Context: an optimization exercise on an open-source flow, tuned for small area and a short achievable clock period. The choices shown serve that exercise and are no tape-out recipe. At most, simulation tests tie the RTL to the original design; equivalence was not proved. Not every run is shown, and edits may drop behaviour that the tests do not exercise. The RTL of run 2 was laid out without a check of its function. Power is estimated from default activity; no workload was simulated.

[config.mk]
export PLATFORM = sky130hd
export DESIGN_NAME = SingleCycle_Top
export DESIGN_NICKNAME = SingleCycle_Top
export VERILOG_FILES = /design/flow/design.v
export SDC_FILE = /design/flow/constraint.sdc
export NUM_CORES = 4
export LEC_CHECK = 0
export CAP_MARGIN = 20
export CORE_MARGIN = 2
export CORE_UTILIZATION = 40
export SLEW_MARGIN = 20
[design.v]
package typedefs;
parameter NUM_OPS  = 32;
parameter WIDTH_OP = $clog2(NUM_OPS);
typedef enum logic[WIDTH_OP-1:0] {ALU_ADD , ALU_SUB , ALU_NOT , ALU_AND , ALU_OR , ALU_XOR , ALU_SLL , ALU_SRL , ALU_SLA , ALU_SRA , EQ , GRT , GTU , GTE , LTE , GEU , LEU, ALU_BSL} alu_opcode_t;
typedef enum logic[5:0] {
    ADD   = 6'b000000,
    SUB   = 6'b000001,
    NOT   = 6'b000010,
    AND   = 6'b000011,
    OR    = 6'b000100,
    XOR   = 6'b000101,
    SLL   = 6'b000110,
    SRL   = 6'b000111,
    SRA   = 6'b001000,
    ADDI  = 6'b001001,
    LUI   = 6'b001010,
    ANDI  = 6'b001011,
    ORI   = 6'b001100,
    XORI  = 6'b001101,
    BEQ   = 6'b001110,
    BNE   = 6'b001111,
    BLT   = 6'b010000,
    BGT   = 6'b010001,
    BGE   = 6'b010010,
    BLE   = 6'b010011,
    BLTU  = 6'b010100,
    BGTU  = 6'b010101,
    BGEU  = 6'b010110,
    BLEU  = 6'b010111,
    JAL   = 6'b011000,
    LW    = 6'b011001,
    SW    = 6'b011010,
    LAD   = 6'b011011,
    LOA   = 6'b011100
} opcode_t;
endpackage
module Mux2x1
( 
  input  [15:0] a   ,
  input  [15:0] b   ,
  input  sel ,
  output [15:0] out 
);
logic [15:0] aux;
assign out = aux;
always_comb begin
        aux = (sel == 1'b1) ? b : a;
end
endmodule
module Reg
#(
    parameter WIDTH = 16
)
(
    input  [WIDTH-1:0]  in,
    input               clk,
    input               rst,
    output [WIDTH-1:0]  out
);
logic [WIDTH-1:0] aux;
assign out = aux;
always_ff @(posedge clk or negedge rst) begin
    if (!rst) begin
        aux <= '0;
    end
    else begin
        aux <= in;
    end
end
endmodule
module RegFile
#(
    parameter WIDTH = 16,
    parameter DEPTH = 32,
    parameter ADDR_SIZE = $clog2(DEPTH)
)
(
    input  [ADDR_SIZE-1:0] a1,
    input  [ADDR_SIZE-1:0] a2,
    input  [WIDTH-1:0]     wdata,
    input                  we,
    input                  clk,
    input                  rst,
    output [WIDTH-1:0]     rd1,
    output [WIDTH-1:0]     rd2
);
logic [WIDTH-1:0] file [DEPTH-1:0];  
logic [WIDTH-1:0] out1, out2;
assign rd1 = out1;
assign rd2 = out2;
always_comb begin
	out1 = file[a1];
	out2 = file[a2];
end
always_ff @(negedge clk or negedge rst) begin
    if (!rst) begin
        integer i;
        for (i = 0; i < DEPTH; i = i + 1) begin
            file[i] <= '0;
        end
    end else if (we) begin
        file[a2] <= wdata;
    end
end
endmodule
import typedefs::*;
module ALU
#(
    parameter WIDTH    = 16
)
(
    input  [WIDTH-1:0]    a     ,
    input  [WIDTH-1:0]    b     ,
    input  typedefs::alu_opcode_t       opcode,
    output [WIDTH-1:0]    out   ,
    output                comp
);
logic [WIDTH-1:0] aux_out;
logic             aux_comp;
assign out = aux_out;
assign comp = aux_comp;
always_comb begin
    case (opcode)
        ALU_ADD : begin
            aux_out = (a + b);
            aux_comp = '0;
        end
        ALU_SUB : begin
            aux_out = (a - b);
            aux_comp = '0;
        end
        ALU_NOT : begin
            aux_out = ~a;
            aux_comp = '0;
        end
        ALU_AND : begin
            aux_out = (a & b);
            aux_comp = '0;
        end
        ALU_OR  : begin
            aux_out = (a | b);
            aux_comp = '0;
        end
        ALU_XOR : begin
            aux_out = (a ^ b);
            aux_comp = '0;
        end
        ALU_SLL : begin
            aux_out = (a << b);
            aux_comp = '0;
        end
        ALU_SRL : begin
            aux_out = (a >> b);
            aux_comp = '0;
        end
        ALU_SLA : begin
            aux_out = (a <<< b);
            aux_comp = '0;
        end
        ALU_SRA : begin
            aux_out = (a >>> b);
            aux_comp = '0;
        end
        EQ  : begin
            aux_out = '0;
            aux_comp = (signed'(a) == signed'(b)) ? '1 : '0;
        end
        GRT : begin
            aux_out = '0;
            aux_comp = (signed'(a) > signed'(b)) ? '1 : '0;
        end
        GTU : begin
            aux_out = '0;
            aux_comp = (a > b) ? '1 : '0;
        end
        GTE : begin
            aux_out = '0;
            aux_comp = (signed'(a) >= signed'(b)) ? '1 : '0;
        end
        LTE : begin
            aux_out = '0;
            aux_comp = (signed'(a) <= signed'(b)) ? '1 : '0;
        end
        GEU : begin
            aux_out = '0;
            aux_comp = (a >= b) ? '1 : '0;
        end
        LEU : begin
            aux_out = '0;
            aux_comp = (a <= b) ? '1 : '0;
        end
		  ALU_BSL : begin		 
            aux_out = (b << 8);
            aux_comp = '0;
        end
        default : begin
            aux_out = '0;
            aux_comp = '0;
        end
    endcase
end
endmodule
import typedefs::*;
module Controller
(
    input  logic        clk       ,
    input  typedefs::opcode_t     op        ,
    input  logic        comp      ,
    output logic        sel_PC    ,
    output logic        sum_imm   ,
    output logic        store_pc  ,
    output logic        reg_we    ,
    output logic        alu_imm   ,
    output typedefs::alu_opcode_t alu_ctrl  ,
    output logic        alu_bypass,
	 output logic			alu_feedback_in,
    output logic        mem_we    ,
    output logic        mem_bypass
);
always_comb begin
    case(op)
        ADD  : begin
            sel_PC     = '0;
            sum_imm    = '0;
            store_pc   = '0;
            reg_we     = '0;
            alu_imm    = '0;
            alu_ctrl   = ALU_ADD;
            alu_bypass = '0;
				alu_feedback_in = '0;
            mem_we     = '0;
            mem_bypass = '0;        
        end
        SUB  : begin
            sel_PC     = '0;
            sum_imm    = '0;
            store_pc   = '0;
            reg_we     = '0;
            alu_imm    = '0;
            alu_ctrl   = ALU_SUB;
            alu_bypass = '0;
				alu_feedback_in = '0;
            mem_we     = '0;
            mem_bypass = '0;        
        end
        NOT : begin
            sel_PC     = '0;
            sum_imm    = '0;
            store_pc   = '0;
            reg_we     = '0;
            alu_imm    = '0;
            alu_ctrl   = ALU_NOT;
            alu_bypass = '0;
				alu_feedback_in = '0;
            mem_we     = '0;
            mem_bypass = '0;        
        end
        AND  : begin
            sel_PC     = '0;
            sum_imm    = '0;
            store_pc   = '0;
            reg_we     = '0;
            alu_imm    = '0;
            alu_ctrl   = ALU_AND;
            alu_bypass = '0;
				alu_feedback_in = '0;
            mem_we     = '0;
            mem_bypass = '0;        
        end
        OR   : begin
            sel_PC     = '0;
            sum_imm    = '0;
            store_pc   = '0;
            reg_we     = '0;
            alu_imm    = '0;
            alu_ctrl   = ALU_OR;
            alu_bypass = '0;
				alu_feedback_in = '0;
            mem_we     = '0;
            mem_bypass = '0;        
        end
        XOR  : begin
            sel_PC     = '0;
            sum_imm    = '0;
            store_pc   = '0;
            reg_we     = '0;
            alu_imm    = '0;
            alu_ctrl   = ALU_XOR;
            alu_bypass = '0;
				alu_feedback_in = '0;
            mem_we     = '0;
            mem_bypass = '0;        
        end
        SLL  : begin
            sel_PC     = '0;
            sum_imm    = '0;
            store_pc   = '0;
            reg_we     = '0;
            alu_imm    = '0;
            alu_ctrl   = ALU_SLL;
            alu_bypass = '0;
				alu_feedback_in = '0;
            mem_we     = '0;
            mem_bypass = '0;        
        end
        SRL  : begin
            sel_PC     = '0;
            sum_imm    = '0;
            store_pc   = '0;
            reg_we     = '0;
            alu_imm    = '0;
            alu_ctrl   = ALU_SRL;
            alu_bypass = '0;
				alu_feedback_in = '0;
            mem_we     = '0;
            mem_bypass = '0;        
        end
        SRA  : begin
            sel_PC     = '0;
            sum_imm    = '0;
            store_pc   = '0;
            reg_we     = '0;
            alu_imm    = '0;
            alu_ctrl   = ALU_SRA;
            alu_bypass = '0;
				alu_feedback_in = '0;
            mem_we     = '0;
            mem_bypass = '0;        
        end
        ADDI : begin
            sel_PC     = '0;
            sum_imm    = '0;
            store_pc   = '0;
            reg_we     = '0;
            alu_imm    = '1;
            alu_ctrl   = ALU_ADD;
            alu_bypass = '0;
				alu_feedback_in = '1;
            mem_we     = '0;
            mem_bypass = '0;        
        end
        LUI  : begin
            sel_PC     = '0;
            sum_imm    = '0;
            store_pc   = '0;
            reg_we     = '0;
            alu_imm    = '1;
            alu_ctrl   = ALU_BSL;
            alu_bypass = '0;
				alu_feedback_in = '0;
            mem_we     = '0;
            mem_bypass = '0;        
        end
        ANDI : begin
            sel_PC     = '0;
            sum_imm    = '0;
            store_pc   = '0;
            reg_we     = '0;
            alu_imm    = '1;
            alu_ctrl   = ALU_AND;
            alu_bypass = '0;
				alu_feedback_in = '1;
            mem_we     = '0;
            mem_bypass = '0;        
        end
        ORI  : begin
            sel_PC     = '0;
            sum_imm    = '0;
            store_pc   = '0;
            reg_we     = '0;
            alu_imm    = '1;
            alu_ctrl   = ALU_OR;
            alu_bypass = '0;
				alu_feedback_in = '1;
            mem_we     = '0;
            mem_bypass = '0;        
        end
        XORI : begin
            sel_PC     = '0;
            sum_imm    = '0;
            store_pc   = '0;
            reg_we     = '0;
            alu_imm    = '1;
            alu_ctrl   = ALU_XOR;
            alu_bypass = '0;
				alu_feedback_in = '1;
            mem_we     = '0;
            mem_bypass = '0;        
        end
        BEQ  : begin
            sel_PC     = '0;
            if(comp == '1) 
                sum_imm = '1;
            else
                sum_imm = '0;
            store_pc   = '0;
            reg_we     = '0;
            alu_imm    = '0;
            alu_ctrl   = EQ;
				alu_feedback_in = '0;
            alu_bypass = '0;
            mem_we     = '0;
            mem_bypass = '0;
        end
        BNE  : begin
            sel_PC     = '0;
            if(comp == '0) 
                sum_imm = '1;
            else
                sum_imm = '0;
            store_pc   = '0;
            reg_we     = '0;
            alu_imm    = '0;
            alu_ctrl   = EQ;
				alu_feedback_in = '0;
            alu_bypass = '0;
            mem_we     = '0;
            mem_bypass = '0;
        end
        BGT  : begin
            sel_PC     = '0;
            if(comp == '1) 
                sum_imm = '1;
            else
                sum_imm = '0;
            store_pc   = '0;
            reg_we     = '0;
            alu_imm    = '0;
            alu_ctrl   = GRT;
				alu_feedback_in = '0;
            alu_bypass = '0;
            mem_we     = '0;
            mem_bypass = '0;
        end
        BLT  : begin
            sel_PC     = '0;
            if(comp == '0) 
                sum_imm = '1;
            else
                sum_imm = '0;
            store_pc   = '0;
            reg_we     = '0;
            alu_imm    = '0;
            alu_ctrl   = GRT;
				alu_feedback_in = '0;
            alu_bypass = '0;
            mem_we     = '0;
            mem_bypass = '0;
        end
        BGE  : begin
            sel_PC     = '0;
            if(comp == '1) 
                sum_imm = '1;
            else
                sum_imm = '0;
            store_pc   = '0;
            reg_we     = '0;
            alu_imm    = '0;
            alu_ctrl   = GTE;
				alu_feedback_in = '0;
            alu_bypass = '0;
            mem_we     = '0;
            mem_bypass = '0;
        end
        BLE : begin
            sel_PC     = '0;
            if(comp == '1) 
                sum_imm = '1;
            else
                sum_imm = '0;
            store_pc   = '0;
            reg_we     = '0;
            alu_imm    = '0;
            alu_ctrl   = LTE;
				alu_feedback_in = '0;
            alu_bypass = '0;
            mem_we     = '0;
            mem_bypass = '0;
        end
        BGTU : begin
            sel_PC     = '0;
            if(comp == '1) 
                sum_imm = '1;
            else
                sum_imm = '0;
            store_pc   = '0;
            reg_we     = '0;
            alu_imm    = '0;
            alu_ctrl   = GTU;
				alu_feedback_in = '0;
            alu_bypass = '0;
            mem_we     = '0;
            mem_bypass = '0;
        end
        BLTU : begin
            sel_PC     = '0;
            if(comp == '0) 
                sum_imm = '1;
            else
                sum_imm = '0;
            store_pc   = '0;
            reg_we     = '0;
            alu_imm    = '0;
            alu_ctrl   = GTU;
				alu_feedback_in = '0;
            alu_bypass = '0;
            mem_we     = '0;
            mem_bypass = '0;
        end
        BGEU : begin
            sel_PC     = '0;
            if(comp == '1) 
                sum_imm = '1;
            else
                sum_imm = '0;
            store_pc   = '0;
            reg_we     = '0;
            alu_imm    = '0;
            alu_ctrl   = GEU;
				alu_feedback_in = '0;
            alu_bypass = '0;
            mem_we     = '0;
            mem_bypass = '0;
        end
        BLEU : begin
            sel_PC     = '0;
            if(comp == '1) 
                sum_imm = '1;
            else
                sum_imm = '0;
            store_pc   = '0;
            reg_we     = '0;
            alu_imm    = '0;
            alu_ctrl   = LEU;
				alu_feedback_in = '0;
            alu_bypass = '0;
            mem_we     = '0;
            mem_bypass = '0;
        end
        JAL  : begin
            sel_PC     = '1;
            sum_imm    = '0;
            store_pc   = '1;
            reg_we     = '1;
            alu_imm    = '0;
            alu_ctrl   = ALU_ADD;
            alu_bypass = '0;
				alu_feedback_in = '0;
            mem_we     = '0;
            mem_bypass = '0;
        end
        LW   : begin
            sel_PC     = '0;
            sum_imm    = '0;
            store_pc   = '0;
            reg_we     = '1;
            alu_imm    = '0;
            alu_ctrl   = ALU_ADD;
            alu_bypass = '0;
				alu_feedback_in = '0;
            mem_we     = '0;
            mem_bypass = '0;
        end
        SW   : begin
            sel_PC     = '0;
            sum_imm    = '0;
            store_pc   = '0;
            reg_we     = '0;
            alu_imm    = '0;
            alu_ctrl   = ALU_ADD;
            alu_bypass = '0;
				alu_feedback_in = '0;
            mem_we     = '1;
            mem_bypass = '0;
        end
        LAD  : begin
            sel_PC     = '0;
            sum_imm    = '0;
            store_pc   = '0;
            reg_we     = '1;
            alu_imm    = '0;
            alu_ctrl   = ALU_ADD;
            alu_bypass = '0;
				alu_feedback_in = '0;
            mem_we     = '0;
            mem_bypass = '1;
        end
        LOA  : begin
            sel_PC     = '0;
            sum_imm    = '0;
            store_pc   = '0;
            reg_we     = '0;
            alu_imm    = '0;
            alu_ctrl   = ALU_ADD;
            alu_bypass = '1;
				alu_feedback_in = '0;
            mem_we     = '0;
            mem_bypass = '0;
        end
        default : begin
            sel_PC     = '0;
            sum_imm    = '0;
            store_pc   = '0;
            reg_we     = '0;
            alu_imm    = '0;
            alu_ctrl   = ALU_ADD;
            alu_bypass = '0;
				alu_feedback_in = '0;
            mem_we     = '0;
            mem_bypass = '0;
        end
    endcase
end
endmodule
import typedefs::*;
module SingleCycle_Top
(
	input				CLK	,
	input				RST	,
	output [9:0]	IMEM_ADDR	,
	input	 [15:0]	IMEM_RDATA	,
	output [9:0]	DMEM_ADDR	,
	output [15:0]	DMEM_WDATA	,
	output			DMEM_WE		,
	input	 [15:0]	DMEM_RDATA
);
	wire [15:0] sel_pc_out;
	wire [15:0] pc_out;
	wire [15:0] im_out;
	wire [15:0] alu_in;
	wire [15:0] rd1;
	wire [15:0] rd2;
	wire [15:0] alu_imm_out;
	wire [15:0] alu_out;
	wire [15:0] alu_bypass_out;
	wire [15:0] aux_out;
	wire [15:0] mem_out;
	wire [15:0] mem_bypass_out;
	wire [15:0] store_pc_out;
	wire [15:0] sum_imm_out;
	wire               comp;
	wire               sel_pc;    
	wire               sum_imm;   
	wire               store_pc;  
	wire               reg_we;    
	wire               alu_imm;   
	typedefs::alu_opcode_t alu_ctrl;  
	wire               alu_bypass;
	wire					 alu_feedback_in;
	wire               mem_we;    
	wire               mem_bypass;
	Controller control_block(
		.clk(CLK), 
		.op(typedefs::opcode_t'(im_out[15:10])), 
		.comp(comp), 
		.sel_PC(sel_pc), 
		.sum_imm(sum_imm), 
		.store_pc(store_pc), 
		.reg_we(reg_we), 
		.alu_imm(alu_imm), 
		.alu_ctrl(alu_ctrl), 
		.alu_bypass(alu_bypass),
		.alu_feedback_in(alu_feedback_in),
		.mem_we(mem_we), 
		.mem_bypass(mem_bypass)
	);
	Mux2x1 feedback_mux(
		.a(rd1), 
		.b(aux_out), 
		.sel(alu_feedback_in), 
		.out(alu_in)
	);
	Mux2x1 pc_mux(
		.a(pc_out + sum_imm_out), 
		.b(aux_out), 
		.sel(sel_pc), 
		.out(sel_pc_out)
	);
	Mux2x1 sum_imm_mux(
		.a(16'h1), 
		.b(aux_out), 
		.sel(sum_imm), 
		.out(sum_imm_out)
	);
	Reg pc(
		.in(sel_pc_out), 
		.clk(CLK),
		.rst(RST), 
		.out(pc_out)
	);
	assign IMEM_ADDR = pc_out[9:0];
	assign im_out    = IMEM_RDATA;
	RegFile reg_file(
		.a1(im_out[9:5]), 
		.a2(im_out[4:0]), 
		.wdata(store_pc_out), 
		.we(reg_we), 
		.clk(CLK),
		.rst(RST),
		.rd1(rd1), 
		.rd2(rd2)
	);
	Mux2x1 alu_imm_mux(
		.a(rd2), 
		.b({8'h0, im_out[7:0]}), 
		.sel(alu_imm), 
		.out(alu_imm_out)
	);
	ALU my_alu(
		.a(alu_in), 
		.b(alu_imm_out), 
		.opcode(alu_ctrl), 
		.out(alu_out), 
		.comp(comp)
	);
	Mux2x1 alu_bypass_mux(
		.a(alu_out), 
		.b(alu_imm_out), 
		.sel(alu_bypass), 
		.out(alu_bypass_out)
	);
	Reg aux(
		.in(alu_bypass_out), 
		.clk(CLK), 
		.rst(RST),
		.out(aux_out)
	);
	assign DMEM_ADDR  = aux_out[9:0];
	assign DMEM_WDATA = rd2;
	assign DMEM_WE    = mem_we;
	assign mem_out    = DMEM_RDATA;
	Mux2x1 mem_bypass_mux(
		.a(mem_out), 
		.b(aux_out), 
		.sel(mem_bypass), 
		.out(mem_bypass_out)
	);
	Mux2x1 store_pc_mux(
		.a(mem_bypass_out), 
		.b(pc_out), 
		.sel(store_pc), 
		.out(store_pc_out)
	);
endmodule
[constraint.sdc]
create_clock -name core_clock -period 16.0 [get_ports {CLK}]
set_input_delay 3.2000 -clock core_clock [delete_from_list [all_inputs] [get_ports {CLK}]]
set_output_delay 3.2000 -clock core_clock [all_outputs]
set_load 0.01 [all_outputs]
[run.sh]
#!/bin/bash
# synth_recipe.tcl (not shown) runs the flow's synth.tcl, then flattens the netlist and writes it again
# the make line also repeats each setting of config.mk as NAME=value (left out here)
make -C /OpenROAD-flow-scripts/flow DESIGN_CONFIG=/design/flow/config.mk WORK_HOME=/design/flow/orfs CLKGATE_MAP_FILE= SYNTH_SCRIPT=/design/flow/synth_recipe.tcl finish
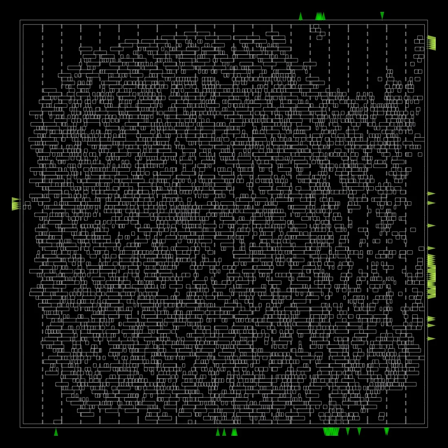
run_1/final_placement.png
num sequential: 544
final core utilization: 45.83%
# rows: 106
Tap Count: 1,080
Core Area: 83,560 um2

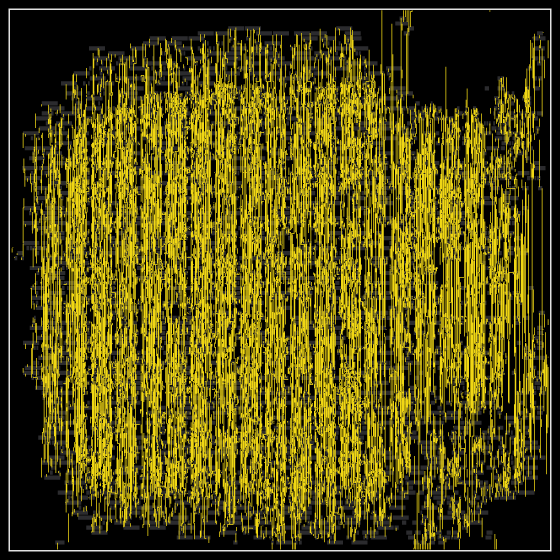
run_1/met2.png
main direction: vertical
wire length on this layer: 74.5 mm
nets with wire on the layer: 3,171
longest straight run: 114 um
share of all routed wire: 41%

==> results.yml, run 1 <==
worst_setup_path:
  worstSetupPathType: "register to register"
  max_stage_delay_ns: 0.47
  crit_path_top_delay_cell: "fa_1"
  start_kind: "register"
  cp-end-kind: "register"
  cpMostUsedCell: "o21ai_1"
  cp_data_required_time_ns: 16.51
synthesis:
  synth_most_common_cell: "nand2_1"
  synth_cell_types: 114
  synth_top_family_by_area: "simple AND/OR/NAND/NOR gates"
  yosysSeqAreaShare_pct: 40.38
  synthTopCellsByArea: "dfrtn_1 (38%), o21ai_0 (8.8%), nand2_1 (7.2%)"
  synth-edff-count: 0
  synthAdderAreaFrac_pct: 2.516
  yosysWarnings: 6
  synth_compound_area_share_pct: 22.17
  synth_flop_cell: "dfrtn_1"
  syn_area_um2: 33710
  yosysTopAreaCell: "dfrtn_1"
  async_flop_share_pct: 100.0
  synthesis.nets: 4195
  avgSynthCellArea_um2: 8.232
  synth_top_area_share_pct: 38.01
  synthTopCellsByCount: "nand2_1 (643), o21ai_0 (592), dfrtn_1 (512), nand3_1 (427), clkbuf_1 (236)"
routing:
  first_iter_violations: 6308
  wl_um: 182600
  first_pass_iters: 9
  viasPerCell: 6.962
  ant_nets: 0
  drc: 0
placement:
  hpwlAfterDp_um: 123200
  place_congestion: 1.045
  portBuffers: 70
finish:
  fill_cells: 8289
  regArea_um2: 13610
  nets: 4175
  multiInputGateArea_um2: 18270
  drive_gt1_share_pct: 12.01
global_routing:
  grt_overflow: 0
  first_global_vias: 33950
  grt_use_total_pct: 41.48
clock_network:
  h-tree-depth: 3
  cts.sinks: 544
  ctsRootBufferMaster: "clkbuf_16"
  cts.path.max_buffers: 3
  cts_buffers: 66
  clock_latency_ns: 0.62
  cts_hold_repair.buffers: 0
  path_clk_slew_ns: 0.06
  cts_tree: "yes"
floorplanning:
  start_util_pct: 40.35
  dieHeight_um: 294.3
  io_pins: 71
  fp.dieW_um: 294.3
timing:
  worst_pin_slew_ns: 1.319
  slew_violations: 0
  skew_ns: 0.03294
  hold_viol: 0
  timing.slew.headroom_pct: 11.76
  setup_viol: 0
power:
  power.density_nw_per_um2: 97.05
  power.leakage_uw: 0.01669
  finalPower_uw: 3716
  peakVddDrop_mv: 0.07221
min_path:
  hp-class: "register to register"
status:
  status: "finished clean"
flow_run:
  cap_violations: 0
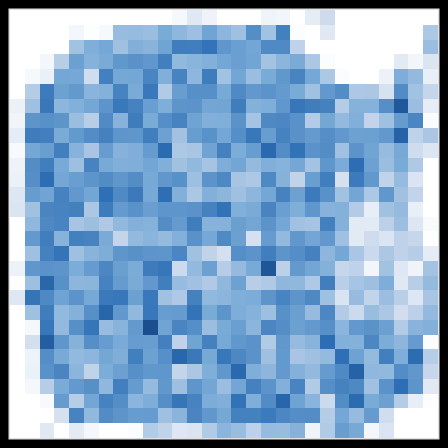
run_1/density.png
29 x 29 tiles, from white (low) to dark blue (high), 0 to 100% covered.
mean over tiles: 43%
fullest tile: 88%
nearly empty tiles: 11%

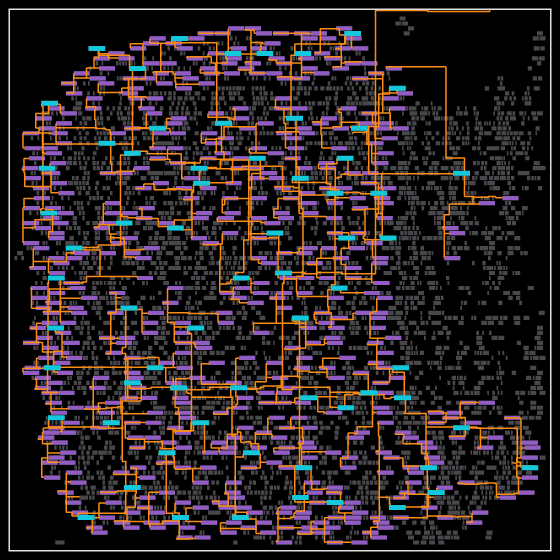
run_1/clock_map.png
[clock wires] orange | length: 8,160 um
[cells driving clock nets] cyan | count: 66
[flip-flops] purple | count: 544
routed clock nets: 67

## run 1: layout by cell type, fill, tap and decap left out, types with 38 or more instances in the layout
cell type	Yosys	layout
a2111oi_0	45	43
a21oi_1	101	84
a22oi_1	82	82
a32oi_1	38	38
and3_1	156	156
buf_4	37	233
clkbuf_16	0	67
clkdlybuf4s50_1	0	60
dfrtn_1	512	512
ha_1	63	63
inv_1	66	65
mux2i_1	63	63
nand2_1	643	643
nand3_1	427	416
nand4_1	124	124
nor2_1	141	133
o21ai_0	592	589
## run 1: state kept, by name (all words and copies together) (netlist names)
register / flops
aux.aux: 16
reg_file.file: 512
pc.aux: 16
## run 1: cell type report
| class | count | share of cell area [%] |
|---|---|---|
| diodes | 11 | 0.07189 |
| clock buffers | 91 | 4.980 |
| clock inverters | 22 | 0.6339 |
| inverters | 70 | 0.6928 |
| multi-input cells | 3080 | 47.72 |
| flip-flops and latches | 544 | 35.55 |
| well taps | 1080 | 3.529 |
| repair buffers | 313 | 6.817 |
## run 1: per-layer routing
metal	track usage (%)	share of wire [%]	vias up
li1	-	-	14950
met1	50.33	36	17280
met2	58.96	41	3032
met3	15.01	13	1006
met4	33.51	9.8	8
met5	0.5672	0.071	-
## run 1: where the power goes
group | internal (uW) | total (uW) | leakage (uW) | switching, uW
Sequential | 1460 | 1550 | 0.00750 | 92.9
Clock | 884 | 1540 | 0.00107 | 652
Combinational | 199 | 626 | 0.00813 | 427
Total | 2540 | 3720 | 0.0167 | 1170
## run 1: repair_timing
item,4_1_cts,5_1_grt
setup buffers,0,0
gates resized for setup,1,16
endpoints found under the hold margin,0,0
setup endpoints to repair,1,3
pin swaps,0,3
## run 1: worst max-delay path: cells and delay by family, from the launching register on
kind                       cells  cell delay, ns
buffers and inverters          5            0.52
AOI/OAI and AO/OA             22            4.35
muxes                          1            0.36
adders and majority gates      4            1.04
DFF                            1            0.43
and+or+nand+nor                4            0.70
## run 1: metrics by stage
stage                     worst slack (ns)  cell area, um2  setup TNS (ns)  cells  hold slack, ns
after floorplan                     0.5665           33710               0   4095          0.4104
after global placement              0.1116           36060               0   5087          0.4259
after detailed placement           0.07657           36060               0   5087          0.4411
after CTS                          0.08823           38210               0   5200          0.4410
after global routing              -0.05656           38260        -0.05656   5200          0.4632
final                               0.5238           38290               0   5211          0.4455
## run 1: cell families (layout without fill, tap and decap cells)
logic type | count (synthesis) | in the layout
flops | 544 | 544
fa+ha+maj | 66 | 66
simple gates | 1744 | 1744
mux | 82 | 82
buf+inv | 471 | 496
compound gates | 1176 | 1176
other cells | 0 | 11
xor+xnor | 12 | 12
## run 1: path summary, 6_finish.rpt
kind	start	end	slack, ns	cells past startpoint
min in group asynchronous	RST	aux.aux[10]	3.41	2
worst max register to register	reg_file.file[24][0]	pc.aux[14]	0.52	36
worst min-delay path	reg_file.file[31][13]	reg_file.file[31][13]	0.45	2
worst max-delay path	reg_file.file[24][0]	pc.aux[14]	0.52	36
worst min register to register	reg_file.file[31][13]	reg_file.file[31][13]	0.45	2
max in group asynchronous	RST	reg_file.file[0][2]	4.04	2
--- run 2 (changed files replaced; the others as in run 1) ---
removed: run.sh
==> design.v <==
module rf_hold (input we, input wd, input nwe, input q, output y);
	assign y = (we & wd) | (nwe & q);
endmodule
module rf_rdbit (input [31:0] sel, input [31:0] d, output y);
	assign y = |(sel & d);
endmodule
module add16 (input [15:0] a, input [15:0] b, output [15:0] y);
	wire [16:0] c;
	assign c[0] = 1'b0;
	genvar i;
	generate
		for (i = 0; i < 16; i = i + 1) begin : rc
			assign y[i]   = a[i] ^ b[i] ^ c[i];
			assign c[i+1] = (a[i] & b[i]) | (c[i] & (a[i] ^ b[i]));
		end
	endgenerate
endmodule
module inc16 (input [15:0] a, output [15:0] y);
	wire [16:0] c;
	assign c[0] = 1'b1;
	genvar i;
	generate
		for (i = 0; i < 16; i = i + 1) begin : rc
			assign y[i]   = a[i] ^ c[i];
			assign c[i+1] = a[i] & c[i];
		end
	endgenerate
endmodule
module SingleCycle_Top
(
	input				CLK	,
	input				RST	,
	output [9:0]	IMEM_ADDR	,
	input	 [15:0]	IMEM_RDATA	,
	output [9:0]	DMEM_ADDR	,
	output [15:0]	DMEM_WDATA	,
	output			DMEM_WE		,
	input	 [15:0]	DMEM_RDATA
);
	reg  [15:0] pc;
	reg  [15:0] aux;
	reg  [31:0] vld;
	wire [15:0] I  = IMEM_RDATA;
	wire [5:0]  op = I[15:10];
	wire [4:0]  fa = I[9:5];
	wire [4:0]  fb = I[4:0];
	wire is_sub  = (op == 6'd1);
	wire is_not  = (op == 6'd2);
	wire is_and  = (op == 6'd3) | (op == 6'd11);
	wire is_or   = (op == 6'd4) | (op == 6'd12);
	wire is_xor  = (op == 6'd5) | (op == 6'd13);
	wire is_sll  = (op == 6'd6);
	wire is_srl  = (op == 6'd7) | (op == 6'd8);
	wire is_imm  = (op >= 6'd9) & (op <= 6'd13);
	wire is_lui  = (op == 6'd10);
	wire is_br   = (op >= 6'd14) & (op <= 6'd23);
	wire is_jal  = (op == 6'd24);
	wire is_lw   = (op == 6'd25);
	wire is_sw   = (op == 6'd26);
	wire is_loa  = (op == 6'd28);
	wire reg_we  = (op == 6'd24) | (op == 6'd25) | (op == 6'd27);
	wire [15:0] wdata = is_jal ? pc : (is_lw ? DMEM_RDATA : aux);
	wire [31:0] sel1, sel2;
	wire [31:0] col [0:15];    
	genvar g, b;
	generate
		for (g = 0; g < 32; g = g + 1) begin : regs
			wire        we  = reg_we & (fb == g);
			wire        nwe = ~we;
			wire [15:0] d;
			reg  [15:0] r;
			for (b = 0; b < 16; b = b + 1) begin : bits
				rf_hold h (.we(we), .wd(wdata[b]), .nwe(nwe), .q(r[b]), .y(d[b]));
				assign col[b][g] = r[b];
			end
			always @(posedge CLK) r <= d;
			always @(posedge CLK or negedge RST) begin
				if (!RST) vld[g] <= 1'b0;
				else if (we) vld[g] <= 1'b1;
			end
			assign sel1[g] = (fa == g) & vld[g];
			assign sel2[g] = (fb == g) & vld[g];
		end
	endgenerate
	wire [15:0] rd1, rd2;
	generate
		for (b = 0; b < 16; b = b + 1) begin : rdp
			rf_rdbit p1 (.sel(sel1), .d(col[b]), .y(rd1[b]));
			rf_rdbit p2 (.sel(sel2), .d(col[b]), .y(rd2[b]));
		end
	endgenerate
	wire [15:0] X = is_imm ? aux : ((reg_we & (fa == fb)) ? wdata : rd1);
	wire [15:0] Y = is_imm ? {8'h00, I[7:0]} : (reg_we ? wdata : rd2);
	wire        sub  = is_sub | is_br;
	wire [15:0] Yp   = Y ^ {16{sub}};
	wire [15:0] p    = X ^ Yp;           
	wire [15:0] gn   = X & Yp;           
	wire [16:0] sum  = {1'b0, X} + {1'b0, Yp} + {16'h0, sub};
	wire        eq   = &p;               
	wire        ge_u = sum[16];
	wire        ge_s = sum[16] ^ X[15] ^ Y[15];
	wire        gt_u = ge_u & ~eq;
	wire        gt_s = ge_s & ~eq;
	reg taken;
	always @* begin
		case (op[4:0])
			5'd14:   taken = eq;
			5'd15:   taken = ~eq;
			5'd16:   taken = ~gt_s;
			5'd17:   taken = gt_s;
			5'd18:   taken = ge_s;
			5'd19:   taken = ~gt_s;
			5'd20:   taken = ~gt_u;
			5'd21:   taken = gt_u;
			5'd22:   taken = ge_u;
			default: taken = ~gt_u;
		endcase
	end
	wire [15:0] Xr, T, Tr;
	genvar j;
	generate
		for (j = 0; j < 16; j = j + 1) begin : rev
			assign Xr[j] = X[15-j];
			assign Tr[j] = T[15-j];
		end
	endgenerate
	wire [15:0] Z   = is_sll ? X : Xr;
	assign      T   = Z << Y[3:0];
	wire        big = |Y[15:4];
	wire s_sum = ~(is_not | is_and | is_or | is_xor | is_sll | is_srl | is_lui | is_br | is_loa);
	wire [15:0] aux_n =
		  ({16{s_sum}}          & sum[15:0])
		| ({16{is_not}}         & ~X)
		| ({16{is_and}}         & gn)
		| ({16{is_or}}          & (p | gn))
		| ({16{is_xor}}         & p)
		| ({16{is_sll & ~big}}  & T)
		| ({16{is_srl & ~big}}  & Tr)
		| ({16{is_lui}}         & {I[7:0], 8'h00})
		| ({16{is_loa}}         & Y);
	wire [15:0] pc_br, pc_inc;
	add16 u_pcbr (.a(pc), .b(aux), .y(pc_br));
	inc16 u_pcinc (.a(pc), .y(pc_inc));
	wire [15:0] pc_n = is_jal ? aux : ((is_br & taken) ? pc_br : pc_inc);
	always @(posedge CLK or negedge RST) begin
		if (!RST) begin
			pc  <= 16'h0;
			aux <= 16'h0;
		end else begin
			pc  <= pc_n;
			aux <= aux_n;
		end
	end
	assign IMEM_ADDR  = pc[9:0];
	assign DMEM_ADDR  = aux[9:0];
	assign DMEM_WDATA = rd2;
	assign DMEM_WE    = is_sw;
endmodule
==> flow/run.sh <==
#!/bin/bash
# Layout flow: the standard synthesis unchanged, then the standard ORFS
# layout steps with these changes:
#  - ports are buffered with buf_2 cells (the default picks a slow delay cell),
#  - timing repair may resize across cell footprints and aims for extra
#    setup slack, repairing only the worst paths.
set -euo pipefail
bash standard.sh synth > synth.log 2>&1
bash standard.sh \
  "BUFFER_PORTS_ARGS=-buffer_cell sky130_fd_sc_hd__buf_2" \
  MATCH_CELL_FOOTPRINT=0 \
  SETUP_SLACK_MARGIN=${MARGIN:-7.5} \
  TNS_END_PERCENT=5 \
  finish > layout.log 2>&1
==> standard.sh <==
#!/bin/bash
# synth_recipe.tcl (not shown) runs the flow's synth.tcl, then flattens the netlist and writes it again
# the make line also repeats each setting of config.mk as NAME=value (left out here)
make -C /OpenROAD-flow-scripts/flow DESIGN_CONFIG=/design/flow/config.mk WORK_HOME=/design/flow/orfs CLKGATE_MAP_FILE= SYNTH_SCRIPT=/design/flow/synth_recipe.tcl "${@:-finish}"
==> config.mk <==
export PLATFORM = sky130hd
export DESIGN_NAME = SingleCycle_Top
export DESIGN_NICKNAME = SingleCycle_Top
export VERILOG_FILES = /design/flow/design.v
export SDC_FILE = /design/flow/constraint.sdc
export NUM_CORES = 4
export LEC_CHECK = 0
export CAP_MARGIN = 20
export CORE_MARGIN = 2
export CORE_UTILIZATION = 40
export SLEW_MARGIN = 20
export SYNTH_HIERARCHICAL = 1
==> results.yml, run 2 <==
timing:
  hold_viol: 0
  skew_ns: 0.03265
  timing.slew.headroom_pct: 22.68
  worst_pin_slew_ns: 1.148
  fin_ws_ns: 7.329
  setup_tns_ns: 0
synthesis:
  yosysWarnings: 7
  synthTopCellsByCount: "a22o_1 (515), dfxtp_1 (512), a22oi_1 (490), nand4_1 (135), nand2_1 (102)"
  syn_area_um2: 28410
  yosysTopAreaCell: "dfxtp_1"
  async_flop_share_pct: 11.11
  synth-edff-count: 0
  synth_cell_types: 89
  synth_most_common_cell: "a22o_1"
  yosysSeqAreaShare_pct: 41.71
  synth_flop_cell: "dfxtp_1"
  synthesis.nets: 2928
power:
  switching_share_pct: 28.14
  power.density_nw_per_um2: 106.3
  power.leakage_uw: 0.01309
  p_int_uw: 2565
  p_sw_uw: 1004
  peakVddDrop_mv: 0.07178
  pwr-share-clk_pct: 43.3
  p_comb_share_pct: 12.3
routing:
  first_iter_violations: 3996
  viasPerCell: 7.142
  first_pass_iters: 7
  ant_nets: 0
  drc: 0
finish:
  num_antenna_cells: 0
  fin_area_um2: 33570
  utilization_pct: 47.85
  nets: 3096
  largest_reg_flops: 512
  reg_top3: "regs.r: 512 flops, vld: 32 flops"
  drive_gt1_share_pct: 18.77
  fill_cells: 6623
  final_cell_mix: "a22o_1 (515), dfxtp_1 (512), a22oi_1 (451)"
worst_setup_path:
  r2r_end: "pc[15]"
  rr_worst_depth: 19
  rrSetupSlack_ns: 8.81
  crit_family: "simple AND/OR/NAND/NOR gates"
  max_stage_delay_ns: 0.66
min_path:
  min_from: "vld[22]"
  whs_path_depth: 1
  min_to: "vld[22]"
placement:
  dpl_cell_area_um2: 30140
  portBuffers: 70
floorplanning:
  design.core.area_um2: 70150
  dieHeight_um: 270.5
  io_pins: 71
status:
  status: "finished clean"
clock_network:
  cts_tree: "yes"
  cts.path.max_buffers: 3
  cts_hold_repair.buffers: 0
  path_clk_slew_ns: 0.06
  cts_buffers: 66
global_routing:
  grt_use_total_pct: 35.44
  first_global_vias: 26600
==> run 2: cell types whose count changed after synthesis, moves of 53 or more <==
cell | previous run | this run
nand3_1 | 427 | 26
a22o_1 | 19 | 515
and3_1 | 156 | 74
o21ai_0 | 592 | 62
buf_2 | 88 | 12
dfrtn_1 | 512 | 0
a21oi_1 | 101 | 48
nand2_1 | 643 | 102
clkbuf_1 | 236 | 50
a22oi_1 | 82 | 490
dfxtp_1 | 0 | 512
==> run 2: metrics by stage <==
| step | power, uW | std cells |
|---|---|---|
| 2_1_floorplan | 1856 | 2832 |
| 3_3_place_gp | 2012 | 3811 |
| 3_5_place_dp | 2024 | 3811 |
| 4_1_cts | 3568 | 3973 |
| 5_1_grt | 3680 | 3988 |
| 6_report | 3569 | 3988 |
==> run 2: power by group through the flow <==
stage               registers, uW  clock network [uW]  logic [uW]
detailed placement           1620                   0         409
finish                       1590                1540         437
global route                 1600                1620         469
global placement             1610                   0         399
floorplan                    1580                   0         280
CTS                          1590                1560         422
==> run 2: layout make-up <==
class	instances	area (um2)	share of cell area (%)
repair buffers	175	1338	3.984
clock buffers	91	1898	5.654
clock inverters	25	272.8	0.8125
inverters	90	341.6	1.018
flip-flops and latches	576	11850	35.30
well taps	940	1176	3.504
multi-input cells	2091	16690	49.72
==> run 2: timing repair <==
item                       in CTS  in global routing
setup buffers                  32                 13
gates resized for setup       155                 62
pin swaps                      62                 47
setup endpoints to repair      37                 33
cloned                         14                  2
==> run 2: worst register-to-register path, delay by kind of cell, from the launching register on <==
kind                       cells  cell delay (ns)
DFF                            1             0.54
AOI/OAI and AO/OA              2             0.29
and+or+nand+nor                1             0.10
xor gates and xnor gates       1             0.38
adders and majority gates     15             5.78
==> run 2: worst max path at each step <==
stage | startpoint | end | slack [ns] | cells after the start
finish | IMEM_RDATA[2] | DMEM_WDATA[6] | 7.33 | 8
global route | IMEM_RDATA[3] | DMEM_WDATA[14] | 7.43 | 9
CTS | IMEM_RDATA[3] | DMEM_WDATA[8] | 7.47 | 8
detailed placement | IMEM_RDATA[12] | pc[15] | 5.55 | 18
global placement | IMEM_RDATA[12] | pc[5] | 5.56 | 18
floorplan | IMEM_RDATA[0] | pc[1] | 7.51 | 24
==> run 2: routing by layer <==
metal | track usage (%) | wire length [um] | vias to the layer above
met3 | 7.979 | 14470 | 374
met1 | 46.16 | 53370 | 14150
met5 | 0 | 55 | -
li1 | - | - | 11990
met4 | 19.21 | 8383 | 8
met2 | 54.50 | 59660 | 1964
==> run 2: kinds of logic after synthesis <==
logic type      share of synthesized area [%]
compound gates                          37.71
xor+xnor                                1.220
fa+ha+maj                               3.126
buf+inv                                 2.853
flops                                   41.71
mux                                     1.418
simple gates                            11.96
==> run 2: Yosys stat by module (local to each module, per instance) <==
module | area (um2) | flip-flops and latches
rf_hold | 8.758 | 0
SingleCycle_Top | 18380 | 576
inc16 | 187.7 | 0
rf_rdbit | 157.7 | 0
add16 | 316.6 | 0
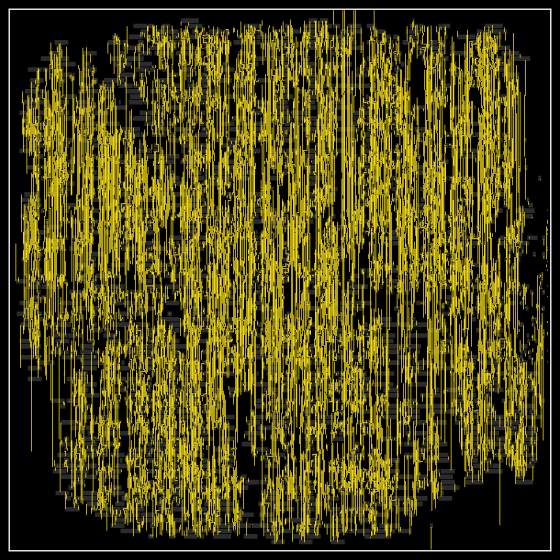
run_2/met2.png
longest straight run: 118 um
main direction: vertical
wire length on this layer: 59.7 mm
share of all routed wire: 44%

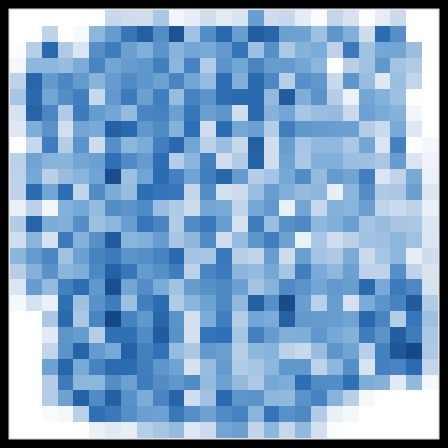
run_2/density.png
27 x 27 tiles, from white (low) to dark blue (high), 0 to 100% covered.
tiles over 75% full: 8.0%
nearly empty tiles: 8.0%
fullest tile: 91%
emptiest ninth of the die: north-east

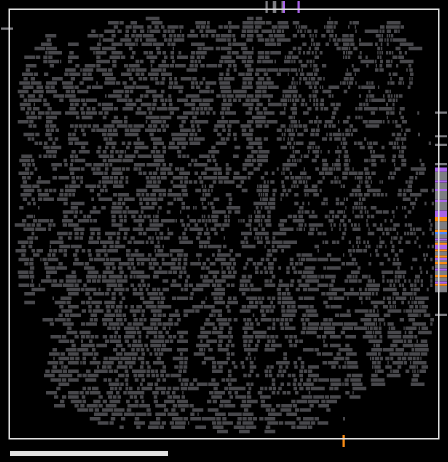
run_2/pins.png
Bar = 100 um. Pins as bars across the die edge, other pins in gray.
| port | color | pins | direction | edge |
|---|---|---|---|---|
| DMEM_WE | blue | 1 | output | east |
| IMEM_ADDR | orange | 10 | output | 9 east, 1 south |
| IMEM_RDATA | purple | 16 | input | 14 east, 2 north |

==> inputs of run 3 (changes only) <==
--- a/design.v
+++ b/design.v
@@ -1,8 +1,28 @@
 module rf_hold (input we, input wd, input nwe, input q, output y);
 	assign y = (we & wd) | (nwe & q);
 endmodule
-module rf_rdbit (input [31:0] sel, input [31:0] d, output y);
-	assign y = |(sel & d);
+module rf_oct (input [7:0] s, input [7:0] d, output y);
+	assign y = |(s & d);
+endmodule
+module rf_nor2 (input a, input b, output y);
+	assign y = ~(a | b);
+endmodule
+module rf_nand3 (input a, input b, input c, output y);
+	assign y = ~(a & b & c);
+endmodule
+module rf_rdbit (input [31:0] sel, input [31:0] d, input nx, output y);
+	wire [3:0] h;
+	wire [1:0] m;
+	genvar i;
+	generate
+		for (i = 0; i < 4; i = i + 1) begin : l2
+			rf_oct u (.s(sel[8*i+7:8*i]), .d(d[8*i+7:8*i]), .y(h[i]));
+		end
+		for (i = 0; i < 2; i = i + 1) begin : l3
+			rf_nor2 u (.a(h[2*i]), .b(h[2*i+1]), .y(m[i]));
+		end
+	endgenerate
+	rf_nand3 u4 (.a(m[0]), .b(m[1]), .c(nx), .y(y));
 endmodule
 module add16 (input [15:0] a, input [15:0] b, output [15:0] y);
 	wire [16:0] c;
@@ -78,19 +98,22 @@
 				if (!RST) vld[g] <= 1'b0;
 				else if (we) vld[g] <= 1'b1;
 			end
-			assign sel1[g] = (fa == g) & vld[g];
-			assign sel2[g] = (fb == g) & vld[g];
+			assign sel1[g] = (fa == g) & vld[g] & ~killX;
+			assign sel2[g] = (fb == g) & vld[g] & ~killY;
 		end
 	endgenerate
-	wire [15:0] rd1, rd2;
+	wire        fwdA  = reg_we & (fa == fb);
+	wire        killX = is_imm | fwdA;
+	wire        killY = is_imm | reg_we;
+	wire [15:0] xsrc  = is_imm ? aux : (fwdA ? wdata : 16'h0);
+	wire [15:0] ysrc  = is_imm ? {8'h00, I[7:0]} : (reg_we ? wdata : 16'h0);
+	wire [15:0] X, Y;
 	generate
 		for (b = 0; b < 16; b = b + 1) begin : rdp
-			rf_rdbit p1 (.sel(sel1), .d(col[b]), .y(rd1[b]));
-			rf_rdbit p2 (.sel(sel2), .d(col[b]), .y(rd2[b]));
+			rf_rdbit p1 (.sel(sel1), .d(col[b]), .nx(~xsrc[b]), .y(X[b]));
+			rf_rdbit p2 (.sel(sel2), .d(col[b]), .nx(~ysrc[b]), .y(Y[b]));
 		end
 	endgenerate
-	wire [15:0] X = is_imm ? aux : ((reg_we & (fa == fb)) ? wdata : rd1);
-	wire [15:0] Y = is_imm ? {8'h00, I[7:0]} : (reg_we ? wdata : rd2);
 	wire        sub  = is_sub | is_br;
 	wire [15:0] Yp   = Y ^ {16{sub}};
 	wire [15:0] p    = X ^ Yp;           
@@ -153,6 +176,6 @@
 	end
 	assign IMEM_ADDR  = pc[9:0];
 	assign DMEM_ADDR  = aux[9:0];
-	assign DMEM_WDATA = rd2;
+	assign DMEM_WDATA = Y;    
 	assign DMEM_WE    = is_sw;
 endmodule
==> results.yml, run 3 <==
routing:
  ant_nets: 0
  first_iter_violations: 3797
  wl_per_cell_um: 32.79
  first_pass_iters: 8
  drc: 0
  viasPerCell: 7.161
  vias: 27210
  wl_um: 124600
global_routing:
  grt_max_degree: 65
  grt_use_total_pct: 34.35
  antenna_found_initial: 7
  grt_overflow: 0
  first_global_vias: 25890
status:
  status: "finished clean"
synthesis:
  synth_cell_types: 82
  avgSynthCellArea_um2: 10.12
  synthTopCellsByCount: "a22oi_1 (541), a22o_1 (513), dfxtp_1 (512), nand4_1 (134), nand2_1 (120)"
  synthMuxAreaShare_pct: 3.264
  yosysWarnings: 7
  synth_compound_area_share_pct: 35.55
  yosysSeqAreaShare_pct: 43.24
  synth_flop_cell: "dfxtp_1"
  syn_inst: 2708
  synth_xor_area_share_pct: 1.173
  syn_area_um2: 27410
  synthesis.nets: 2804
  async_flop_share_pct: 11.11
  synthTopCellsByArea: "dfxtp_1 (37%), a22o_1 (16%), a22oi_1 (15%)"
  synth_top_family_by_area: "compound AO/OA/AOI/OAI gates"
  synthAdderAreaFrac_pct: 3.241
  yosysTopAreaCell: "dfxtp_1"
  synth_most_common_cell: "a22oi_1"
  synth_top_area_share_pct: 37.40
  synth_simple_gate_area_share_pct: 11.08
  synth-edff-count: 0
timing:
  worst_pin_slew_ns: 1.084
  slew_violations: 0
  setup_tns_ns: 0
  setup_viol: 0
  timing.slew.headroom_pct: 27.58
  fin_crit_ns: 9.054
  holdWs_ns: 0.4917
  skew_ns: 0.04593
  hold_viol: 0
clock_network:
  h-tree-depth: 2
  cts.path.max_buffers: 3
  ctsRootBufferMaster: "clkbuf_16"
  cts_tree: "yes"
  cts_hold_repair.buffers: 0
  cts_buffers: 60
  cts.sinks: 576
  clock_latency_ns: 0.66
  path_clk_slew_ns: 0.06
worst_setup_path:
  cp-end-kind: "primary output"
  r2r_start: "aux[0]"
  max_stage_delay_ns: 0.35
  rrSetupSlack_ns: 9.00
  rr_worst_depth: 18
  r2r_end: "pc[15]"
  start_kind: "input pin"
  worstSetupPathType: "input pin to primary output"
  crit_path_top_delay_cell: "nand4_1"
  cp_data_required_time_ns: 12.80
  cpMostUsedCell: "buf_12"
power:
  power.density_nw_per_um2: 103.0
  peakVddDrop_mv: 0.08929
  finalPower_uw: 3420
  power.leakage_uw: 0.01301
finish:
  layout_commonest_cell: "a22o_1"
  regArea_um2: 11850
  nets: 2970
  area_growth_pct: 21.11
  multiInputGateArea_um2: 16470
  largest_reg_flops: 512
  top_register: "regs.r"
  drive_gt1_share_pct: 18.88
  final_cell_mix: "a22o_1 (513), dfxtp_1 (512), a22oi_1 (480)"
  reg_top3: "regs.r: 512 flops, vld: 32 flops"
floorplanning:
  design.core.area_um2: 67510
  start_util_pct: 40.59
  fp.dieW_um: 265.8
  num_rows: 95
  io_pins: 71
  dieHeight_um: 265.8
  die-area_um2: 70630
min_path:
  min_to: "vld[12]"
  hp-class: "register to register"
  min_from: "vld[12]"
  whs_path_depth: 1
placement:
  portBuffers: 70
  hpwlAfterDp_um: 82210
  place_congestion: 1.079
flow_run:
  cap_violations: 0
==> run 3: cell count changes in the layout (fill, tap and decap cells not counted), sizes merged, moves of 11 or more <==
cell,previous run,this run
a21oi,58,38
or4,36,2
mux4,0,11
nand2,104,120
inv,92,70
mux2i,29,56
o221ai,19,4
a22oi,522,541
nand3,26,40
or2,25,4
buf,173,159
a211oi,23,5
a221o,16,5
==> run 3: through the flow <==
step,cells,setup slack (ns),cell area [um2]
final,3800,6.946,33190
after global routing,3796,6.977,33180
after CTS,3794,7.124,32820
after detailed placement,3624,5.526,29100
after global placement,3624,5.537,29090
after floorplan,2708,7.450,27620
==> run 3: cell type report <==
type | count | area share (%)
Antenna cell | 4 | 0.03016
Inverter | 71 | 0.8030
Clock buffer | 89 | 5.398
Tap cell | 873 | 3.291
Multi-Input combinational cell | 2000 | 49.64
Timing Repair Buffer | 165 | 4.218
Sequential cell | 576 | 35.71
Clock inverter | 22 | 0.9160
==> run 3: cell families (layout without fill, tap and decap cells) <==
logic type / after synthesis / count (layout)
and+or+nand+nor: 581 / 597
adders and majority gates: 62 / 62
AOI/OAI and AO/OA: 1233 / 1233
DFF: 576 / 576
xor gates and xnor gates: 35 / 35
other: 0 / 4
buffers and inverters: 148 / 347
muxes: 73 / 73
==> run 3: repair_timing <==
| action | 4_1_cts | 5_1_grt |
|---|---|---|
| pin swaps | 101 | 13 |
| gates resized for setup | 253 | 96 |
| gates cloned | 23 | 0 |
| setup buffers | 36 | 2 |
| setup endpoints to repair | 44 | 47 |
==> run 3: how the worst max path moves through the flow <==
stage	endpoint	cells after the start	startpoint
global placement	pc[2]	23	IMEM_RDATA[10]
finish	DMEM_WDATA[11]	13	IMEM_RDATA[12]
CTS	DMEM_WDATA[2]	14	IMEM_RDATA[12]
detailed placement	pc[4]	23	IMEM_RDATA[10]
global route	DMEM_WDATA[11]	13	IMEM_RDATA[12]
floorplan	DMEM_WDATA[5]	9	IMEM_RDATA[15]
==> run 3: modules after synthesis, one instance, submodules excluded, a selection <==
| module | area, um2 | cells inside | copies in the design |
|---|---|---|---|
| add16 | 316.6 | 16 | 1 |
| rf_nor2 | 3.754 | 1 | 64 |
| SingleCycle_Top | 17370 | 1428 | 1 |
| rf_hold | 8.758 | 1 | 512 |
| rf_nand3 | 5.005 | 1 | 32 |
| rf_oct | 36.28 | 5 | 128 |
| inc16 | 187.7 | 16 | 1 |
==> run 3: power breakdown <==
group | switching, uW | internal [uW] | total, uW | leakage [uW]
logic | 230 | 130 | 360 | 0.00701
clock network | 625 | 870 | 1490 | 0.00103
registers | 72.0 | 1490 | 1570 | 0.00498
==> run 3: critical path, delay by kind of cell <==
kind | cells | cell delay, ns
compound gates | 1 | 0.34
buf+inv | 4 | 0.66
simple gates | 8 | 1.63
==> run 3: routing by layer <==
| metal | global-route usage [%] | up-vias | part of all wire (%) |
|---|---|---|---|
| met2 | 50.02 | 1760 | 42 |
| met3 | 9.889 | 433 | 11 |
| li1 | - | 11450 | - |
| met5 | 0 | - | 0.091 |
| met1 | 45.22 | 13560 | 40 |
| met4 | 20.09 | 10 | 6.9 |
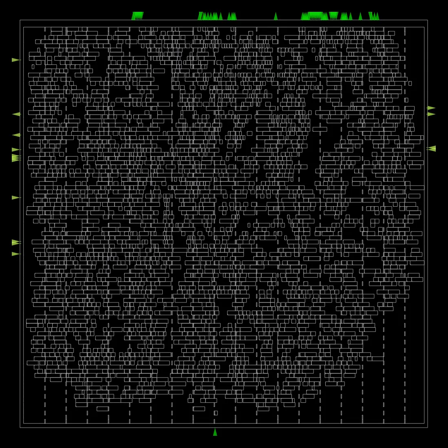
run_3/final_placement.png
# fillers: 6,154
Tap Count: 873
final core utilization: 49.16%

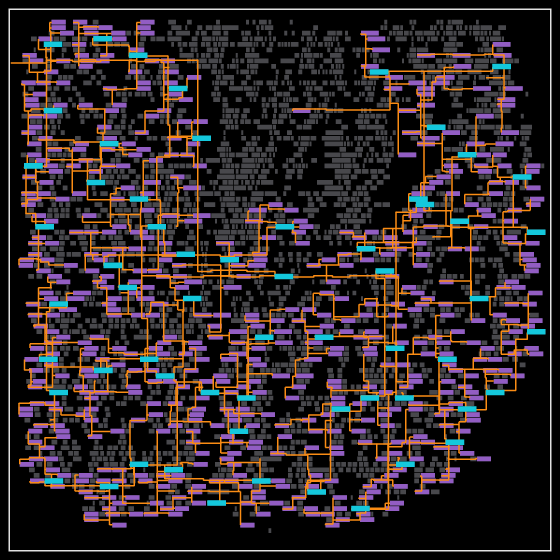
run_3/clock_map.png
[cells driving clock nets] cyan | count: 60
[flip-flops] purple | count: 576
[clock wires] orange | length: 7,630 um
flops lie: spread over the die

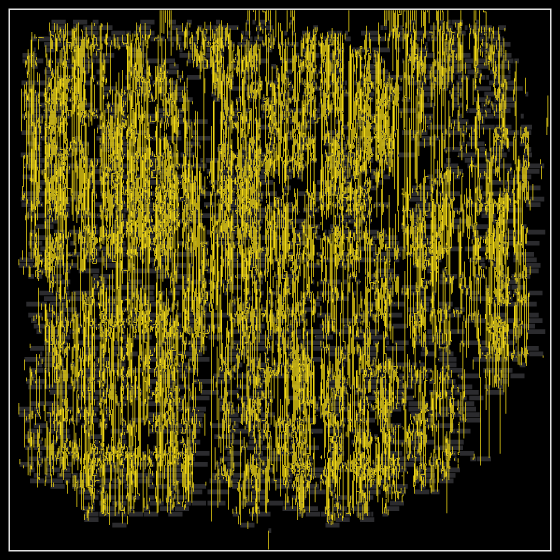
run_3/met2.png
longest straight run: 108 um
nets with wire on the layer: 2,587

==> inputs of run 4 (changes only) <==
--- a/design.v
+++ b/design.v
@@ -4,13 +4,13 @@
 module rf_oct (input [7:0] s, input [7:0] d, output y);
 	assign y = |(s & d);
 endmodule
-module rf_nor2 (input a, input b, output y);
-	assign y = ~(a | b);
+module rf_oai21 (input a, input b, input c, output y);
+	assign y = ~((a | b) & c);
 endmodule
 module rf_nand3 (input a, input b, input c, output y);
 	assign y = ~(a & b & c);
 endmodule
-module rf_rdbit (input [31:0] sel, input [31:0] d, input nx, output y);
+module rf_rdbit (input [31:0] sel, input [31:0] d, input nkill, input nx, output y);
 	wire [3:0] h;
 	wire [1:0] m;
 	genvar i;
@@ -19,7 +19,7 @@
 			rf_oct u (.s(sel[8*i+7:8*i]), .d(d[8*i+7:8*i]), .y(h[i]));
 		end
 		for (i = 0; i < 2; i = i + 1) begin : l3
-			rf_nor2 u (.a(h[2*i]), .b(h[2*i+1]), .y(m[i]));
+			rf_oai21 u (.a(h[2*i]), .b(h[2*i+1]), .c(nkill), .y(m[i]));
 		end
 	endgenerate
 	rf_nand3 u4 (.a(m[0]), .b(m[1]), .c(nx), .y(y));
@@ -98,8 +98,8 @@
 				if (!RST) vld[g] <= 1'b0;
 				else if (we) vld[g] <= 1'b1;
 			end
-			assign sel1[g] = (fa == g) & vld[g] & ~killX;
-			assign sel2[g] = (fb == g) & vld[g] & ~killY;
+			assign sel1[g] = (fa == g) & vld[g];
+			assign sel2[g] = (fb == g) & vld[g];
 		end
 	endgenerate
 	wire        fwdA  = reg_we & (fa == fb);
@@ -110,8 +110,8 @@
 	wire [15:0] X, Y;
 	generate
 		for (b = 0; b < 16; b = b + 1) begin : rdp
-			rf_rdbit p1 (.sel(sel1), .d(col[b]), .nx(~xsrc[b]), .y(X[b]));
-			rf_rdbit p2 (.sel(sel2), .d(col[b]), .nx(~ysrc[b]), .y(Y[b]));
+			rf_rdbit p1 (.sel(sel1), .d(col[b]), .nkill(~killX), .nx(~xsrc[b]), .y(X[b]));
+			rf_rdbit p2 (.sel(sel2), .d(col[b]), .nkill(~killY), .nx(~ysrc[b]), .y(Y[b]));
 		end
 	endgenerate
 	wire        sub  = is_sub | is_br;
==> flow/run.sh (replaced) <==
#!/bin/bash
# Layout flow: the standard synthesis unchanged, then the standard ORFS
# layout steps with these changes:
#  - ports are buffered with buf_2 cells (the default picks a slow delay cell),
#  - timing repair may resize across cell footprints and aims for extra
#    setup slack, repairing only the worst paths,
#  - the clock tree uses larger sink clusters of clkbuf_8 cells.
set -euo pipefail
bash standard.sh synth > synth.log 2>&1
bash standard.sh \
  "BUFFER_PORTS_ARGS=-buffer_cell sky130_fd_sc_hd__buf_2" \
  MATCH_CELL_FOOTPRINT=0 \
  SETUP_SLACK_MARGIN=8 \
  TNS_END_PERCENT=5 \
  CTS_CLUSTER_SIZE=16 \
  CTS_CLUSTER_DIAMETER=60 \
  CTS_BUF_LIST=sky130_fd_sc_hd__clkbuf_8 \
  finish > layout.log 2>&1
==> results.yml, run 4 <==
min_path:
  whs_path_depth: 1
  hp-class: "register to register"
  min_to: "vld[27]"
  min_from: "vld[27]"
timing:
  slew_violations: 0
  timing.slew.headroom_pct: 35.45
  fin_crit_ns: 8.390
  setup_viol: 0
  skew_ns: 0.07992
  hold_viol: 0
  worst_pin_slew_ns: 0.9648
  setup_tns_ns: 0
worst_setup_path:
  rrSetupSlack_ns: 8.97
  worstSetupPathType: "input pin to primary output"
  crit_family: "simple AND/OR/NAND/NOR gates"
  path_buf_inv: 3
  max_stage_delay_ns: 0.38
  cp_data_required_time_ns: 12.80
  r2r_start: "aux[0]"
  rr_worst_depth: 18
  crit_path_top_delay_cell: "o21ai_2"
  r2r_end: "pc[15]"
  crit_chain: "buf_6, nor2b_4, buf_6, and3_4, a22oi_2, nand4_1, o21ai_2, nand3_4, buf_6"
  start_kind: "input pin"
  cp-end-kind: "primary output"
  cpMostUsedCell: "buf_6"
global_routing:
  grt_use_total_pct: 37.83
  grt_max_degree: 65
  first_global_vias: 27050
  grt_overflow: 0
  antenna_found_initial: 8
clock_network:
  cts.sinks: 576
  path_clk_slew_ns: 0.11
  cts.path.max_buffers: 3
  cts_tree: "yes"
  clock_latency_ns: 0.73
  cts_buffers: 47
  h-tree-depth: 2
  cts_hold_repair.buffers: 0
  ctsRootBufferMaster: "clkbuf_8"
floorplanning:
  start_util_pct: 40.40
  num_rows: 96
  design.core.area_um2: 68710
  io_pins: 71
  fp.dieW_um: 267.4
  die-area_um2: 71520
  dieHeight_um: 267.4
routing:
  drc: 0
  wl_um: 140500
  ant_nets: 0
  first_iter_violations: 4243
  viasPerCell: 7.328
  wl_per_cell_um: 35.83
  vias: 28740
  first_pass_iters: 7
synthesis:
  synth_most_common_cell: "a22oi_1"
  synth_cell_types: 87
  yosysTopAreaCell: "dfxtp_1"
  synth_top_area_share_pct: 36.93
  avgSynthCellArea_um2: 10.12
  syn_inst: 2743
  yosysWarnings: 7
  synth-edff-count: 0
  yosysSeqAreaShare_pct: 42.70
  synthesis.nets: 2839
  synthTopCellsByCount: "a22oi_1 (544), a22o_1 (514), dfxtp_1 (512), nand4_1 (132), nand2_1 (120)"
  synthTopCellsByArea: "dfxtp_1 (37%), a22o_1 (16%), a22oi_1 (15%)"
  async_flop_share_pct: 11.11
  synth-seq-cells: 576
  syn_area_um2: 27760
finish:
  final_cell_mix: "a22o_1 (514), dfxtp_1 (512), a22oi_1 (488)"
  final_cell_count_no_fill: 3922
  reg_top3: "regs.r: 512 flops, vld: 32 flops"
  multiInputGateArea_um2: 16700
  top_register: "regs.r"
  utilization_pct: 48.49
  largest_reg_flops: 512
  drive_gt1_share_pct: 18.88
  area_growth_pct: 20.01
  regArea_um2: 11850
  nets: 3056
  fill_cells: 6345
  layout_commonest_cell: "a22o_1"
power:
  peakVddDrop_mv: 0.07222
  power.density_nw_per_um2: 88.00
  power.leakage_uw: 0.01300
  finalPower_uw: 2932
placement:
  dp_cells: 3721
  portBuffers: 70
  hpwlAfterDp_um: 82280
  place_congestion: 1.017
flow_run:
  cap_violations: 0
status:
  status: "finished clean"
## run 4: cell types whose count changed after synthesis, sizes merged, moves of 5 or more
cell / change
clkbuf: +6
mux4: +6
nand3: +15
nor2b: +5
nor2: -65
mux2i: -29
nand4b: +16
a21oi: -10
o21ai: +59
o2111ai: +5
and3: +9
nor3: -7
## run 4: logic make-up (layout without fill, tap and decap cells)
group                      count (synthesis)  in the layout  synth area share [%]
muxes                                     46             46                 2.475
xor gates and xnor gates                  33             33                 1.095
and+or+nand+nor                          569            593                 11.57
DFF                                      576            576                 42.70
AOI/OAI and AO/OA                       1304           1304                 36.53
buffers and inverters                    153            373                 2.434
other                                      0              4                     0
adders and majority gates                 62             62                 3.200
## run 4: timing repair
| item | in CTS | in global routing |
|---|---|---|
| gates resized for setup | 337 | 23 |
| endpoints found under the setup margin | 35 | 32 |
| buffers inserted | 75 | 0 |
| cloned | 46 | 0 |
| pin swaps | 127 | 12 |
## run 4: layout make-up
class / count / area share [%]
antenna: 4 / 0.03005
clock buffer: 50 / 2.066
clock inverter: 26 / 0.7549
inverter: 72 / 0.8113
multi-input combinational: 2038 / 50.12
sequential: 576 / 35.58
tap: 931 / 3.497
timing repair buffer: 225 / 7.144
## run 4: how the worst max path moves through the flow
stage	end	cells after the start	slack (ns)	start
global route	DMEM_WDATA[12]	9	7.66	IMEM_RDATA[0]
global placement	pc[13]	21	6.47	IMEM_RDATA[14]
CTS	DMEM_WDATA[4]	9	7.78	IMEM_RDATA[4]
floorplan	DMEM_WDATA[2]	10	7.68	IMEM_RDATA[12]
detailed placement	pc[5]	21	6.32	IMEM_RDATA[14]
finish	DMEM_WDATA[6]	9	7.61	IMEM_RDATA[0]
## run 4: per-module statistics from Yosys, one instance, submodules excluded, a selection
module / area, um2 / flip-flops and latches / copies in the design / cells inside
inc16: 187.7 / 0 / 1 / 16
rf_hold: 8.758 / 0 / 512 / 1
rf_nand3: 5.005 / 0 / 32 / 1
SingleCycle_Top: 17640 / 576 / 1 / 1463
rf_oai21: 5.005 / 0 / 64 / 1
rf_oct: 36.28 / 0 / 128 / 5
add16: 316.6 / 0 / 1 / 16
## run 4: power breakdown
group	internal, uW	switching, uW	leakage [uW]	total [uW]
sequential	1490	81.4	0.00498	1570
combinational	180	288	0.00751	468
clock	348	541	0.000513	890
## run 4: per-layer routing
layer | share of wire [%] | global-route usage, %
met5 | 0.027 | 0
met4 | 7.9 | 24.54
met3 | 12 | 11.85
met2 | 42 | 55.49
met1 | 38 | 47.86
## run 4: per-stage QoR
step	area (um2)	hold WS, ns	setup WS [ns]
6_report	33310	0.5049	7.610
2_1_floorplan	28200	0.4403	7.683
5_1_grt	33310	0.5210	7.663
4_1_cts	33260	0.5017	7.776
3_5_place_dp	29710	0.4628	6.320
3_3_place_gp	29710	0.4554	6.467
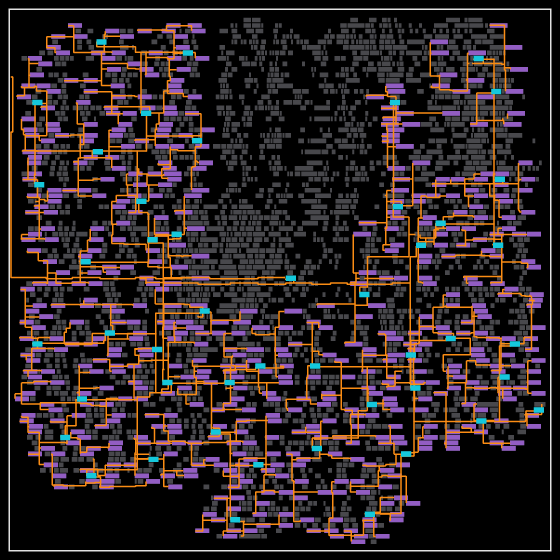
run_4/clock_map.png
[cells driving clock nets] cyan | count: 47
[flip-flops] purple | count: 576
[clock wires] orange | length: 7,060 um
flops lie: spread over the die
routed clock nets: 48

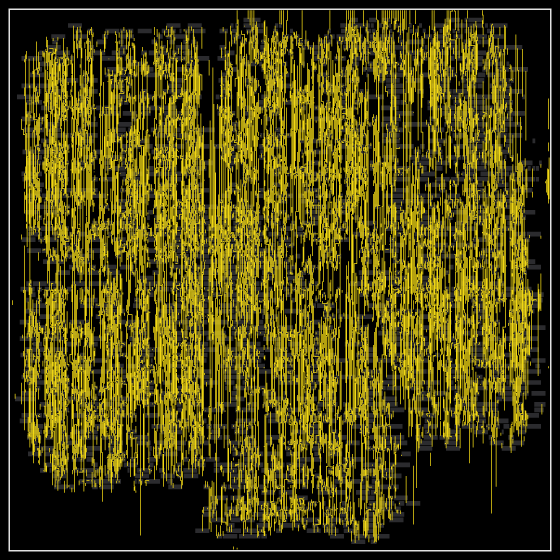
run_4/met2.png
wire length on this layer: 59.0 mm
main direction: vertical

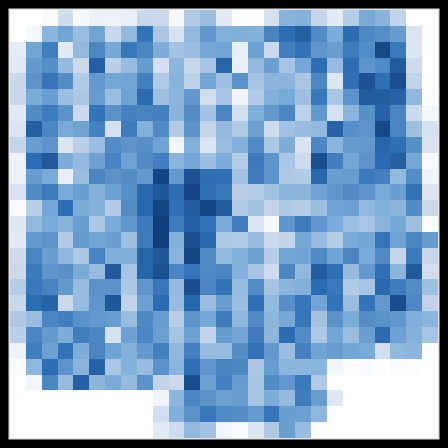
run_4/density.png
27 x 27 tiles, from white (low) to dark blue (high), 0 to 100% covered.
mean over tiles: 45%
nearly empty tiles: 10%
densest ninth of the die: center
emptiest ninth of the die: south-east
tiles over 75% full: 9.2%
fullest tile: 94%

==> inputs of run 5 (changes only) <==
--- a/flow/run.sh
+++ b/flow/run.sh
@@ -10,9 +10,9 @@
 bash standard.sh \
   "BUFFER_PORTS_ARGS=-buffer_cell sky130_fd_sc_hd__buf_2" \
   MATCH_CELL_FOOTPRINT=0 \
-  SETUP_SLACK_MARGIN=8 \
+  SETUP_SLACK_MARGIN=7.4 \
   TNS_END_PERCENT=5 \
-  CTS_CLUSTER_SIZE=16 \
+  CTS_CLUSTER_SIZE=14 \
   CTS_CLUSTER_DIAMETER=60 \
   CTS_BUF_LIST=sky130_fd_sc_hd__clkbuf_8 \
   finish > layout.log 2>&1
==> results.yml, run 5 <==
status:
  status: "finished clean"
worst_setup_path:
  cp-end-kind: "primary output"
  r2r_end: "pc[15]"
  start_kind: "input pin"
  worstSetupPathType: "input pin to primary output"
  cp_data_required_time_ns: 12.80
  r2r_start: "aux[0]"
floorplanning:
  start_util_pct: 40.40
  num_rows: 96
  io_pins: 71
power:
  pwr-share-clk_pct: 31.3
  seq_power_share_pct: 54.9
  switching_share_pct: 30.19
  p_comb_share_pct: 13.8
  power.leakage_uw: 0.01240
  peakVddDrop_mv: 0.06576
  p_sw_uw: 859.7
routing:
  first_pass_iters: 6
  drc: 0
  vias: 27370
  wl_um: 122300
  wl_per_cell_um: 31.80
finish:
  area_growth_pct: 14.27
  reg_top3: "regs.r: 512 flops, vld: 32 flops"
  final_cell_count_no_fill: 3845
  layout_commonest_cell: "a22oi_1"
  largest_reg_flops: 512
placement:
  place_congestion: 1.033
  portBuffers: 70
synthesis:
  yosysWarnings: 7
  syn_inst: 2743
  synth_cell_types: 87
  synth-edff-count: 0
  yosysTopAreaCell: "dfxtp_1"
  yosysSeqAreaShare_pct: 42.70
  avgSynthCellArea_um2: 10.12
timing:
  hold_viol: 0
  setup_tns_ns: 0
  setup_viol: 0
  skew_ns: 0.03602
  timing.slew.headroom_pct: 30.84
clock_network:
  cts_tree: "yes"
  h-tree-depth: 2
  cts.sinks: 576
  ctsRootBufferMaster: "clkbuf_8"
min_path:
  min_to: "vld[16]"
  whs_path_depth: 1
  hp-class: "register to register"
global_routing:
  first_global_vias: 25630
  grt_max_degree: 65
  grt_overflow: 0
[run 5: changes by cell type in the layout (fill, tap and decap cells not counted), moves of 13 or more]
cell / delta
buf_2: +13
and3_4: -28
buf_4: -33
a22oi_1: +39
buf_6: -16
a22oi_2: -39
and3_1: +20
[run 5: area by class of cell]
cell class                      instances  area (um2)
Antenna cell                            3       7.507
Clock buffer                           55       757.0
Sequential cell                       576       11850
Fill cell                            6565       36990
Tap cell                              931        1165
Clock inverter                         28       205.2
Timing Repair Buffer                  165        1474
Inverter                               72       270.3
Multi-Input combinational cell       2015       15990
[run 5: worst max path at each step]
| stage | startpoint | endpoint | slack [ns] |
|---|---|---|---|
| 2_1_floorplan | IMEM_RDATA[12] | DMEM_WDATA[6] | 7.40 |
| 3_3_place_gp | IMEM_RDATA[14] | pc[14] | 5.99 |
| 3_5_place_dp | IMEM_RDATA[14] | pc[6] | 5.86 |
| 4_1_cts | IMEM_RDATA[0] | DMEM_WDATA[14] | 7.30 |
| 5_1_grt | IMEM_RDATA[2] | DMEM_WDATA[2] | 7.33 |
| 6_report | IMEM_RDATA[0] | DMEM_WDATA[6] | 7.28 |
[run 5: critical path, cell delays in order]
cell and delay, ns:
buf_2 0.19, nor2b_2 0.21, buf_4 0.21, and3_4 0.26, a22oi_1 0.29, nand4_1 0.37
o21ai_2 0.31, nand3_2 0.23, buf_2 0.21
[run 5: cell families (layout without fill, tap and decap cells)]
group | count (synthesis) | count (layout) | synth area share, %
buffers and inverters | 153 | 320 | 2.434
DFF | 576 | 576 | 42.70
muxes | 46 | 46 | 2.475
other | 0 | 3 | 0
xor gates and xnor gates | 33 | 33 | 1.095
adders and majority gates | 62 | 62 | 3.200
AOI/OAI and AO/OA | 1304 | 1304 | 36.53
and+or+nand+nor | 569 | 570 | 11.57
[run 5: repair_timing]
action,in CTS,in global routing
gates cloned,4,5
resized for setup,140,71
endpoints found under the hold margin,0,0
endpoints found under the setup margin,32,32
setup buffers,13,20
pin swaps,8,18
[run 5: modules after synthesis, one instance, submodules excluded, excerpt]
module           copies in the design  area (um2)  flops+latches  cells
add16                               1       316.6              0     16
inc16                               1       187.7              0     16
rf_nand3                           32       5.005              0      1
rf_oct                            128       36.28              0      5
rf_hold                           512       8.758              0      1
SingleCycle_Top                     1       17640            576   1463
[run 5: per-layer routing]
layer / up-vias / wire [um] / track usage, %
met1: 13590 / 47040 / 41.08
li1: 11580 / - / -
met4: 16 / 7388 / 17.05
met2: 1813 / 54240 / 49.89
met5: - / 165 / 0.2079
met3: 371 / 13450 / 8.505
[run 5: power groups by stage]
| stage | logic (uW) | registers (uW) | clock network, uW |
|---|---|---|---|
| finish | 394 | 1560 | 891 |
| global route | 417 | 1570 | 952 |
| CTS | 353 | 1560 | 899 |
| detailed placement | 330 | 1590 | 0 |
| global placement | 322 | 1590 | 0 |
| floorplan | 221 | 1570 | 0 |
[run 5: metrics by stage]
| stage | worst slack (ns) | area [um2] | hold WS, ns | power [uW] | util [%] |
|---|---|---|---|---|---|
| 2_1_floorplan | 7.399 | 27970 | 0.4403 | 1790 | - |
| 3_3_place_gp | 5.986 | 29500 | 0.4549 | 1913 | 42.93 |
| 3_5_place_dp | 5.858 | 29500 | 0.4594 | 1923 | 42.93 |
| 4_1_cts | 7.298 | 31110 | 0.4826 | 2812 | 45.28 |
| 5_1_grt | 7.333 | 31710 | 0.5058 | 2941 | 46.16 |
| 6_report | 7.283 | 31720 | 0.4905 | 2847 | 46.16 |
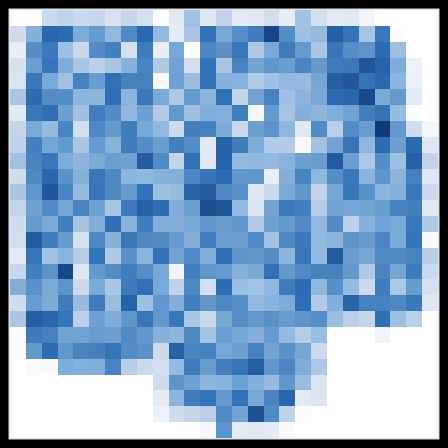
run_5/density.png
27 x 27 tiles, from white (low) to dark blue (high), 0 to 100% covered.
nearly empty tiles: 15%
emptiest ninth of the die: south-east
mean over tiles: 43%

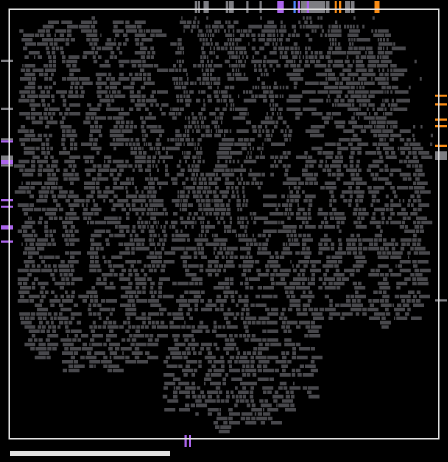
run_5/pins.png
Bar = 100 um. Pins as bars across the die edge, other pins in gray.
| port | color | pins | direction | edge |
|---|---|---|---|---|
| IMEM_RDATA | purple | 16 | input | 8 west, 6 north, 2 south |
| IMEM_ADDR | orange | 10 | output | 5 north, 5 east |
| DMEM_WE | blue | 1 | output | north |

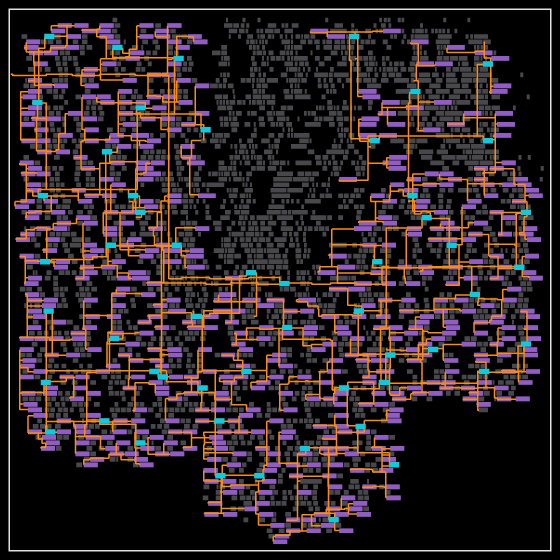
run_5/clock_map.png
[flip-flops] purple | count: 576
[cells driving clock nets] cyan | count: 53
[clock wires] orange | length: 7,230 um
routed clock nets: 54

==> inputs of run 6 (changes only) <==
--- a/design.v
+++ b/design.v
@@ -6,6 +6,12 @@
 endmodule
 module rf_oai21 (input a, input b, input c, output y);
 	assign y = ~((a | b) & c);
+endmodule
+module rf_nor2 (input a, input b, output y);
+	assign y = ~(a | b);
+endmodule
+module rf_nand2 (input a, input b, output y);
+	assign y = ~(a & b);
 endmodule
 module rf_nand3 (input a, input b, input c, output y);
 	assign y = ~(a & b & c);
@@ -23,6 +29,23 @@
 		end
 	endgenerate
 	rf_nand3 u4 (.a(m[0]), .b(m[1]), .c(nx), .y(y));
+endmodule
+module rf_rdbit2 (input [31:0] sel, input [31:0] d, input nkill, input nx, output r, output y);
+	wire [3:0] h;
+	wire [1:0] m;
+	wire       t;
+	genvar i;
+	generate
+		for (i = 0; i < 4; i = i + 1) begin : l2
+			rf_oct u (.s(sel[8*i+7:8*i]), .d(d[8*i+7:8*i]), .y(h[i]));
+		end
+		for (i = 0; i < 2; i = i + 1) begin : l3
+			rf_nor2 u (.a(h[2*i]), .b(h[2*i+1]), .y(m[i]));
+		end
+	endgenerate
+	rf_nand2 u4 (.a(m[0]), .b(m[1]), .y(r));
+	rf_nand2 u5 (.a(r), .b(nkill), .y(t));
+	rf_nand2 u6 (.a(t), .b(nx), .y(y));
 endmodule
 module add16 (input [15:0] a, input [15:0] b, output [15:0] y);
 	wire [16:0] c;
@@ -107,11 +130,11 @@
 	wire        killY = is_imm | reg_we;
 	wire [15:0] xsrc  = is_imm ? aux : (fwdA ? wdata : 16'h0);
 	wire [15:0] ysrc  = is_imm ? {8'h00, I[7:0]} : (reg_we ? wdata : 16'h0);
-	wire [15:0] X, Y;
+	wire [15:0] X, Y, rd2;
 	generate
 		for (b = 0; b < 16; b = b + 1) begin : rdp
 			rf_rdbit p1 (.sel(sel1), .d(col[b]), .nkill(~killX), .nx(~xsrc[b]), .y(X[b]));
-			rf_rdbit p2 (.sel(sel2), .d(col[b]), .nkill(~killY), .nx(~ysrc[b]), .y(Y[b]));
+			rf_rdbit2 p2 (.sel(sel2), .d(col[b]), .nkill(~killY), .nx(~ysrc[b]), .r(rd2[b]), .y(Y[b]));
 		end
 	endgenerate
 	wire        sub  = is_sub | is_br;
@@ -176,6 +199,6 @@
 	end
 	assign IMEM_ADDR  = pc[9:0];
 	assign DMEM_ADDR  = aux[9:0];
-	assign DMEM_WDATA = Y;    
+	assign DMEM_WDATA = rd2;
 	assign DMEM_WE    = is_sw;
 endmodule
==> results.yml, run 6 <==
status:
  status: "finished clean"
floorplanning:
  dieHeight_um: 266.3
  fp.dieW_um: 266.3
  num_rows: 96
  start_util_pct: 40.26
  die-area_um2: 70910
  io_pins: 71
timing:
  rsz0062_at_grt: "yes"
  timing.slew.headroom_pct: 33.42
  skew_ns: 0.05187
  slew_violations: 0
  worst_pin_slew_ns: 0.9987
  fin_ws_ns: 7.290
  post-route-period-util_pct: 54.44
  setup_tns_ns: 0
  fmax_mhz: 114.8
  fin_crit_ns: 8.710
  setup_viol: 0
  hold_viol: 0
  holdWs_ns: 0.4834
power:
  power.leakage_uw: 0.01211
  peakVddDrop_mv: 0.06420
  power.density_nw_per_um2: 89.40
worst_setup_path:
  cp-end-kind: "primary output"
  rr_worst_depth: 18
  worstSetupPathType: "input pin to primary output"
  cp_max_fo: 16
  cp_data_required_time_ns: 12.80
  r2r_start: "pc[0]"
  start_kind: "input pin"
  r2r_end: "pc[15]"
  rrSetupSlack_ns: 8.99
  arrival_ns: 5.51
synthesis:
  synthTopCellsByArea: "dfxtp_1 (37%), a22o_1 (16%), a22oi_1 (15%)"
  synth-seq-cells: 576
  synth_cell_types: 69
  yosysSeqAreaShare_pct: 43.07
  synth_flop_cell: "dfxtp_1"
  yosysWarnings: 7
  avgSynthCellArea_um2: 9.992
  syn_area_um2: 27520
  syn_inst: 2754
  synth_most_common_cell: "a22oi_1"
  yosysTopAreaCell: "dfxtp_1"
  synth-edff-count: 0
  synthesis.nets: 2850
  synthTopCellsByCount: "a22oi_1 (543), a22o_1 (514), dfxtp_1 (512), nand2_1 (173), nand4_1 (132)"
  synth_top_area_share_pct: 37.25
  async_flop_share_pct: 11.11
finish:
  largest_reg_flops: 512
  drive_gt1_share_pct: 10.89
  top_register: "regs.r"
  nets: 2965
  reg_top3: "regs.r: 512 flops, vld: 32 flops"
  layout_commonest_cell: "a22oi_1"
  area_growth_pct: 11.15
  regArea_um2: 11850
  final_cell_mix: "a22oi_1 (535), a22o_1 (514), dfxtp_1 (512)"
  multiInputGateArea_um2: 15460
routing:
  wl_per_cell_um: 31.51
  first_iter_violations: 3908
  vias: 26820
  first_pass_iters: 6
  viasPerCell: 7.098
  drc: 0
  wl_um: 119000
  ant_nets: 0
global_routing:
  antenna_found_initial: 9
  first_global_vias: 25360
  grt_overflow: 0
  grt_use_total_pct: 32.53
  grt_pass1_wl_um: 173200
  grt_max_degree: 65
clock_network:
  clock_latency_ns: 0.74
  cts_tree: "yes"
  path_clk_slew_ns: 0.08
  cts_buffers: 51
  h-tree-depth: 2
  cts.sinks: 576
  cts_hold_repair.buffers: 0
  ctsRootBufferMaster: "clkbuf_8"
  cts.path.max_buffers: 3
placement:
  dp_cells: 3688
  hpwlAfterDp_um: 79830
  portBuffers: 70
  preCtsSetupSlack_ns: 6.544
  place_congestion: 0.9936
min_path:
  whs_path_depth: 1
  min_to: "vld[18]"
  hp-class: "register to register"
  min_from: "vld[18]"
flow_run:
  cap_violations: 0
## run 6: cell count changes after synthesis, sizes merged, moves of 5 or more
| cell | change |
|---|---|
| nand2 | +52 |
| mux2i | +40 |
| nor2 | +32 |
| nand3 | -29 |
| o21ai | -28 |
| and3 | -15 |
| nand4b | -15 |
| mux4 | -11 |
| nand2b | -7 |
| o221ai | +6 |
| or2 | +6 |
| o21a | -5 |
| or3 | +5 |
## run 6: cells by family after synthesis
logic type,after synthesis,share of synthesized area (%)
compound gates,1259,35.88
xor+xnor,35,1.169
fa+ha+maj,62,3.228
buf+inv,155,2.519
flops,576,43.07
mux,75,3.010
simple gates,592,11.13
## run 6: worst max path at each step
| stage | to | startpoint | slack (ns) |
|---|---|---|---|
| final | DMEM_WDATA[10] | IMEM_RDATA[3] | 7.29 |
| after detailed placement | pc[4] | IMEM_RDATA[1] | 6.54 |
| after floorplan | pc[11] | IMEM_RDATA[15] | 7.41 |
| after global routing | DMEM_WDATA[9] | IMEM_RDATA[3] | 7.36 |
| after CTS | DMEM_WDATA[10] | IMEM_RDATA[1] | 7.35 |
| after global placement | pc[7] | IMEM_RDATA[1] | 6.71 |
## run 6: metrics by stage
step                power, uW  instance area (um2)
floorplan                1778                27640
global placement         1892                29270
detailed placement       1903                29300
CTS                      2736                30340
global route             2831                30580
finish                   2734                30590
## run 6: what timing repair did
item | CTS | global route
endpoints found under the setup margin | 32 | 37
pin swaps | 4 | 8
buffers inserted | 2 | 6
resized for setup | 50 | 38
## run 6: Yosys stat by module, one instance, submodules excluded, a selection
module	cell area (um2)	copies in the design	flops+latches
add16	316.6	1	0
inc16	187.7	1	0
rf_oct	36.28	128	0
rf_hold	8.758	512	0
rf_oai21	5.005	32	0
rf_nand3	5.005	16	0
rf_nand2	3.754	48	0
rf_nor2	3.754	32	0
## run 6: critical path, stage by stage
cell and delay [ns]:
clkbuf_4 0.25, nand2b_1 0.24, nor2_1 0.12, and3_2 0.38
a22oi_1 0.23, nand4_1 0.31, nor2_2 0.33, nand2_1 0.23
buf_2 0.20
## run 6: power by group
| part | total [uW] | leakage [uW] | internal [uW] | switching (uW) |
|---|---|---|---|---|
| clock | 848 | 0.000498 | 313 | 535 |
| sequential | 1560 | 0.00498 | 1490 | 65.5 |
| combinational | 329 | 0.00664 | 120 | 209 |
## run 6: cell type report
cell class,instances,area share [%]
antenna,4,0.03273
clock buffer,53,2.385
clock inverter,23,0.4745
inverter,74,0.9204
multi-input combinational,2023,50.54
sequential,576,38.75
tap,882,3.608
timing repair buffer,143,3.289
## run 6: metal layers
| metal | GRT usage, % | part of all wire [%] | wire [um] | vias up |
|---|---|---|---|---|
| met4 | 20.38 | 7.5 | 8890 | 8 |
| met5 | 0 | 0.035 | 42 | - |
| met3 | 7.070 | 11 | 13030 | 397 |
| met1 | 43.28 | 39 | 46760 | 13200 |
| met2 | 47.87 | 42 | 50320 | 1807 |
| li1 | - | - | - | 11400 |
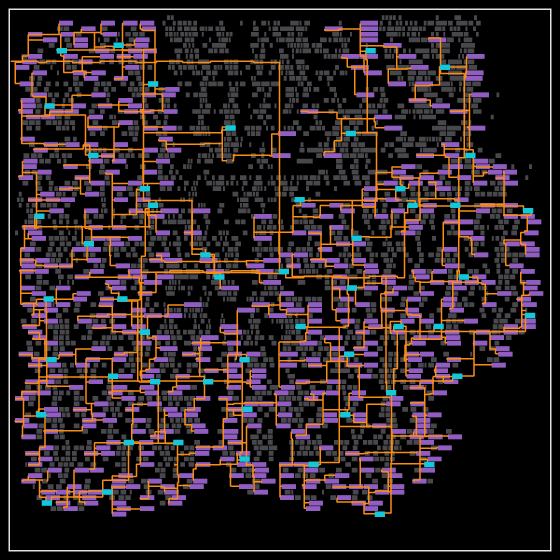
run_6/clock_map.png
[flip-flops] purple | count: 576
[clock wires] orange | length: 7,280 um
[cells driving clock nets] cyan | count: 51
flops lie: spread over the die
routed clock nets: 52

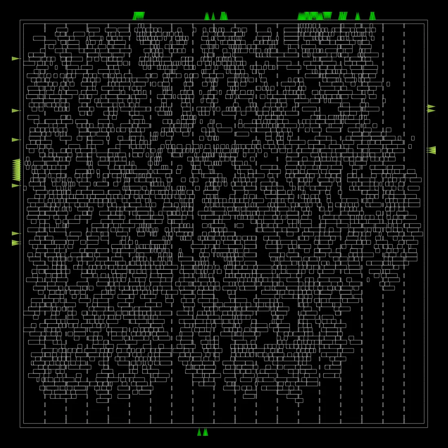
run_6/final_placement.png
final std cells w/o fill: 3,778
final core utilization: 44.75%
# fillers: 6,537
Core Area: 68,350 um2

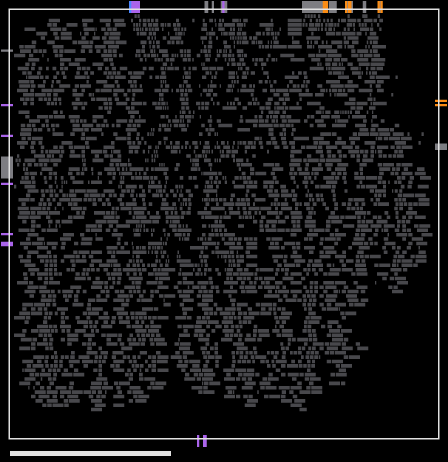
run_6/pins.png
Bar = 100 um. Pins as bars across the die edge, other pins in gray.
| port | color | pins | direction | edge |
|---|---|---|---|---|
| IMEM_RDATA | purple | 16 | input | 7 north, 6 west, 3 south |
| IMEM_ADDR | orange | 10 | output | 8 north, 2 east |
| DMEM_WE | blue | 1 | output | north |

==> inputs of run 7 (changes only) <==
--- a/flow/run.sh
+++ b/flow/run.sh
@@ -10,7 +10,7 @@
 bash standard.sh \
   "BUFFER_PORTS_ARGS=-buffer_cell sky130_fd_sc_hd__buf_2" \
   MATCH_CELL_FOOTPRINT=0 \
-  SETUP_SLACK_MARGIN=7.4 \
+  SETUP_SLACK_MARGIN=7.8 \
   TNS_END_PERCENT=5 \
   CTS_CLUSTER_SIZE=14 \
   CTS_CLUSTER_DIAMETER=60 \
==> results.yml, run 7 <==
synthesis:
  synthesis.nets: 2850
  syn_inst: 2754
  synthTopCellsByArea: "dfxtp_1 (37%), a22o_1 (16%), a22oi_1 (15%)"
  synth_flop_cell: "dfxtp_1"
  async_flop_share_pct: 11.11
  yosysWarnings: 7
  synth_top_area_share_pct: 37.25
  synth-seq-cells: 576
  synth_cell_types: 69
  synthTopCellsByCount: "a22oi_1 (543), a22o_1 (514), dfxtp_1 (512), nand2_1 (173), nand4_1 (132)"
  syn_area_um2: 27520
  avgSynthCellArea_um2: 9.992
  yosysSeqAreaShare_pct: 43.07
  synth_most_common_cell: "a22oi_1"
  synth-edff-count: 0
  yosysTopAreaCell: "dfxtp_1"
routing:
  drc: 0
  ant_nets: 0
  wl_per_cell_um: 32.16
  viasPerCell: 7.175
  wl_um: 122500
  first_iter_violations: 3891
  vias: 27330
  first_pass_iters: 6
flow_run:
  cap_violations: 0
power:
  peakVddDrop_mv: 0.07332
  finalPower_uw: 2784
  power.leakage_uw: 0.01240
  switching_share_pct: 29.10
  power.density_nw_per_um2: 88.90
  p_sw_uw: 810.2
  pwr-share-clk_pct: 31.8
  seq_power_share_pct: 56.0
  p_int_uw: 1974
  p_comb_share_pct: 12.2
timing:
  setup_tns_ns: 0
  rsz0062_at_grt: "yes"
  fin_crit_ns: 8.379
  slew_violations: 0
  setup_viol: 0
  fmax_mhz: 119.4
  timing.slew.headroom_pct: 29.57
  worst_pin_slew_ns: 1.054
  skew_ns: 0.04319
  post-route-period-util_pct: 52.37
  hold_viol: 0
clock_network:
  h-tree-depth: 2
  path_clk_slew_ns: 0.09
  cts_hold_repair.buffers: 0
  cts_buffers: 51
  clock_latency_ns: 0.70
  cts.sinks: 576
  ctsRootBufferMaster: "clkbuf_8"
  cts.path.max_buffers: 3
  cts_tree: "yes"
global_routing:
  grt_use_total_pct: 32.66
  grt_overflow: 0
  grt_max_degree: 66
  antenna_found_initial: 7
  first_global_vias: 25340
  grt_pass1_wl_um: 173600
worst_setup_path:
  r2r_end: "pc[15]"
  r2r_start: "aux[0]"
  arrival_ns: 5.18
  rrSetupSlack_ns: 9.03
  cp-end-kind: "primary output"
  start_kind: "input pin"
  cp_max_fo: 16
  rr_worst_depth: 18
  worstSetupPathType: "input pin to primary output"
  cp_data_required_time_ns: 12.80
floorplanning:
  die-area_um2: 70910
  dieHeight_um: 266.3
  io_pins: 71
  start_util_pct: 40.26
  design.core.area_um2: 68350
  fp.dieW_um: 266.3
  num_rows: 96
finish:
  area_growth_pct: 13.81
  final_cell_mix: "a22oi_1 (534), a22o_1 (514), dfxtp_1 (512)"
  reg_top3: "regs.r: 512 flops, vld: 32 flops"
  layout_commonest_cell: "a22oi_1"
  nets: 2998
  drive_gt1_share_pct: 13.48
  largest_reg_flops: 512
  top_register: "regs.r"
placement:
  portBuffers: 70
  place_congestion: 0.9532
  hpwlAfterDp_um: 77550
status:
  status: "finished clean"
min_path:
  hp-class: "register to register"
  min_from: "vld[0]"
  whs_path_depth: 1
  min_to: "vld[0]"
==> run 7: what timing repair did <==
action	CTS	global route
buffers inserted	11	18
cloned	4	9
pin swaps	34	25
gates resized for setup	112	62
setup endpoints to repair	37	37
==> run 7: worst max-delay path by stage <==
stage | from | endpoint | slack [ns]
floorplan | IMEM_RDATA[11] | pc[11] | 7.81
global placement | IMEM_RDATA[15] | pc[12] | 6.70
detailed placement | IMEM_RDATA[15] | pc[14] | 6.61
CTS | IMEM_RDATA[2] | DMEM_WDATA[8] | 7.67
global route | IMEM_RDATA[3] | DMEM_WDATA[6] | 7.67
finish | IMEM_RDATA[2] | DMEM_WDATA[7] | 7.62
==> run 7: area by class of cell <==
class                   instances  area, um2  area share, %
inverters                      74      277.8         0.8869
repair buffers                167       1330          4.247
multi-input cells            2032      15800          50.46
diodes                          4      10.01        0.03196
clock inverters                18      171.4         0.5473
flip-flops and latches        576      11850          37.84
clock buffers                  56      770.7          2.461
well taps                     882       1104          3.524
==> run 7: critical path: stages <==
cell     delay [ns]
buf_6          0.15
nand2_1        0.14
nor2_1         0.11
and3_4         0.31
a22oi_1        0.22
nand4_1        0.45
nor2_4         0.32
nand2_2        0.11
buf_2          0.15
==> run 7: cell families (layout without fill, tap and decap cells) <==
group	Yosys count	after routing	share of synthesized area, %
DFF	576	576	43.07
muxes	75	75	3.010
other	0	4	0
buffers and inverters	155	315	2.519
AOI/OAI and AO/OA	1259	1261	35.88
xor gates and xnor gates	35	35	1.169
and+or+nand+nor	592	599	11.13
adders and majority gates	62	62	3.228
==> run 7: metal layers <==
metal | vias to the layer above | GRT usage, % | wire length, um | share of wire (%)
li1 | 11490 | - | - | -
met1 | 13600 | 43.82 | 48770 | 40
met2 | 1901 | 48.11 | 51380 | 42
met3 | 343 | 8.410 | 14790 | 12
met4 | 4 | 17.16 | 7541 | 6.2
met5 | - | 0 | 23 | 0.019
==> run 7: through the flow <==
stage          hold slack [ns]  std cells  worst slack (ns)  util, %  cell area [um2]
2_1_floorplan           0.4387       2754             7.810        -            27700
3_3_place_gp            0.4551       3685             6.701    42.82            29260
3_5_place_dp            0.4609       3687             6.608    42.92            29330
4_1_cts                 0.4921       3776             7.671    45.01            30760
5_1_grt                 0.5171       3807             7.669    45.82            31310
6_report                0.4903       3809             7.621    45.82            31320
==> run 7: modules after synthesis (local to each module, per instance), excerpt <==
module | copies in the design | flops+latches | cell area (um2) | cells inside
SingleCycle_Top | 1 | 576 | 17340 | 1442
rf_oai21 | 32 | 0 | 5.005 | 1
rf_hold | 512 | 0 | 8.758 | 1
inc16 | 1 | 0 | 187.7 | 16
rf_nor2 | 32 | 0 | 3.754 | 1
rf_nand3 | 16 | 0 | 5.005 | 1
rf_nand2 | 48 | 0 | 3.754 | 1
add16 | 1 | 0 | 316.6 | 16
rf_oct | 128 | 0 | 36.28 | 5
==> run 7: power by group through the flow <==
stage	Clock, uW	Combinational (uW)	Sequential (uW)
after global routing	948	365	1570
after global placement	0	295	1590
after floorplan	0	212	1570
after detailed placement	0	311	1590
after CTS	894	318	1560
final	885	341	1560
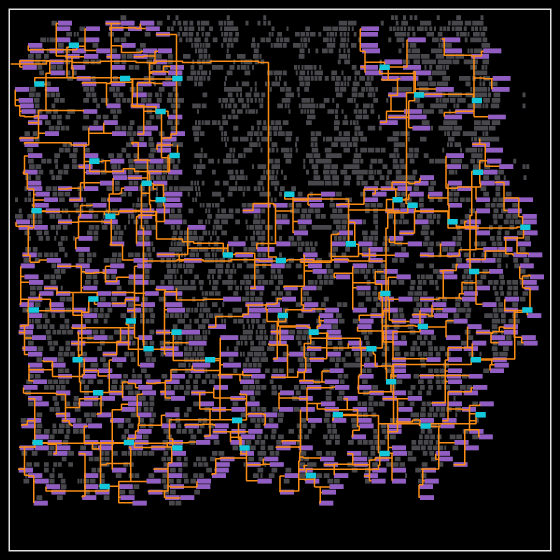
run_7/clock_map.png
[clock wires] orange | length: 7,150 um
[flip-flops] purple | count: 576
[cells driving clock nets] cyan | count: 51
routed clock nets: 52
flops lie: spread over the die

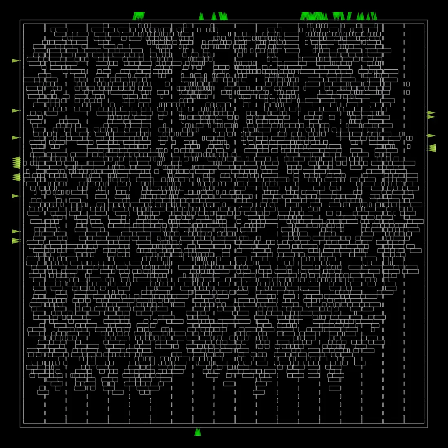
run_7/final_placement.png
final std cells w/o fill: 3,809
Tap Count: 882
# fillers: 6,422

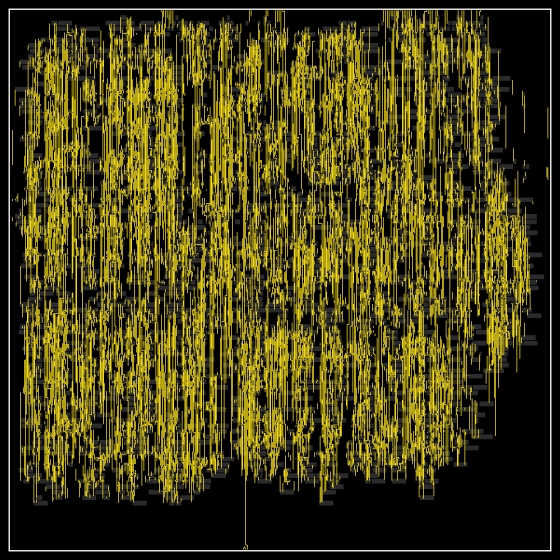
run_7/met2.png
longest straight run: 97.8 um
main direction: vertical
wire length on this layer: 51.4 mm
share of all routed wire: 42%
nets with wire on the layer: 2,617

==> inputs of run 8 (changes only) <==
--- a/flow/run.sh
+++ b/flow/run.sh
@@ -10,7 +10,7 @@
 bash standard.sh \
   "BUFFER_PORTS_ARGS=-buffer_cell sky130_fd_sc_hd__buf_2" \
   MATCH_CELL_FOOTPRINT=0 \
-  SETUP_SLACK_MARGIN=7.8 \
+  SETUP_SLACK_MARGIN=8.2 \
   TNS_END_PERCENT=5 \
   CTS_CLUSTER_SIZE=14 \
   CTS_CLUSTER_DIAMETER=60 \
==> results.yml, run 8 <==
placement:
  dp_cells: 3687
  place_congestion: 0.9617
  dpl_cell_area_um2: 29420
  portBuffers: 70
timing:
  worst_pin_slew_ns: 1.047
  slew_violations: 0
  fin_crit_ns: 8.290
  timing.slew.headroom_pct: 30.17
  setup_viol: 0
  setup_tns_ns: 0
  rsz0062_at_grt: "yes"
  holdWs_ns: 0.4982
finish:
  nets: 3040
  fin_area_um2: 32320
  fill_cells: 6314
  area_growth_pct: 17.47
  largest_reg_flops: 512
  layout_commonest_cell: "a22o_1"
  final_cell_mix: "a22o_1 (514), dfxtp_1 (512), a22oi_1 (511)"
synthesis:
  yosysTopAreaCell: "dfxtp_1"
  synth_most_common_cell: "a22oi_1"
  synth_top_area_share_pct: 37.25
  synthTopCellsByArea: "dfxtp_1 (37%), a22o_1 (16%), a22oi_1 (15%)"
  synthesis.nets: 2850
  synth-seq-cells: 576
worst_setup_path:
  worstSetupPathType: "input pin to primary output"
  start_kind: "input pin"
  cp_data_required_time_ns: 12.80
  path_buf_inv: 3
  cp.depth: 10
  rr_worst_depth: 18
floorplanning:
  fp.dieW_um: 266.3
  design.core.area_um2: 68350
  dieHeight_um: 266.3
  start_util_pct: 40.26
  die-area_um2: 70910
clock_network:
  ctsRootBufferMaster: "clkbuf_8"
  h-tree-depth: 2
  cts_buffers: 53
  path_clk_slew_ns: 0.09
  cts.path.max_buffers: 3
global_routing:
  antenna_found_initial: 9
  grt_use_total_pct: 33.91
  grt_overflow: 0
  grt_pass1_wl_um: 179400
routing:
  wl_per_cell_um: 32.55
  first_iter_violations: 3792
  ant_nets: 0
  drc: 0
  wl_um: 125400
power:
  power.density_nw_per_um2: 88.24
  peakVddDrop_mv: 0.09456
status:
  status: "finished clean"
run 8: area by class of cell:
cell class / count / area, um2 / share of cell area (%)
multi-input cells: 2038 / 16220 / 50.18
flip-flops and latches: 576 / 11850 / 36.66
repair buffers: 201 / 1844 / 5.705
well taps: 882 / 1104 / 3.414
clock buffers: 57 / 784.5 / 2.427
inverters: 74 / 280.3 / 0.8670
clock inverters: 24 / 236.5 / 0.7316
diodes: 1 / 2.502 / 0.007741
run 8: layer usage:
layer	GRT usage, %	vias up
met3	8.031	389
li1	-	11580
met1	45.46	13450
met4	17.05	8
met5	0	-
met2	50.89	1886
run 8: path summary, 6_finish.rpt:
kind | end | slack [ns]
worst max-delay path | DMEM_WDATA[12] | 7.71
worst min-delay path | vld[4] | 0.50
worst max register to register | pc[15] | 8.90
worst min register to register | vld[4] | 0.50
max in group asynchronous | vld[22] | 12.65
min in group asynchronous | pc[7] | 2.69
run 8: modules after synthesis (local to each module, per instance), excerpt:
module,cells,cell area (um2),times used
rf_nand2,1,3.754,48
rf_nor2,1,3.754,32
rf_oai21,1,5.005,32
rf_nand3,1,5.005,16
rf_oct,5,36.28,128
add16,16,316.6,1
SingleCycle_Top,1442,17340,1
inc16,16,187.7,1
rf_hold,1,8.758,512
run 8: logic make-up (layout without fill, tap and decap cells):
group,Yosys count,count (layout),synth area share [%]
buffers and inverters,155,356,2.519
AND/OR/NAND/NOR,592,607,11.13
other,0,1,0
XOR/XNOR,35,35,1.169
flip-flops,576,576,43.07
multiplexers,75,75,3.010
adder cells (fa/ha/maj),62,62,3.228
AO/OA/AOI/OAI,1259,1259,35.88
run 8: per-stage QoR:
stage	util, %	setup slack, ns	total power [uW]
floorplan	-	8.118	1787
global placement	42.98	6.519	1898
detailed placement	43.05	6.340	1914
CTS	46.37	7.809	2839
global route	47.29	7.747	2945
finish	47.30	7.710	2852
run 8: report_power, final:
group | leakage [uW] | total, uW | switching, uW | internal [uW]
combinational | 0.00734 | 355 | 219 | 136
sequential | 0.00498 | 1560 | 72.4 | 1490
clock | 0.000541 | 934 | 550 | 384
run 8: timing repair:
item                                    in CTS  in global routing
buffers inserted                            41                 24
gates cloned                                16                  2
hold endpoints to repair                     0                  0
pin swaps                                   67                 29
resized for setup                          182                104
endpoints found under the setup margin      46                 41
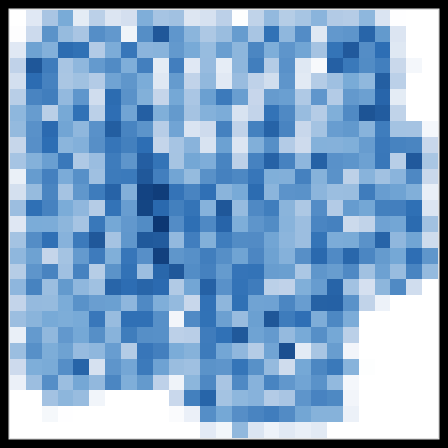
run_8/density.png
27 x 27 tiles, from white (low) to dark blue (high), 0 to 100% covered.
densest ninth of the die: center
mean over tiles: 44%
tiles over 75% full: 7.4%
fullest tile: 97%

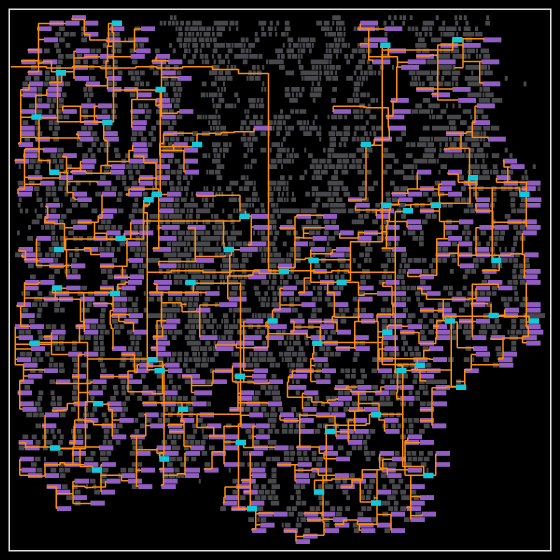
run_8/clock_map.png
[cells driving clock nets] cyan | count: 53
[flip-flops] purple | count: 576
[clock wires] orange | length: 7,300 um
routed clock nets: 54
flops lie: spread over the die

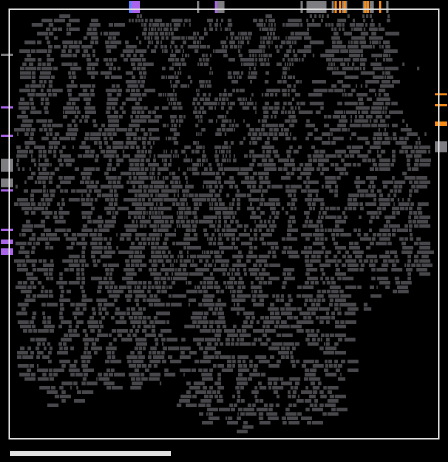
run_8/pins.png
Bar = 100 um. Pins as bars across the die edge, other pins in gray.
| port | color | pins | direction | edge |
|---|---|---|---|---|
| DMEM_WE | blue | 1 | output | north |
| IMEM_ADDR | orange | 10 | output | 6 north, 4 east |
| IMEM_RDATA | purple | 16 | input | 9 west, 7 north |
all pins by edge: 42 north, 20 west, 9 east

==> inputs of run 9 (changes only) <==
--- a/flow/run.sh
+++ b/flow/run.sh
@@ -10,7 +10,7 @@
 bash standard.sh \
   "BUFFER_PORTS_ARGS=-buffer_cell sky130_fd_sc_hd__buf_2" \
   MATCH_CELL_FOOTPRINT=0 \
-  SETUP_SLACK_MARGIN=8.2 \
+  SETUP_SLACK_MARGIN=8.0 \
   TNS_END_PERCENT=5 \
   CTS_CLUSTER_SIZE=14 \
   CTS_CLUSTER_DIAMETER=60 \
==> results.yml, run 9 <==
status:
  status: "finished clean"
routing:
  drc: 0
  first_pass_iters: 7
  wl_met2_um: 53530
  met1_length_um: 48720
  viasPerCell: 7.119
  ant_nets: 0
  highest_layer: "met5"
  wl_um: 124000
  route.met3.wl_um: 13970
  vias: 27300
  wl_per_cell_um: 32.33
timing:
  setup_tns_ns: 0
  worst_pin_slew_ns: 1.186
  setup_viol: 0
  timing.slew.headroom_pct: 20.90
  skew_ns: 0.06384
  holdWs_ns: 0.5030
  rsz0062_at_grt: "yes"
  hold_viol: 0
  post-route-period-util_pct: 51.77
  fin_crit_ns: 8.283
  slew_violations: 0
  fmax_mhz: 120.7
synthesis:
  avgSynthCellArea_um2: 9.992
  yosysSeqAreaShare_pct: 43.07
  synth_most_common_cell: "a22oi_1"
  synthesis.nets: 2850
  yosysWarnings: 7
  synth-seq-cells: 576
  synth-edff-count: 0
  synthTopCellsByCount: "a22oi_1 (543), a22o_1 (514), dfxtp_1 (512), nand2_1 (173), nand4_1 (132)"
  synth_cell_types: 69
  synthTopCellsByArea: "dfxtp_1 (37%), a22o_1 (16%), a22oi_1 (15%)"
  async_flop_share_pct: 11.11
  syn_area_um2: 27520
  synth_top_area_share_pct: 37.25
  yosysTopAreaCell: "dfxtp_1"
global_routing:
  grt_overflow: 0
  grt_pass1_wl_um: 179300
  grt_max_degree: 66
  antenna_found_initial: 8
  grt_use_total_pct: 33.81
finish:
  nets: 3019
  layout_commonest_cell: "a22o_1"
  reg_top3: "regs.r: 512 flops, vld: 32 flops"
  area_growth_pct: 16.53
  largest_reg_flops: 512
  top_register: "regs.r"
  drive_gt1_share_pct: 15.99
  final_cell_mix: "a22o_1 (514), dfxtp_1 (512), a22oi_1 (498)"
  fin_area_um2: 32070
worst_setup_path:
  r2r_end: "pc[15]"
  crit_path_top_delay_cell: "nand4_1"
  cp_max_fo: 16
  cp-end-kind: "primary output"
  cp.depth: 9
  crit_end: "DMEM_WDATA[13]"
  rr_worst_depth: 18
  cp_data_required_time_ns: 12.80
  arrival_ns: 5.08
  r2r_start: "aux[0]"
  start_kind: "input pin"
  worstSetupPathType: "input pin to primary output"
  max_stage_delay_ns: 0.39
  path_buf_inv: 3
  cpMostUsedCell: "buf_6"
  setup.worst_path.start: "IMEM_RDATA[1]"
  rrSetupSlack_ns: 8.89
  crit_family: "simple AND/OR/NAND/NOR gates"
floorplanning:
  dieHeight_um: 266.3
  fp.dieW_um: 266.3
  design.core.area_um2: 68350
  start_util_pct: 40.26
  io_pins: 71
  die-area_um2: 70910
clock_network:
  cts.sinks: 576
  cts.path.max_buffers: 3
  cts_buffers: 54
  clock_latency_ns: 0.72
  ctsRootBufferMaster: "clkbuf_8"
  h-tree-depth: 2
  cts_tree: "yes"
  path_clk_slew_ns: 0.08
power:
  peakVddDrop_mv: 0.07023
  power.density_nw_per_um2: 88.62
min_path:
  hp-class: "register to register"
placement:
  dp_cells: 3685
  portBuffers: 70
  place_congestion: 1.045
  hpwlAfterDp_um: 81100
flow_run:
  cap_violations: 0
## run 9: cell counts after synthesis
Identical to the previous run, type by type.
## run 9: worst min path at each step
| stage | start | end | slack [ns] | cells after the start |
|---|---|---|---|---|
| 2_1_floorplan | vld[10] | vld[10] | 0.44 | 1 |
| 3_3_place_gp | vld[19] | vld[19] | 0.46 | 1 |
| 3_5_place_dp | vld[23] | vld[23] | 0.46 | 1 |
| 4_1_cts | vld[19] | vld[19] | 0.50 | 1 |
| 5_1_grt | regs[22].r[15] | regs[22].r[15] | 0.52 | 1 |
| 6_report | regs[1].r[10] | regs[1].r[10] | 0.50 | 1 |
## run 9: layer usage
metal / track usage, % / up-vias
li1: - / 11550
met1: 44.21 / 13540
met2: 51.17 / 1847
met3: 8.743 / 361
met4: 17.81 / 6
met5: 0 / -
## run 9: Yosys stat by module (local to each module, per instance), excerpt
| module | cells inside | copies in the design | cell area, um2 | flip-flops and latches |
|---|---|---|---|---|
| SingleCycle_Top | 1442 | 1 | 17340 | 576 |
| rf_oct | 5 | 128 | 36.28 | 0 |
| rf_hold | 1 | 512 | 8.758 | 0 |
| rf_nand3 | 1 | 16 | 5.005 | 0 |
| rf_nand2 | 1 | 48 | 3.754 | 0 |
| rf_oai21 | 1 | 32 | 5.005 | 0 |
| rf_nor2 | 1 | 32 | 3.754 | 0 |
| add16 | 16 | 1 | 316.6 | 0 |
| inc16 | 16 | 1 | 187.7 | 0 |
## run 9: area by class of cell
| cell class | count | area (um2) | share of cell area [%] |
|---|---|---|---|
| antenna | 2 | 5.005 | 0.01561 |
| inverter | 74 | 277.8 | 0.8662 |
| sequential | 576 | 11850 | 36.96 |
| clock inverter | 25 | 230.2 | 0.7180 |
| multi-input combinational | 2034 | 16100 | 50.21 |
| tap | 882 | 1104 | 3.442 |
| timing repair buffer | 183 | 1687 | 5.260 |
| clock buffer | 59 | 812.0 | 2.532 |
## run 9: timing repair
item / 4_1_cts / 5_1_grt
pin swaps: 87 / 1
setup endpoints to repair: 39 / 37
resized for setup: 206 / 30
gates cloned: 15 / 2
setup buffers: 44 / 2
hold endpoints to repair: 0 / 0
## run 9: power breakdown
part / leakage [uW] / switching (uW) / total (uW) / internal [uW]
Sequential: 0.00498 / 72.0 / 1560 / 1490
Combinational: 0.00717 / 223 / 354 / 131
Clock: 0.000560 / 544 / 924 / 380
## run 9: stage by stage
stage	utilization, %	power (uW)	setup slack (ns)
after global routing	46.92	2939	7.730
final	46.92	2842	7.717
after CTS	46.64	2839	7.907
after global placement	42.90	1899	6.796
after floorplan	-	1784	8.005
after detailed placement	42.97	1913	6.695
## run 9: logic make-up (layout without fill, tap and decap cells)
logic type / after synthesis / in the layout / share of synthesized area [%]
xor gates and xnor gates: 35 / 35 / 1.169
DFF: 576 / 576 / 43.07
AOI/OAI and AO/OA: 1259 / 1260 / 35.88
other: 0 / 2 / 0
buffers and inverters: 155 / 341 / 2.519
and+or+nand+nor: 592 / 602 / 11.13
adders and majority gates: 62 / 62 / 3.228
muxes: 75 / 75 / 3.010
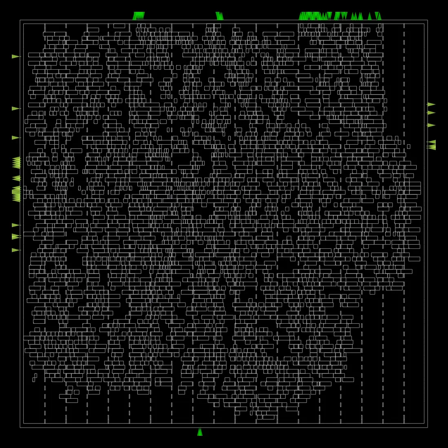
run_9/final_placement.png
final std cells w/o fill: 3,835
sequential share of cell area: 36.96%
num sequential: 576
final core utilization: 46.92%
# rows: 96

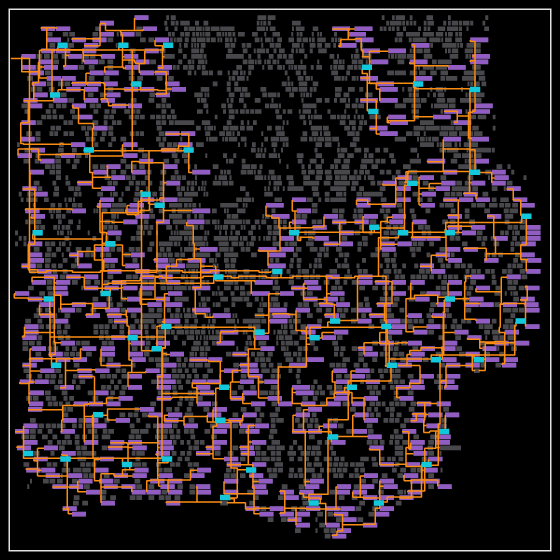
run_9/clock_map.png
[clock wires] orange | length: 7,020 um
[flip-flops] purple | count: 576
[cells driving clock nets] cyan | count: 54
flops lie: spread over the die
routed clock nets: 55

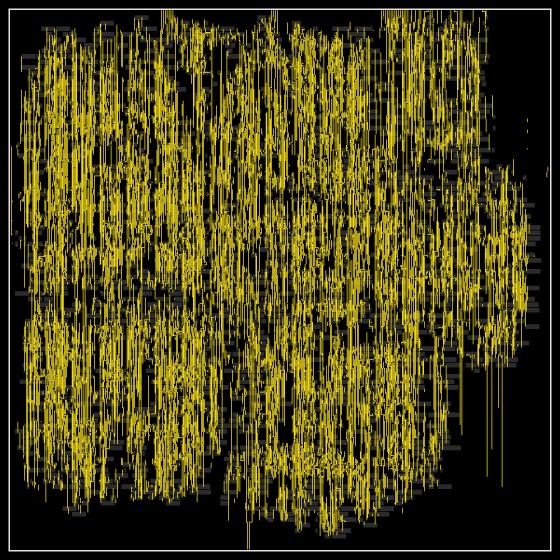
run_9/met2.png
share of all routed wire: 43%
nets with wire on the layer: 2,645
main direction: vertical
longest straight run: 95.2 um
wire length on this layer: 53.5 mm

==> inputs of run 10 (changes only) <==
--- a/flow/run.sh
+++ b/flow/run.sh
@@ -10,7 +10,7 @@
 bash standard.sh \
   "BUFFER_PORTS_ARGS=-buffer_cell sky130_fd_sc_hd__buf_2" \
   MATCH_CELL_FOOTPRINT=0 \
-  SETUP_SLACK_MARGIN=8.0 \
+  SETUP_SLACK_MARGIN=7.4 \
   TNS_END_PERCENT=5 \
   CTS_CLUSTER_SIZE=14 \
   CTS_CLUSTER_DIAMETER=60 \
--- a/config.mk
+++ b/config.mk
@@ -7,6 +7,7 @@
 export LEC_CHECK = 0
 export CAP_MARGIN = 20
 export CORE_MARGIN = 2
-export CORE_UTILIZATION = 40
+export CORE_UTILIZATION = 46
+export PLACE_DENSITY = 0.7
 export SLEW_MARGIN = 20
 export SYNTH_HIERARCHICAL = 1
==> results.yml, run 10 <==
worst_setup_path:
  cp_data_required_time_ns: 12.80
  rr_worst_depth: 18
  r2r_end: "pc[15]"
  crit_end: "DMEM_WDATA[10]"
  start_kind: "input pin"
  setup.worst_path.start: "IMEM_RDATA[3]"
  cp-end-kind: "primary output"
  cp_max_fo: 16
  worstSetupPathType: "input pin to primary output"
  rrSetupSlack_ns: 9.02
  r2r_start: "aux[0]"
  arrival_ns: 5.54
flow_run:
  cap_violations: 0
routing:
  met1_length_um: 44710
  drc: 0
  vias: 27100
  wl_met2_um: 48680
  first_pass_iters: 21
  viasPerCell: 7.399
  highest_layer: "met5"
  wl_per_cell_um: 31.52
  ant_nets: 0
  wl_um: 115500
  first_iter_violations: 4050
floorplanning:
  fp.dieW_um: 248.6
  dieHeight_um: 248.6
  num_rows: 89
  io_pins: 71
  start_util_pct: 46.54
clock_network:
  cts_buffers: 52
  cts_tree: "yes"
  cts.path.max_buffers: 3
  cts_hold_repair.buffers: 0
  ctsRootBufferMaster: "clkbuf_8"
  cts.sinks: 576
  clock_latency_ns: 0.70
  h-tree-depth: 2
  path_clk_slew_ns: 0.07
timing:
  fin_crit_ns: 8.737
  setup_viol: 0
  slew_violations: 0
  worst_pin_slew_ns: 1.095
  fmax_mhz: 114.5
  post-route-period-util_pct: 54.60
  skew_ns: 0.03125
  hold_viol: 0
  timing.slew.headroom_pct: 26.75
  rsz0062_at_grt: "yes"
  setup_tns_ns: 0
finish:
  nets: 2960
  fill_cells: 5396
  fin_area_um2: 30480
  final_cell_mix: "a22oi_1 (531), a22o_1 (514), dfxtp_1 (512)"
  drive_gt1_share_pct: 11.15
  top_register: "regs.r"
  layout_commonest_cell: "a22oi_1"
  area_growth_pct: 10.77
  largest_reg_flops: 512
  reg_top3: "regs.r: 512 flops, vld: 32 flops"
status:
  status: "finished clean"
synthesis:
  synth_cell_types: 69
  syn_area_um2: 27520
  yosysWarnings: 7
  synth_top_area_share_pct: 37.25
  yosysSeqAreaShare_pct: 43.07
  synthTopCellsByCount: "a22oi_1 (543), a22o_1 (514), dfxtp_1 (512), nand2_1 (173), nand4_1 (132)"
  synth_most_common_cell: "a22oi_1"
  yosysTopAreaCell: "dfxtp_1"
  synth_flop_cell: "dfxtp_1"
  synthesis.nets: 2850
  synth-seq-cells: 576
  async_flop_share_pct: 11.11
  avgSynthCellArea_um2: 9.992
  synth-edff-count: 0
  synthTopCellsByArea: "dfxtp_1 (37%), a22o_1 (16%), a22oi_1 (15%)"
global_routing:
  antenna_found_initial: 6
  first_global_vias: 25180
  grt_use_total_pct: 35.77
  grt_overflow: 0
  grt_pass1_wl_um: 169500
  grt_max_degree: 65
placement:
  dpl_cell_area_um2: 29130
  place_congestion: 0.9832
  portBuffers: 70
  hpwlAfterDp_um: 75890
power:
  power.leakage_uw: 0.01211
  peakVddDrop_mv: 0.06791
  power.density_nw_per_um2: 91.92
min_path:
  hp-class: "register to register"
## run 10: power by group
part	total, uW	switching, uW	leakage [uW]	internal (uW)
sequential	1560	69.4	0.00498	1490
combinational	329	211	0.00659	118
clock	912	524	0.000540	388
total	2800	804	0.0121	2000
## run 10: cell families (layout without fill, tap and decap cells)
kind of cell	count (synthesis)	after routing	share of synthesized area (%)
compound gates	1259	1260	35.88
simple gates	592	592	11.13
flops	576	576	43.07
mux	75	75	3.010
xor+xnor	35	35	1.169
other cells	0	2	0
buf+inv	155	288	2.519
fa+ha+maj	62	62	3.228
## run 10: layer usage
metal | up-vias | global-route usage (%)
met5 | - | 0
met4 | 4 | 19.06
met3 | 396 | 8.992
met2 | 2057 | 52.50
met1 | 13270 | 48.37
li1 | 11380 | -
## run 10: through the flow
stage | setup slack [ns] | std cells | hold WS, ns | total power, uW | util (%)
6_report | 7.263 | 3663 | 0.4840 | 2802 | 51.55
5_1_grt | 7.348 | 3661 | 0.5014 | 2893 | 51.54
4_1_cts | 7.349 | 3657 | 0.4842 | 2796 | 51.21
3_5_place_dp | 6.517 | 3577 | 0.4619 | 1904 | 49.27
3_3_place_gp | 6.746 | 3577 | 0.4550 | 1888 | 49.27
2_1_floorplan | 7.407 | 2754 | 0.4387 | 1778 | -
## run 10: Yosys stat by module, one instance, submodules excluded, a selection
module           flops+latches  copies in the design  area [um2]  cells
rf_nor2                      0                    32       3.754      1
rf_hold                      0                   512       8.758      1
inc16                        0                     1       187.7     16
add16                        0                     1       316.6     16
rf_nand2                     0                    48       3.754      1
rf_nand3                     0                    16       5.005      1
rf_oai21                     0                    32       5.005      1
rf_oct                       0                   128       36.28      5
SingleCycle_Top            576                     1       17340   1442
## run 10: area by class of cell
type	count	area [um2]	share of cell area [%]
antenna	2	5.005	0.01642
clock buffer	59	812.0	2.664
clock inverter	19	203.9	0.6691
inverter	74	281.5	0.9236
multi-input combinational	2024	15460	50.71
sequential	576	11850	38.88
tap	773	967.2	3.173
timing repair buffer	136	903.4	2.964
## run 10: what timing repair did
action,in CTS,in global routing
gates cloned,1,0
endpoints found under the setup margin,32,30
buffers inserted,1,2
resized for setup,49,32
pin swaps,3,4
## run 10: critical path: stages
cell	delay (ns)
clkbuf_4	0.25
nand2b_1	0.22
nor2_1	0.11
and3_2	0.36
a22oi_1	0.27
nand4_1	0.28
nor2_2	0.33
nand2_1	0.27
buf_2	0.21
## run 10: worst min path at each step
stage                     endpoint  slack [ns]    start  cells after the start
after detailed placement   vld[13]        0.46  vld[13]                      1
final                      vld[21]        0.48  vld[21]                      1
after floorplan             vld[0]        0.44   vld[0]                      1
after global routing       vld[15]        0.50  vld[15]                      1
after CTS                  vld[21]        0.48  vld[21]                      1
after global placement      vld[5]        0.45   vld[5]                      1
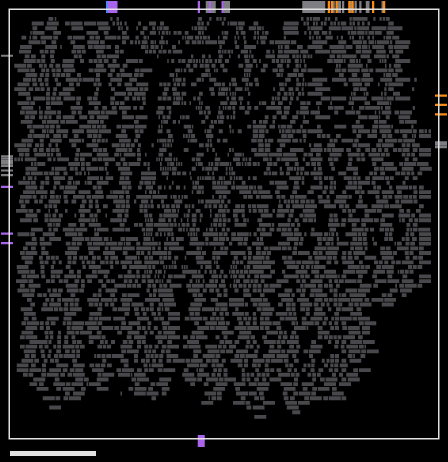
run_10/pins.png
Bar = 50 um. Pins as bars across the die edge, other pins in gray.
| port | color | pins | direction | edge |
|---|---|---|---|---|
| DMEM_WE | blue | 1 | output | north |
| IMEM_ADDR | orange | 10 | output | 7 north, 3 east |
| IMEM_RDATA | purple | 16 | input | 9 north, 4 south, 3 west |
all pins by edge: 50 north, 11 west, 6 east, 4 south

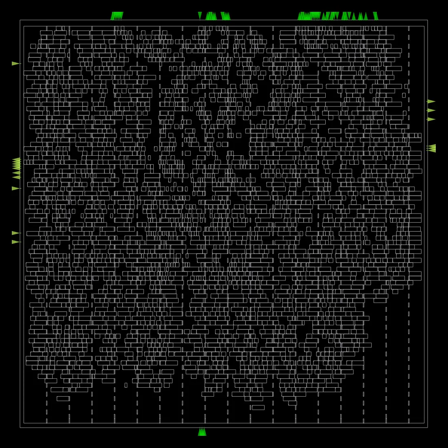
run_10/final_placement.png
Core Area: 59,130 um2
Tap Count: 773
final std cells w/o fill: 3,663

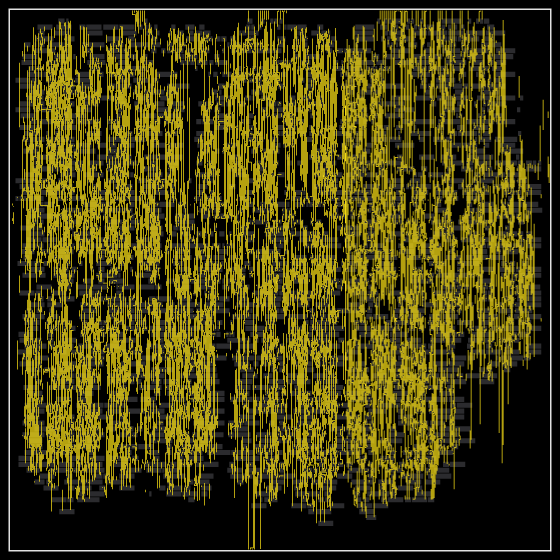
run_10/met2.png
share of all routed wire: 42%
longest straight run: 99.3 um
wire length on this layer: 48.7 mm
nets with wire on the layer: 2,587
main direction: vertical

==> inputs of run 11 (changes only) <==
--- a/design.v
+++ b/design.v
@@ -46,6 +46,28 @@
 	rf_nand2 u4 (.a(m[0]), .b(m[1]), .y(r));
 	rf_nand2 u5 (.a(r), .b(nkill), .y(t));
 	rf_nand2 u6 (.a(t), .b(nx), .y(y));
+endmodule
+module rf_mux4 (input [3:0] d, input [1:0] s, output y);
+	assign y = d[s];
+endmodule
+module rf_rdbit3 (input [31:0] sel, input [31:0] d, input [1:0] lo, input nkill, input nx,
+                  output r, output y);
+	wire [3:0] t;
+	wire       u;
+	genvar i, j;
+	generate
+		for (i = 0; i < 4; i = i + 1) begin : grp
+			wire [7:0] s8, d8;
+			for (j = 0; j < 8; j = j + 1) begin : m
+				assign s8[j] = sel[4*j+i];
+				assign d8[j] = d[4*j+i];
+			end
+			rf_oct u (.s(s8), .d(d8), .y(t[i]));
+		end
+	endgenerate
+	rf_mux4  um (.d(t), .s(lo), .y(r));
+	rf_nand2 u5 (.a(r), .b(nkill), .y(u));
+	rf_nand2 u6 (.a(u), .b(nx), .y(y));
 endmodule
 module add16 (input [15:0] a, input [15:0] b, output [15:0] y);
 	wire [16:0] c;
@@ -121,8 +143,8 @@
 				if (!RST) vld[g] <= 1'b0;
 				else if (we) vld[g] <= 1'b1;
 			end
-			assign sel1[g] = (fa == g) & vld[g];
-			assign sel2[g] = (fb == g) & vld[g];
+			assign sel1[g] = (fa[4:2] == (g >> 2)) & vld[g];
+			assign sel2[g] = (fb[4:2] == (g >> 2)) & vld[g];
 		end
 	endgenerate
 	wire        fwdA  = reg_we & (fa == fb);
@@ -133,8 +155,8 @@
 	wire [15:0] X, Y, rd2;
 	generate
 		for (b = 0; b < 16; b = b + 1) begin : rdp
-			rf_rdbit p1 (.sel(sel1), .d(col[b]), .nkill(~killX), .nx(~xsrc[b]), .y(X[b]));
-			rf_rdbit2 p2 (.sel(sel2), .d(col[b]), .nkill(~killY), .nx(~ysrc[b]), .r(rd2[b]), .y(Y[b]));
+			rf_rdbit3 p1 (.sel(sel1), .d(col[b]), .lo(fa[1:0]), .nkill(~killX), .nx(~xsrc[b]), .r(), .y(X[b]));
+			rf_rdbit3 p2 (.sel(sel2), .d(col[b]), .lo(fb[1:0]), .nkill(~killY), .nx(~ysrc[b]), .r(rd2[b]), .y(Y[b]));
 		end
 	endgenerate
 	wire        sub  = is_sub | is_br;
--- a/flow/run.sh
+++ b/flow/run.sh
@@ -10,7 +10,7 @@
 bash standard.sh \
   "BUFFER_PORTS_ARGS=-buffer_cell sky130_fd_sc_hd__buf_2" \
   MATCH_CELL_FOOTPRINT=0 \
-  SETUP_SLACK_MARGIN=7.4 \
+  SETUP_SLACK_MARGIN=7.8 \
   TNS_END_PERCENT=5 \
   CTS_CLUSTER_SIZE=14 \
   CTS_CLUSTER_DIAMETER=60 \
--- a/config.mk
+++ b/config.mk
@@ -7,7 +7,6 @@
 export LEC_CHECK = 0
 export CAP_MARGIN = 20
 export CORE_MARGIN = 2
-export CORE_UTILIZATION = 46
-export PLACE_DENSITY = 0.7
+export CORE_UTILIZATION = 40
 export SLEW_MARGIN = 20
 export SYNTH_HIERARCHICAL = 1
==> results.yml, run 11 <==
finish:
  area_growth_pct: 13.64
  drive_gt1_share_pct: 15.79
  largest_reg_flops: 512
  top_register: "regs.r"
  reg_top3: "regs.r: 512 flops, vld: 32 flops"
  final_cell_mix: "a22o_1 (513), dfxtp_1 (512), a22oi_1 (493)"
  layout_commonest_cell: "a22o_1"
  nets: 2920
  fin_area_um2: 31720
worst_setup_path:
  path_buf_inv: 4
  cp_data_required_time_ns: 12.80
  cp_max_fo: 7
  cpMostUsedCell: "buf_6"
  rr_worst_depth: 17
  crit_path_top_delay_cell: "mux4_2"
  arrival_ns: 5.38
  start_kind: "input pin"
  rrSetupSlack_ns: 9.01
  worstSetupPathType: "input pin to primary output"
  crit_chain: "buf_12, nor3b_2, buf_6, and2_4, buf_6, a22oi_2, nand4_1, mux4_2, buf_4"
  max_stage_delay_ns: 0.64
  cp-end-kind: "primary output"
  crit_family: "simple AND/OR/NAND/NOR gates"
  cp.depth: 9
  r2r_start: "aux[0]"
  r2r_end: "pc[15]"
timing:
  timing.slew.headroom_pct: 30.91
  setup_viol: 0
  skew_ns: 0.05199
  worst_pin_slew_ns: 1.028
  post-route-period-util_pct: 53.64
  setup_tns_ns: 0
  rsz0062_at_grt: "yes"
  fin_crit_ns: 8.583
  slew_violations: 0
  holdWs_ns: 0.4904
  fmax_mhz: 116.5
flow_run:
  cap_violations: 0
synthesis:
  synth_most_common_cell: "a22oi_1"
  yosysWarnings: 7
  syn_inst: 2657
  synth_flop_cell: "dfxtp_1"
  synthTopCellsByCount: "a22oi_1 (543), a22o_1 (513), dfxtp_1 (512), nand2_1 (162), nand4_1 (132)"
  synth_cell_types: 82
  yosysTopAreaCell: "dfxtp_1"
  yosysSeqAreaShare_pct: 42.46
  synth-edff-count: 0
  synthesis.nets: 2753
  synthTopCellsByArea: "dfxtp_1 (37%), a22o_1 (16%), a22oi_1 (15%)"
  syn_area_um2: 27910
  synth-seq-cells: 576
  synth_top_area_share_pct: 36.72
  avgSynthCellArea_um2: 10.51
  async_flop_share_pct: 11.11
floorplanning:
  die-area_um2: 71910
  io_pins: 71
  dieHeight_um: 268.2
  fp.dieW_um: 268.2
  num_rows: 96
  start_util_pct: 40.56
clock_network:
  path_clk_slew_ns: 0.09
  cts_tree: "yes"
  cts_hold_repair.buffers: 0
  cts_buffers: 51
  clock_latency_ns: 0.73
  cts.path.max_buffers: 3
  ctsRootBufferMaster: "clkbuf_8"
  cts.sinks: 576
  h-tree-depth: 2
routing:
  drc: 0
  vias: 26600
  ant_nets: 0
  wl_um: 123600
  first_iter_violations: 3649
  first_pass_iters: 6
  viasPerCell: 7.029
  wl_per_cell_um: 32.65
global_routing:
  antenna_found_initial: 9
  grt_max_degree: 65
  first_global_vias: 24870
  grt_overflow: 0
  grt_pass1_wl_um: 177800
placement:
  dpl_cell_area_um2: 29770
  hpwlAfterDp_um: 84460
  place_congestion: 1.027
power:
  power.leakage_uw: 0.01220
  peakVddDrop_mv: 0.06470
  power.density_nw_per_um2: 89.70
min_path:
  whs_path_depth: 1
  min_to: "vld[0]"
  min_from: "vld[0]"
  hp-class: "register to register"
status:
  status: "finished clean"
## run 11: cell count changes after synthesis, sizes merged, moves of 9 or more
cell    change
clkbuf     -22
and3       -41
o21ai      -44
buf        +13
nor2       -48
nand3      -19
and2       +57
a21oi      +15
mux4       +40
or2         -9
nand2b     +19
o221a      +15
mux2i      -32
nand2      -11
## run 11: layout make-up
class                           instances  area (um2)  area share [%]
Tap cell                              931        1165           3.672
Multi-Input combinational cell       1948       16060           50.64
Clock buffer                           58       798.3           2.516
Inverter                               69       259.0          0.8165
Antenna cell                            4       10.01         0.03155
Clock inverter                         21       220.2          0.6942
Sequential cell                       576       11850           37.36
Timing Repair Buffer                  178        1355           4.272
## run 11: worst max-delay path by stage
stage / from / to / slack [ns]
floorplan: IMEM_RDATA[12] / pc[10] / 7.82
global placement: IMEM_RDATA[12] / pc[0] / 6.04
detailed placement: IMEM_RDATA[12] / pc[5] / 5.97
CTS: IMEM_RDATA[3] / DMEM_WDATA[13] / 7.59
global route: IMEM_RDATA[3] / DMEM_WDATA[12] / 7.49
finish: IMEM_RDATA[3] / DMEM_WDATA[11] / 7.42
## run 11: what timing repair did
item                                    in CTS  in global routing
buffers inserted                            28                  7
endpoints found under the setup margin      45                 35
pin swaps                                   57                 15
cloned                                      10                  0
resized for setup                          158                 21
endpoints found under the hold margin        0                  0
## run 11: stage by stage
step / instances / total power [uW] / worst slack (ns)
after global placement: 3656 / 1915 / 6.044
after floorplan: 2657 / 1792 / 7.819
after CTS: 3774 / 2852 / 7.590
after detailed placement: 3657 / 1931 / 5.965
after global routing: 3782 / 2945 / 7.485
final: 3785 / 2845 / 7.417
## run 11: per-layer routing
metal,part of all wire (%),up-vias,routed length [um],GRT usage (%)
met1,40,13320,49480,45.13
li1,-,11250,-,-
met5,0.040,-,49,0
met2,43,1689,52680,49.65
met4,6.0,8,7390,17.30
met3,11,336,13980,8.155
## run 11: kinds of logic (layout without fill, tap and decap cells)
group                    Yosys count  in the layout  share of synthesized area, %
AND/OR/NAND/NOR                  529            537                         10.40
other                              0              4                             0
buffers and inverters            141            326                         2.434
flip-flops                       576            576                         42.46
adder cells (fa/ha/maj)           62             62                         3.183
AO/OA/AOI/OAI                   1233           1233                         35.26
XOR/XNOR                          33             33                         1.089
multiplexers                      83             83                         5.177
## run 11: worst register-to-register path, stage by stage, from the launching register on
cell	delay, ns
dfrtp_1	0.49
ha_1	0.25
fa_1	0.38
fa_1	0.39
fa_1	0.39
fa_1	0.39
fa_1	0.40
fa_1	0.39
fa_1	0.39
fa_1	0.38
fa_1	0.40
fa_1	0.40
fa_1	0.39
fa_1	0.42
fa_1	0.40
fa_1	0.37
xor3_1	0.36
o221a_2	0.29
## run 11: Yosys stat by module, one instance, submodules excluded, a selection
module | flip-flops and latches | cells
SingleCycle_Top | 576 | 1377
add16 | 0 | 16
inc16 | 0 | 16
rf_hold | 0 | 1
rf_mux4 | 0 | 1
rf_nand2 | 0 | 1
rf_oct | 0 | 5
## run 11: power by group
part           internal [uW]  total [uW]  leakage [uW]  switching (uW)
logic                    138         357       0.00668             220
registers               1490        1560       0.00496            68.0
clock network            398         929      0.000562             531
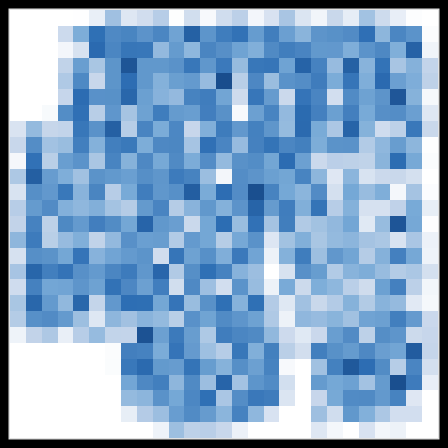
run_11/density.png
27 x 27 tiles, from white (low) to dark blue (high), 0 to 100% covered.
nearly empty tiles: 12%
mean over tiles: 43%
emptiest ninth of the die: south-west
tiles over 75% full: 5.2%

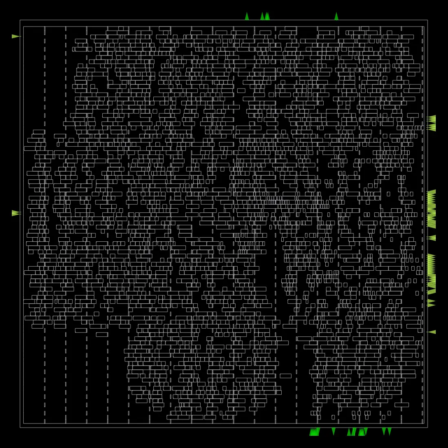
run_11/final_placement.png
sequential share of cell area: 37.36%
Core Area: 68,830 um2
Tap Count: 931
# fillers: 6,435
final core utilization: 46.09%

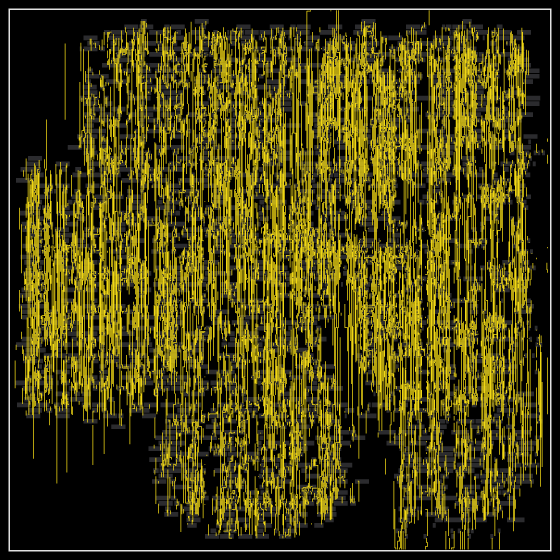
run_11/met2.png
main direction: vertical
longest straight run: 98.8 um
nets with wire on the layer: 2,561

Setup slack of run 11, layout unchanged: 7.417 ns with ideal ports, 7.218 ns with driving cells assumed (clock clkbuf_16, inputs buf_2), 6.836 ns with port delays also shifted by the 0.765 ns mid clock arrival.
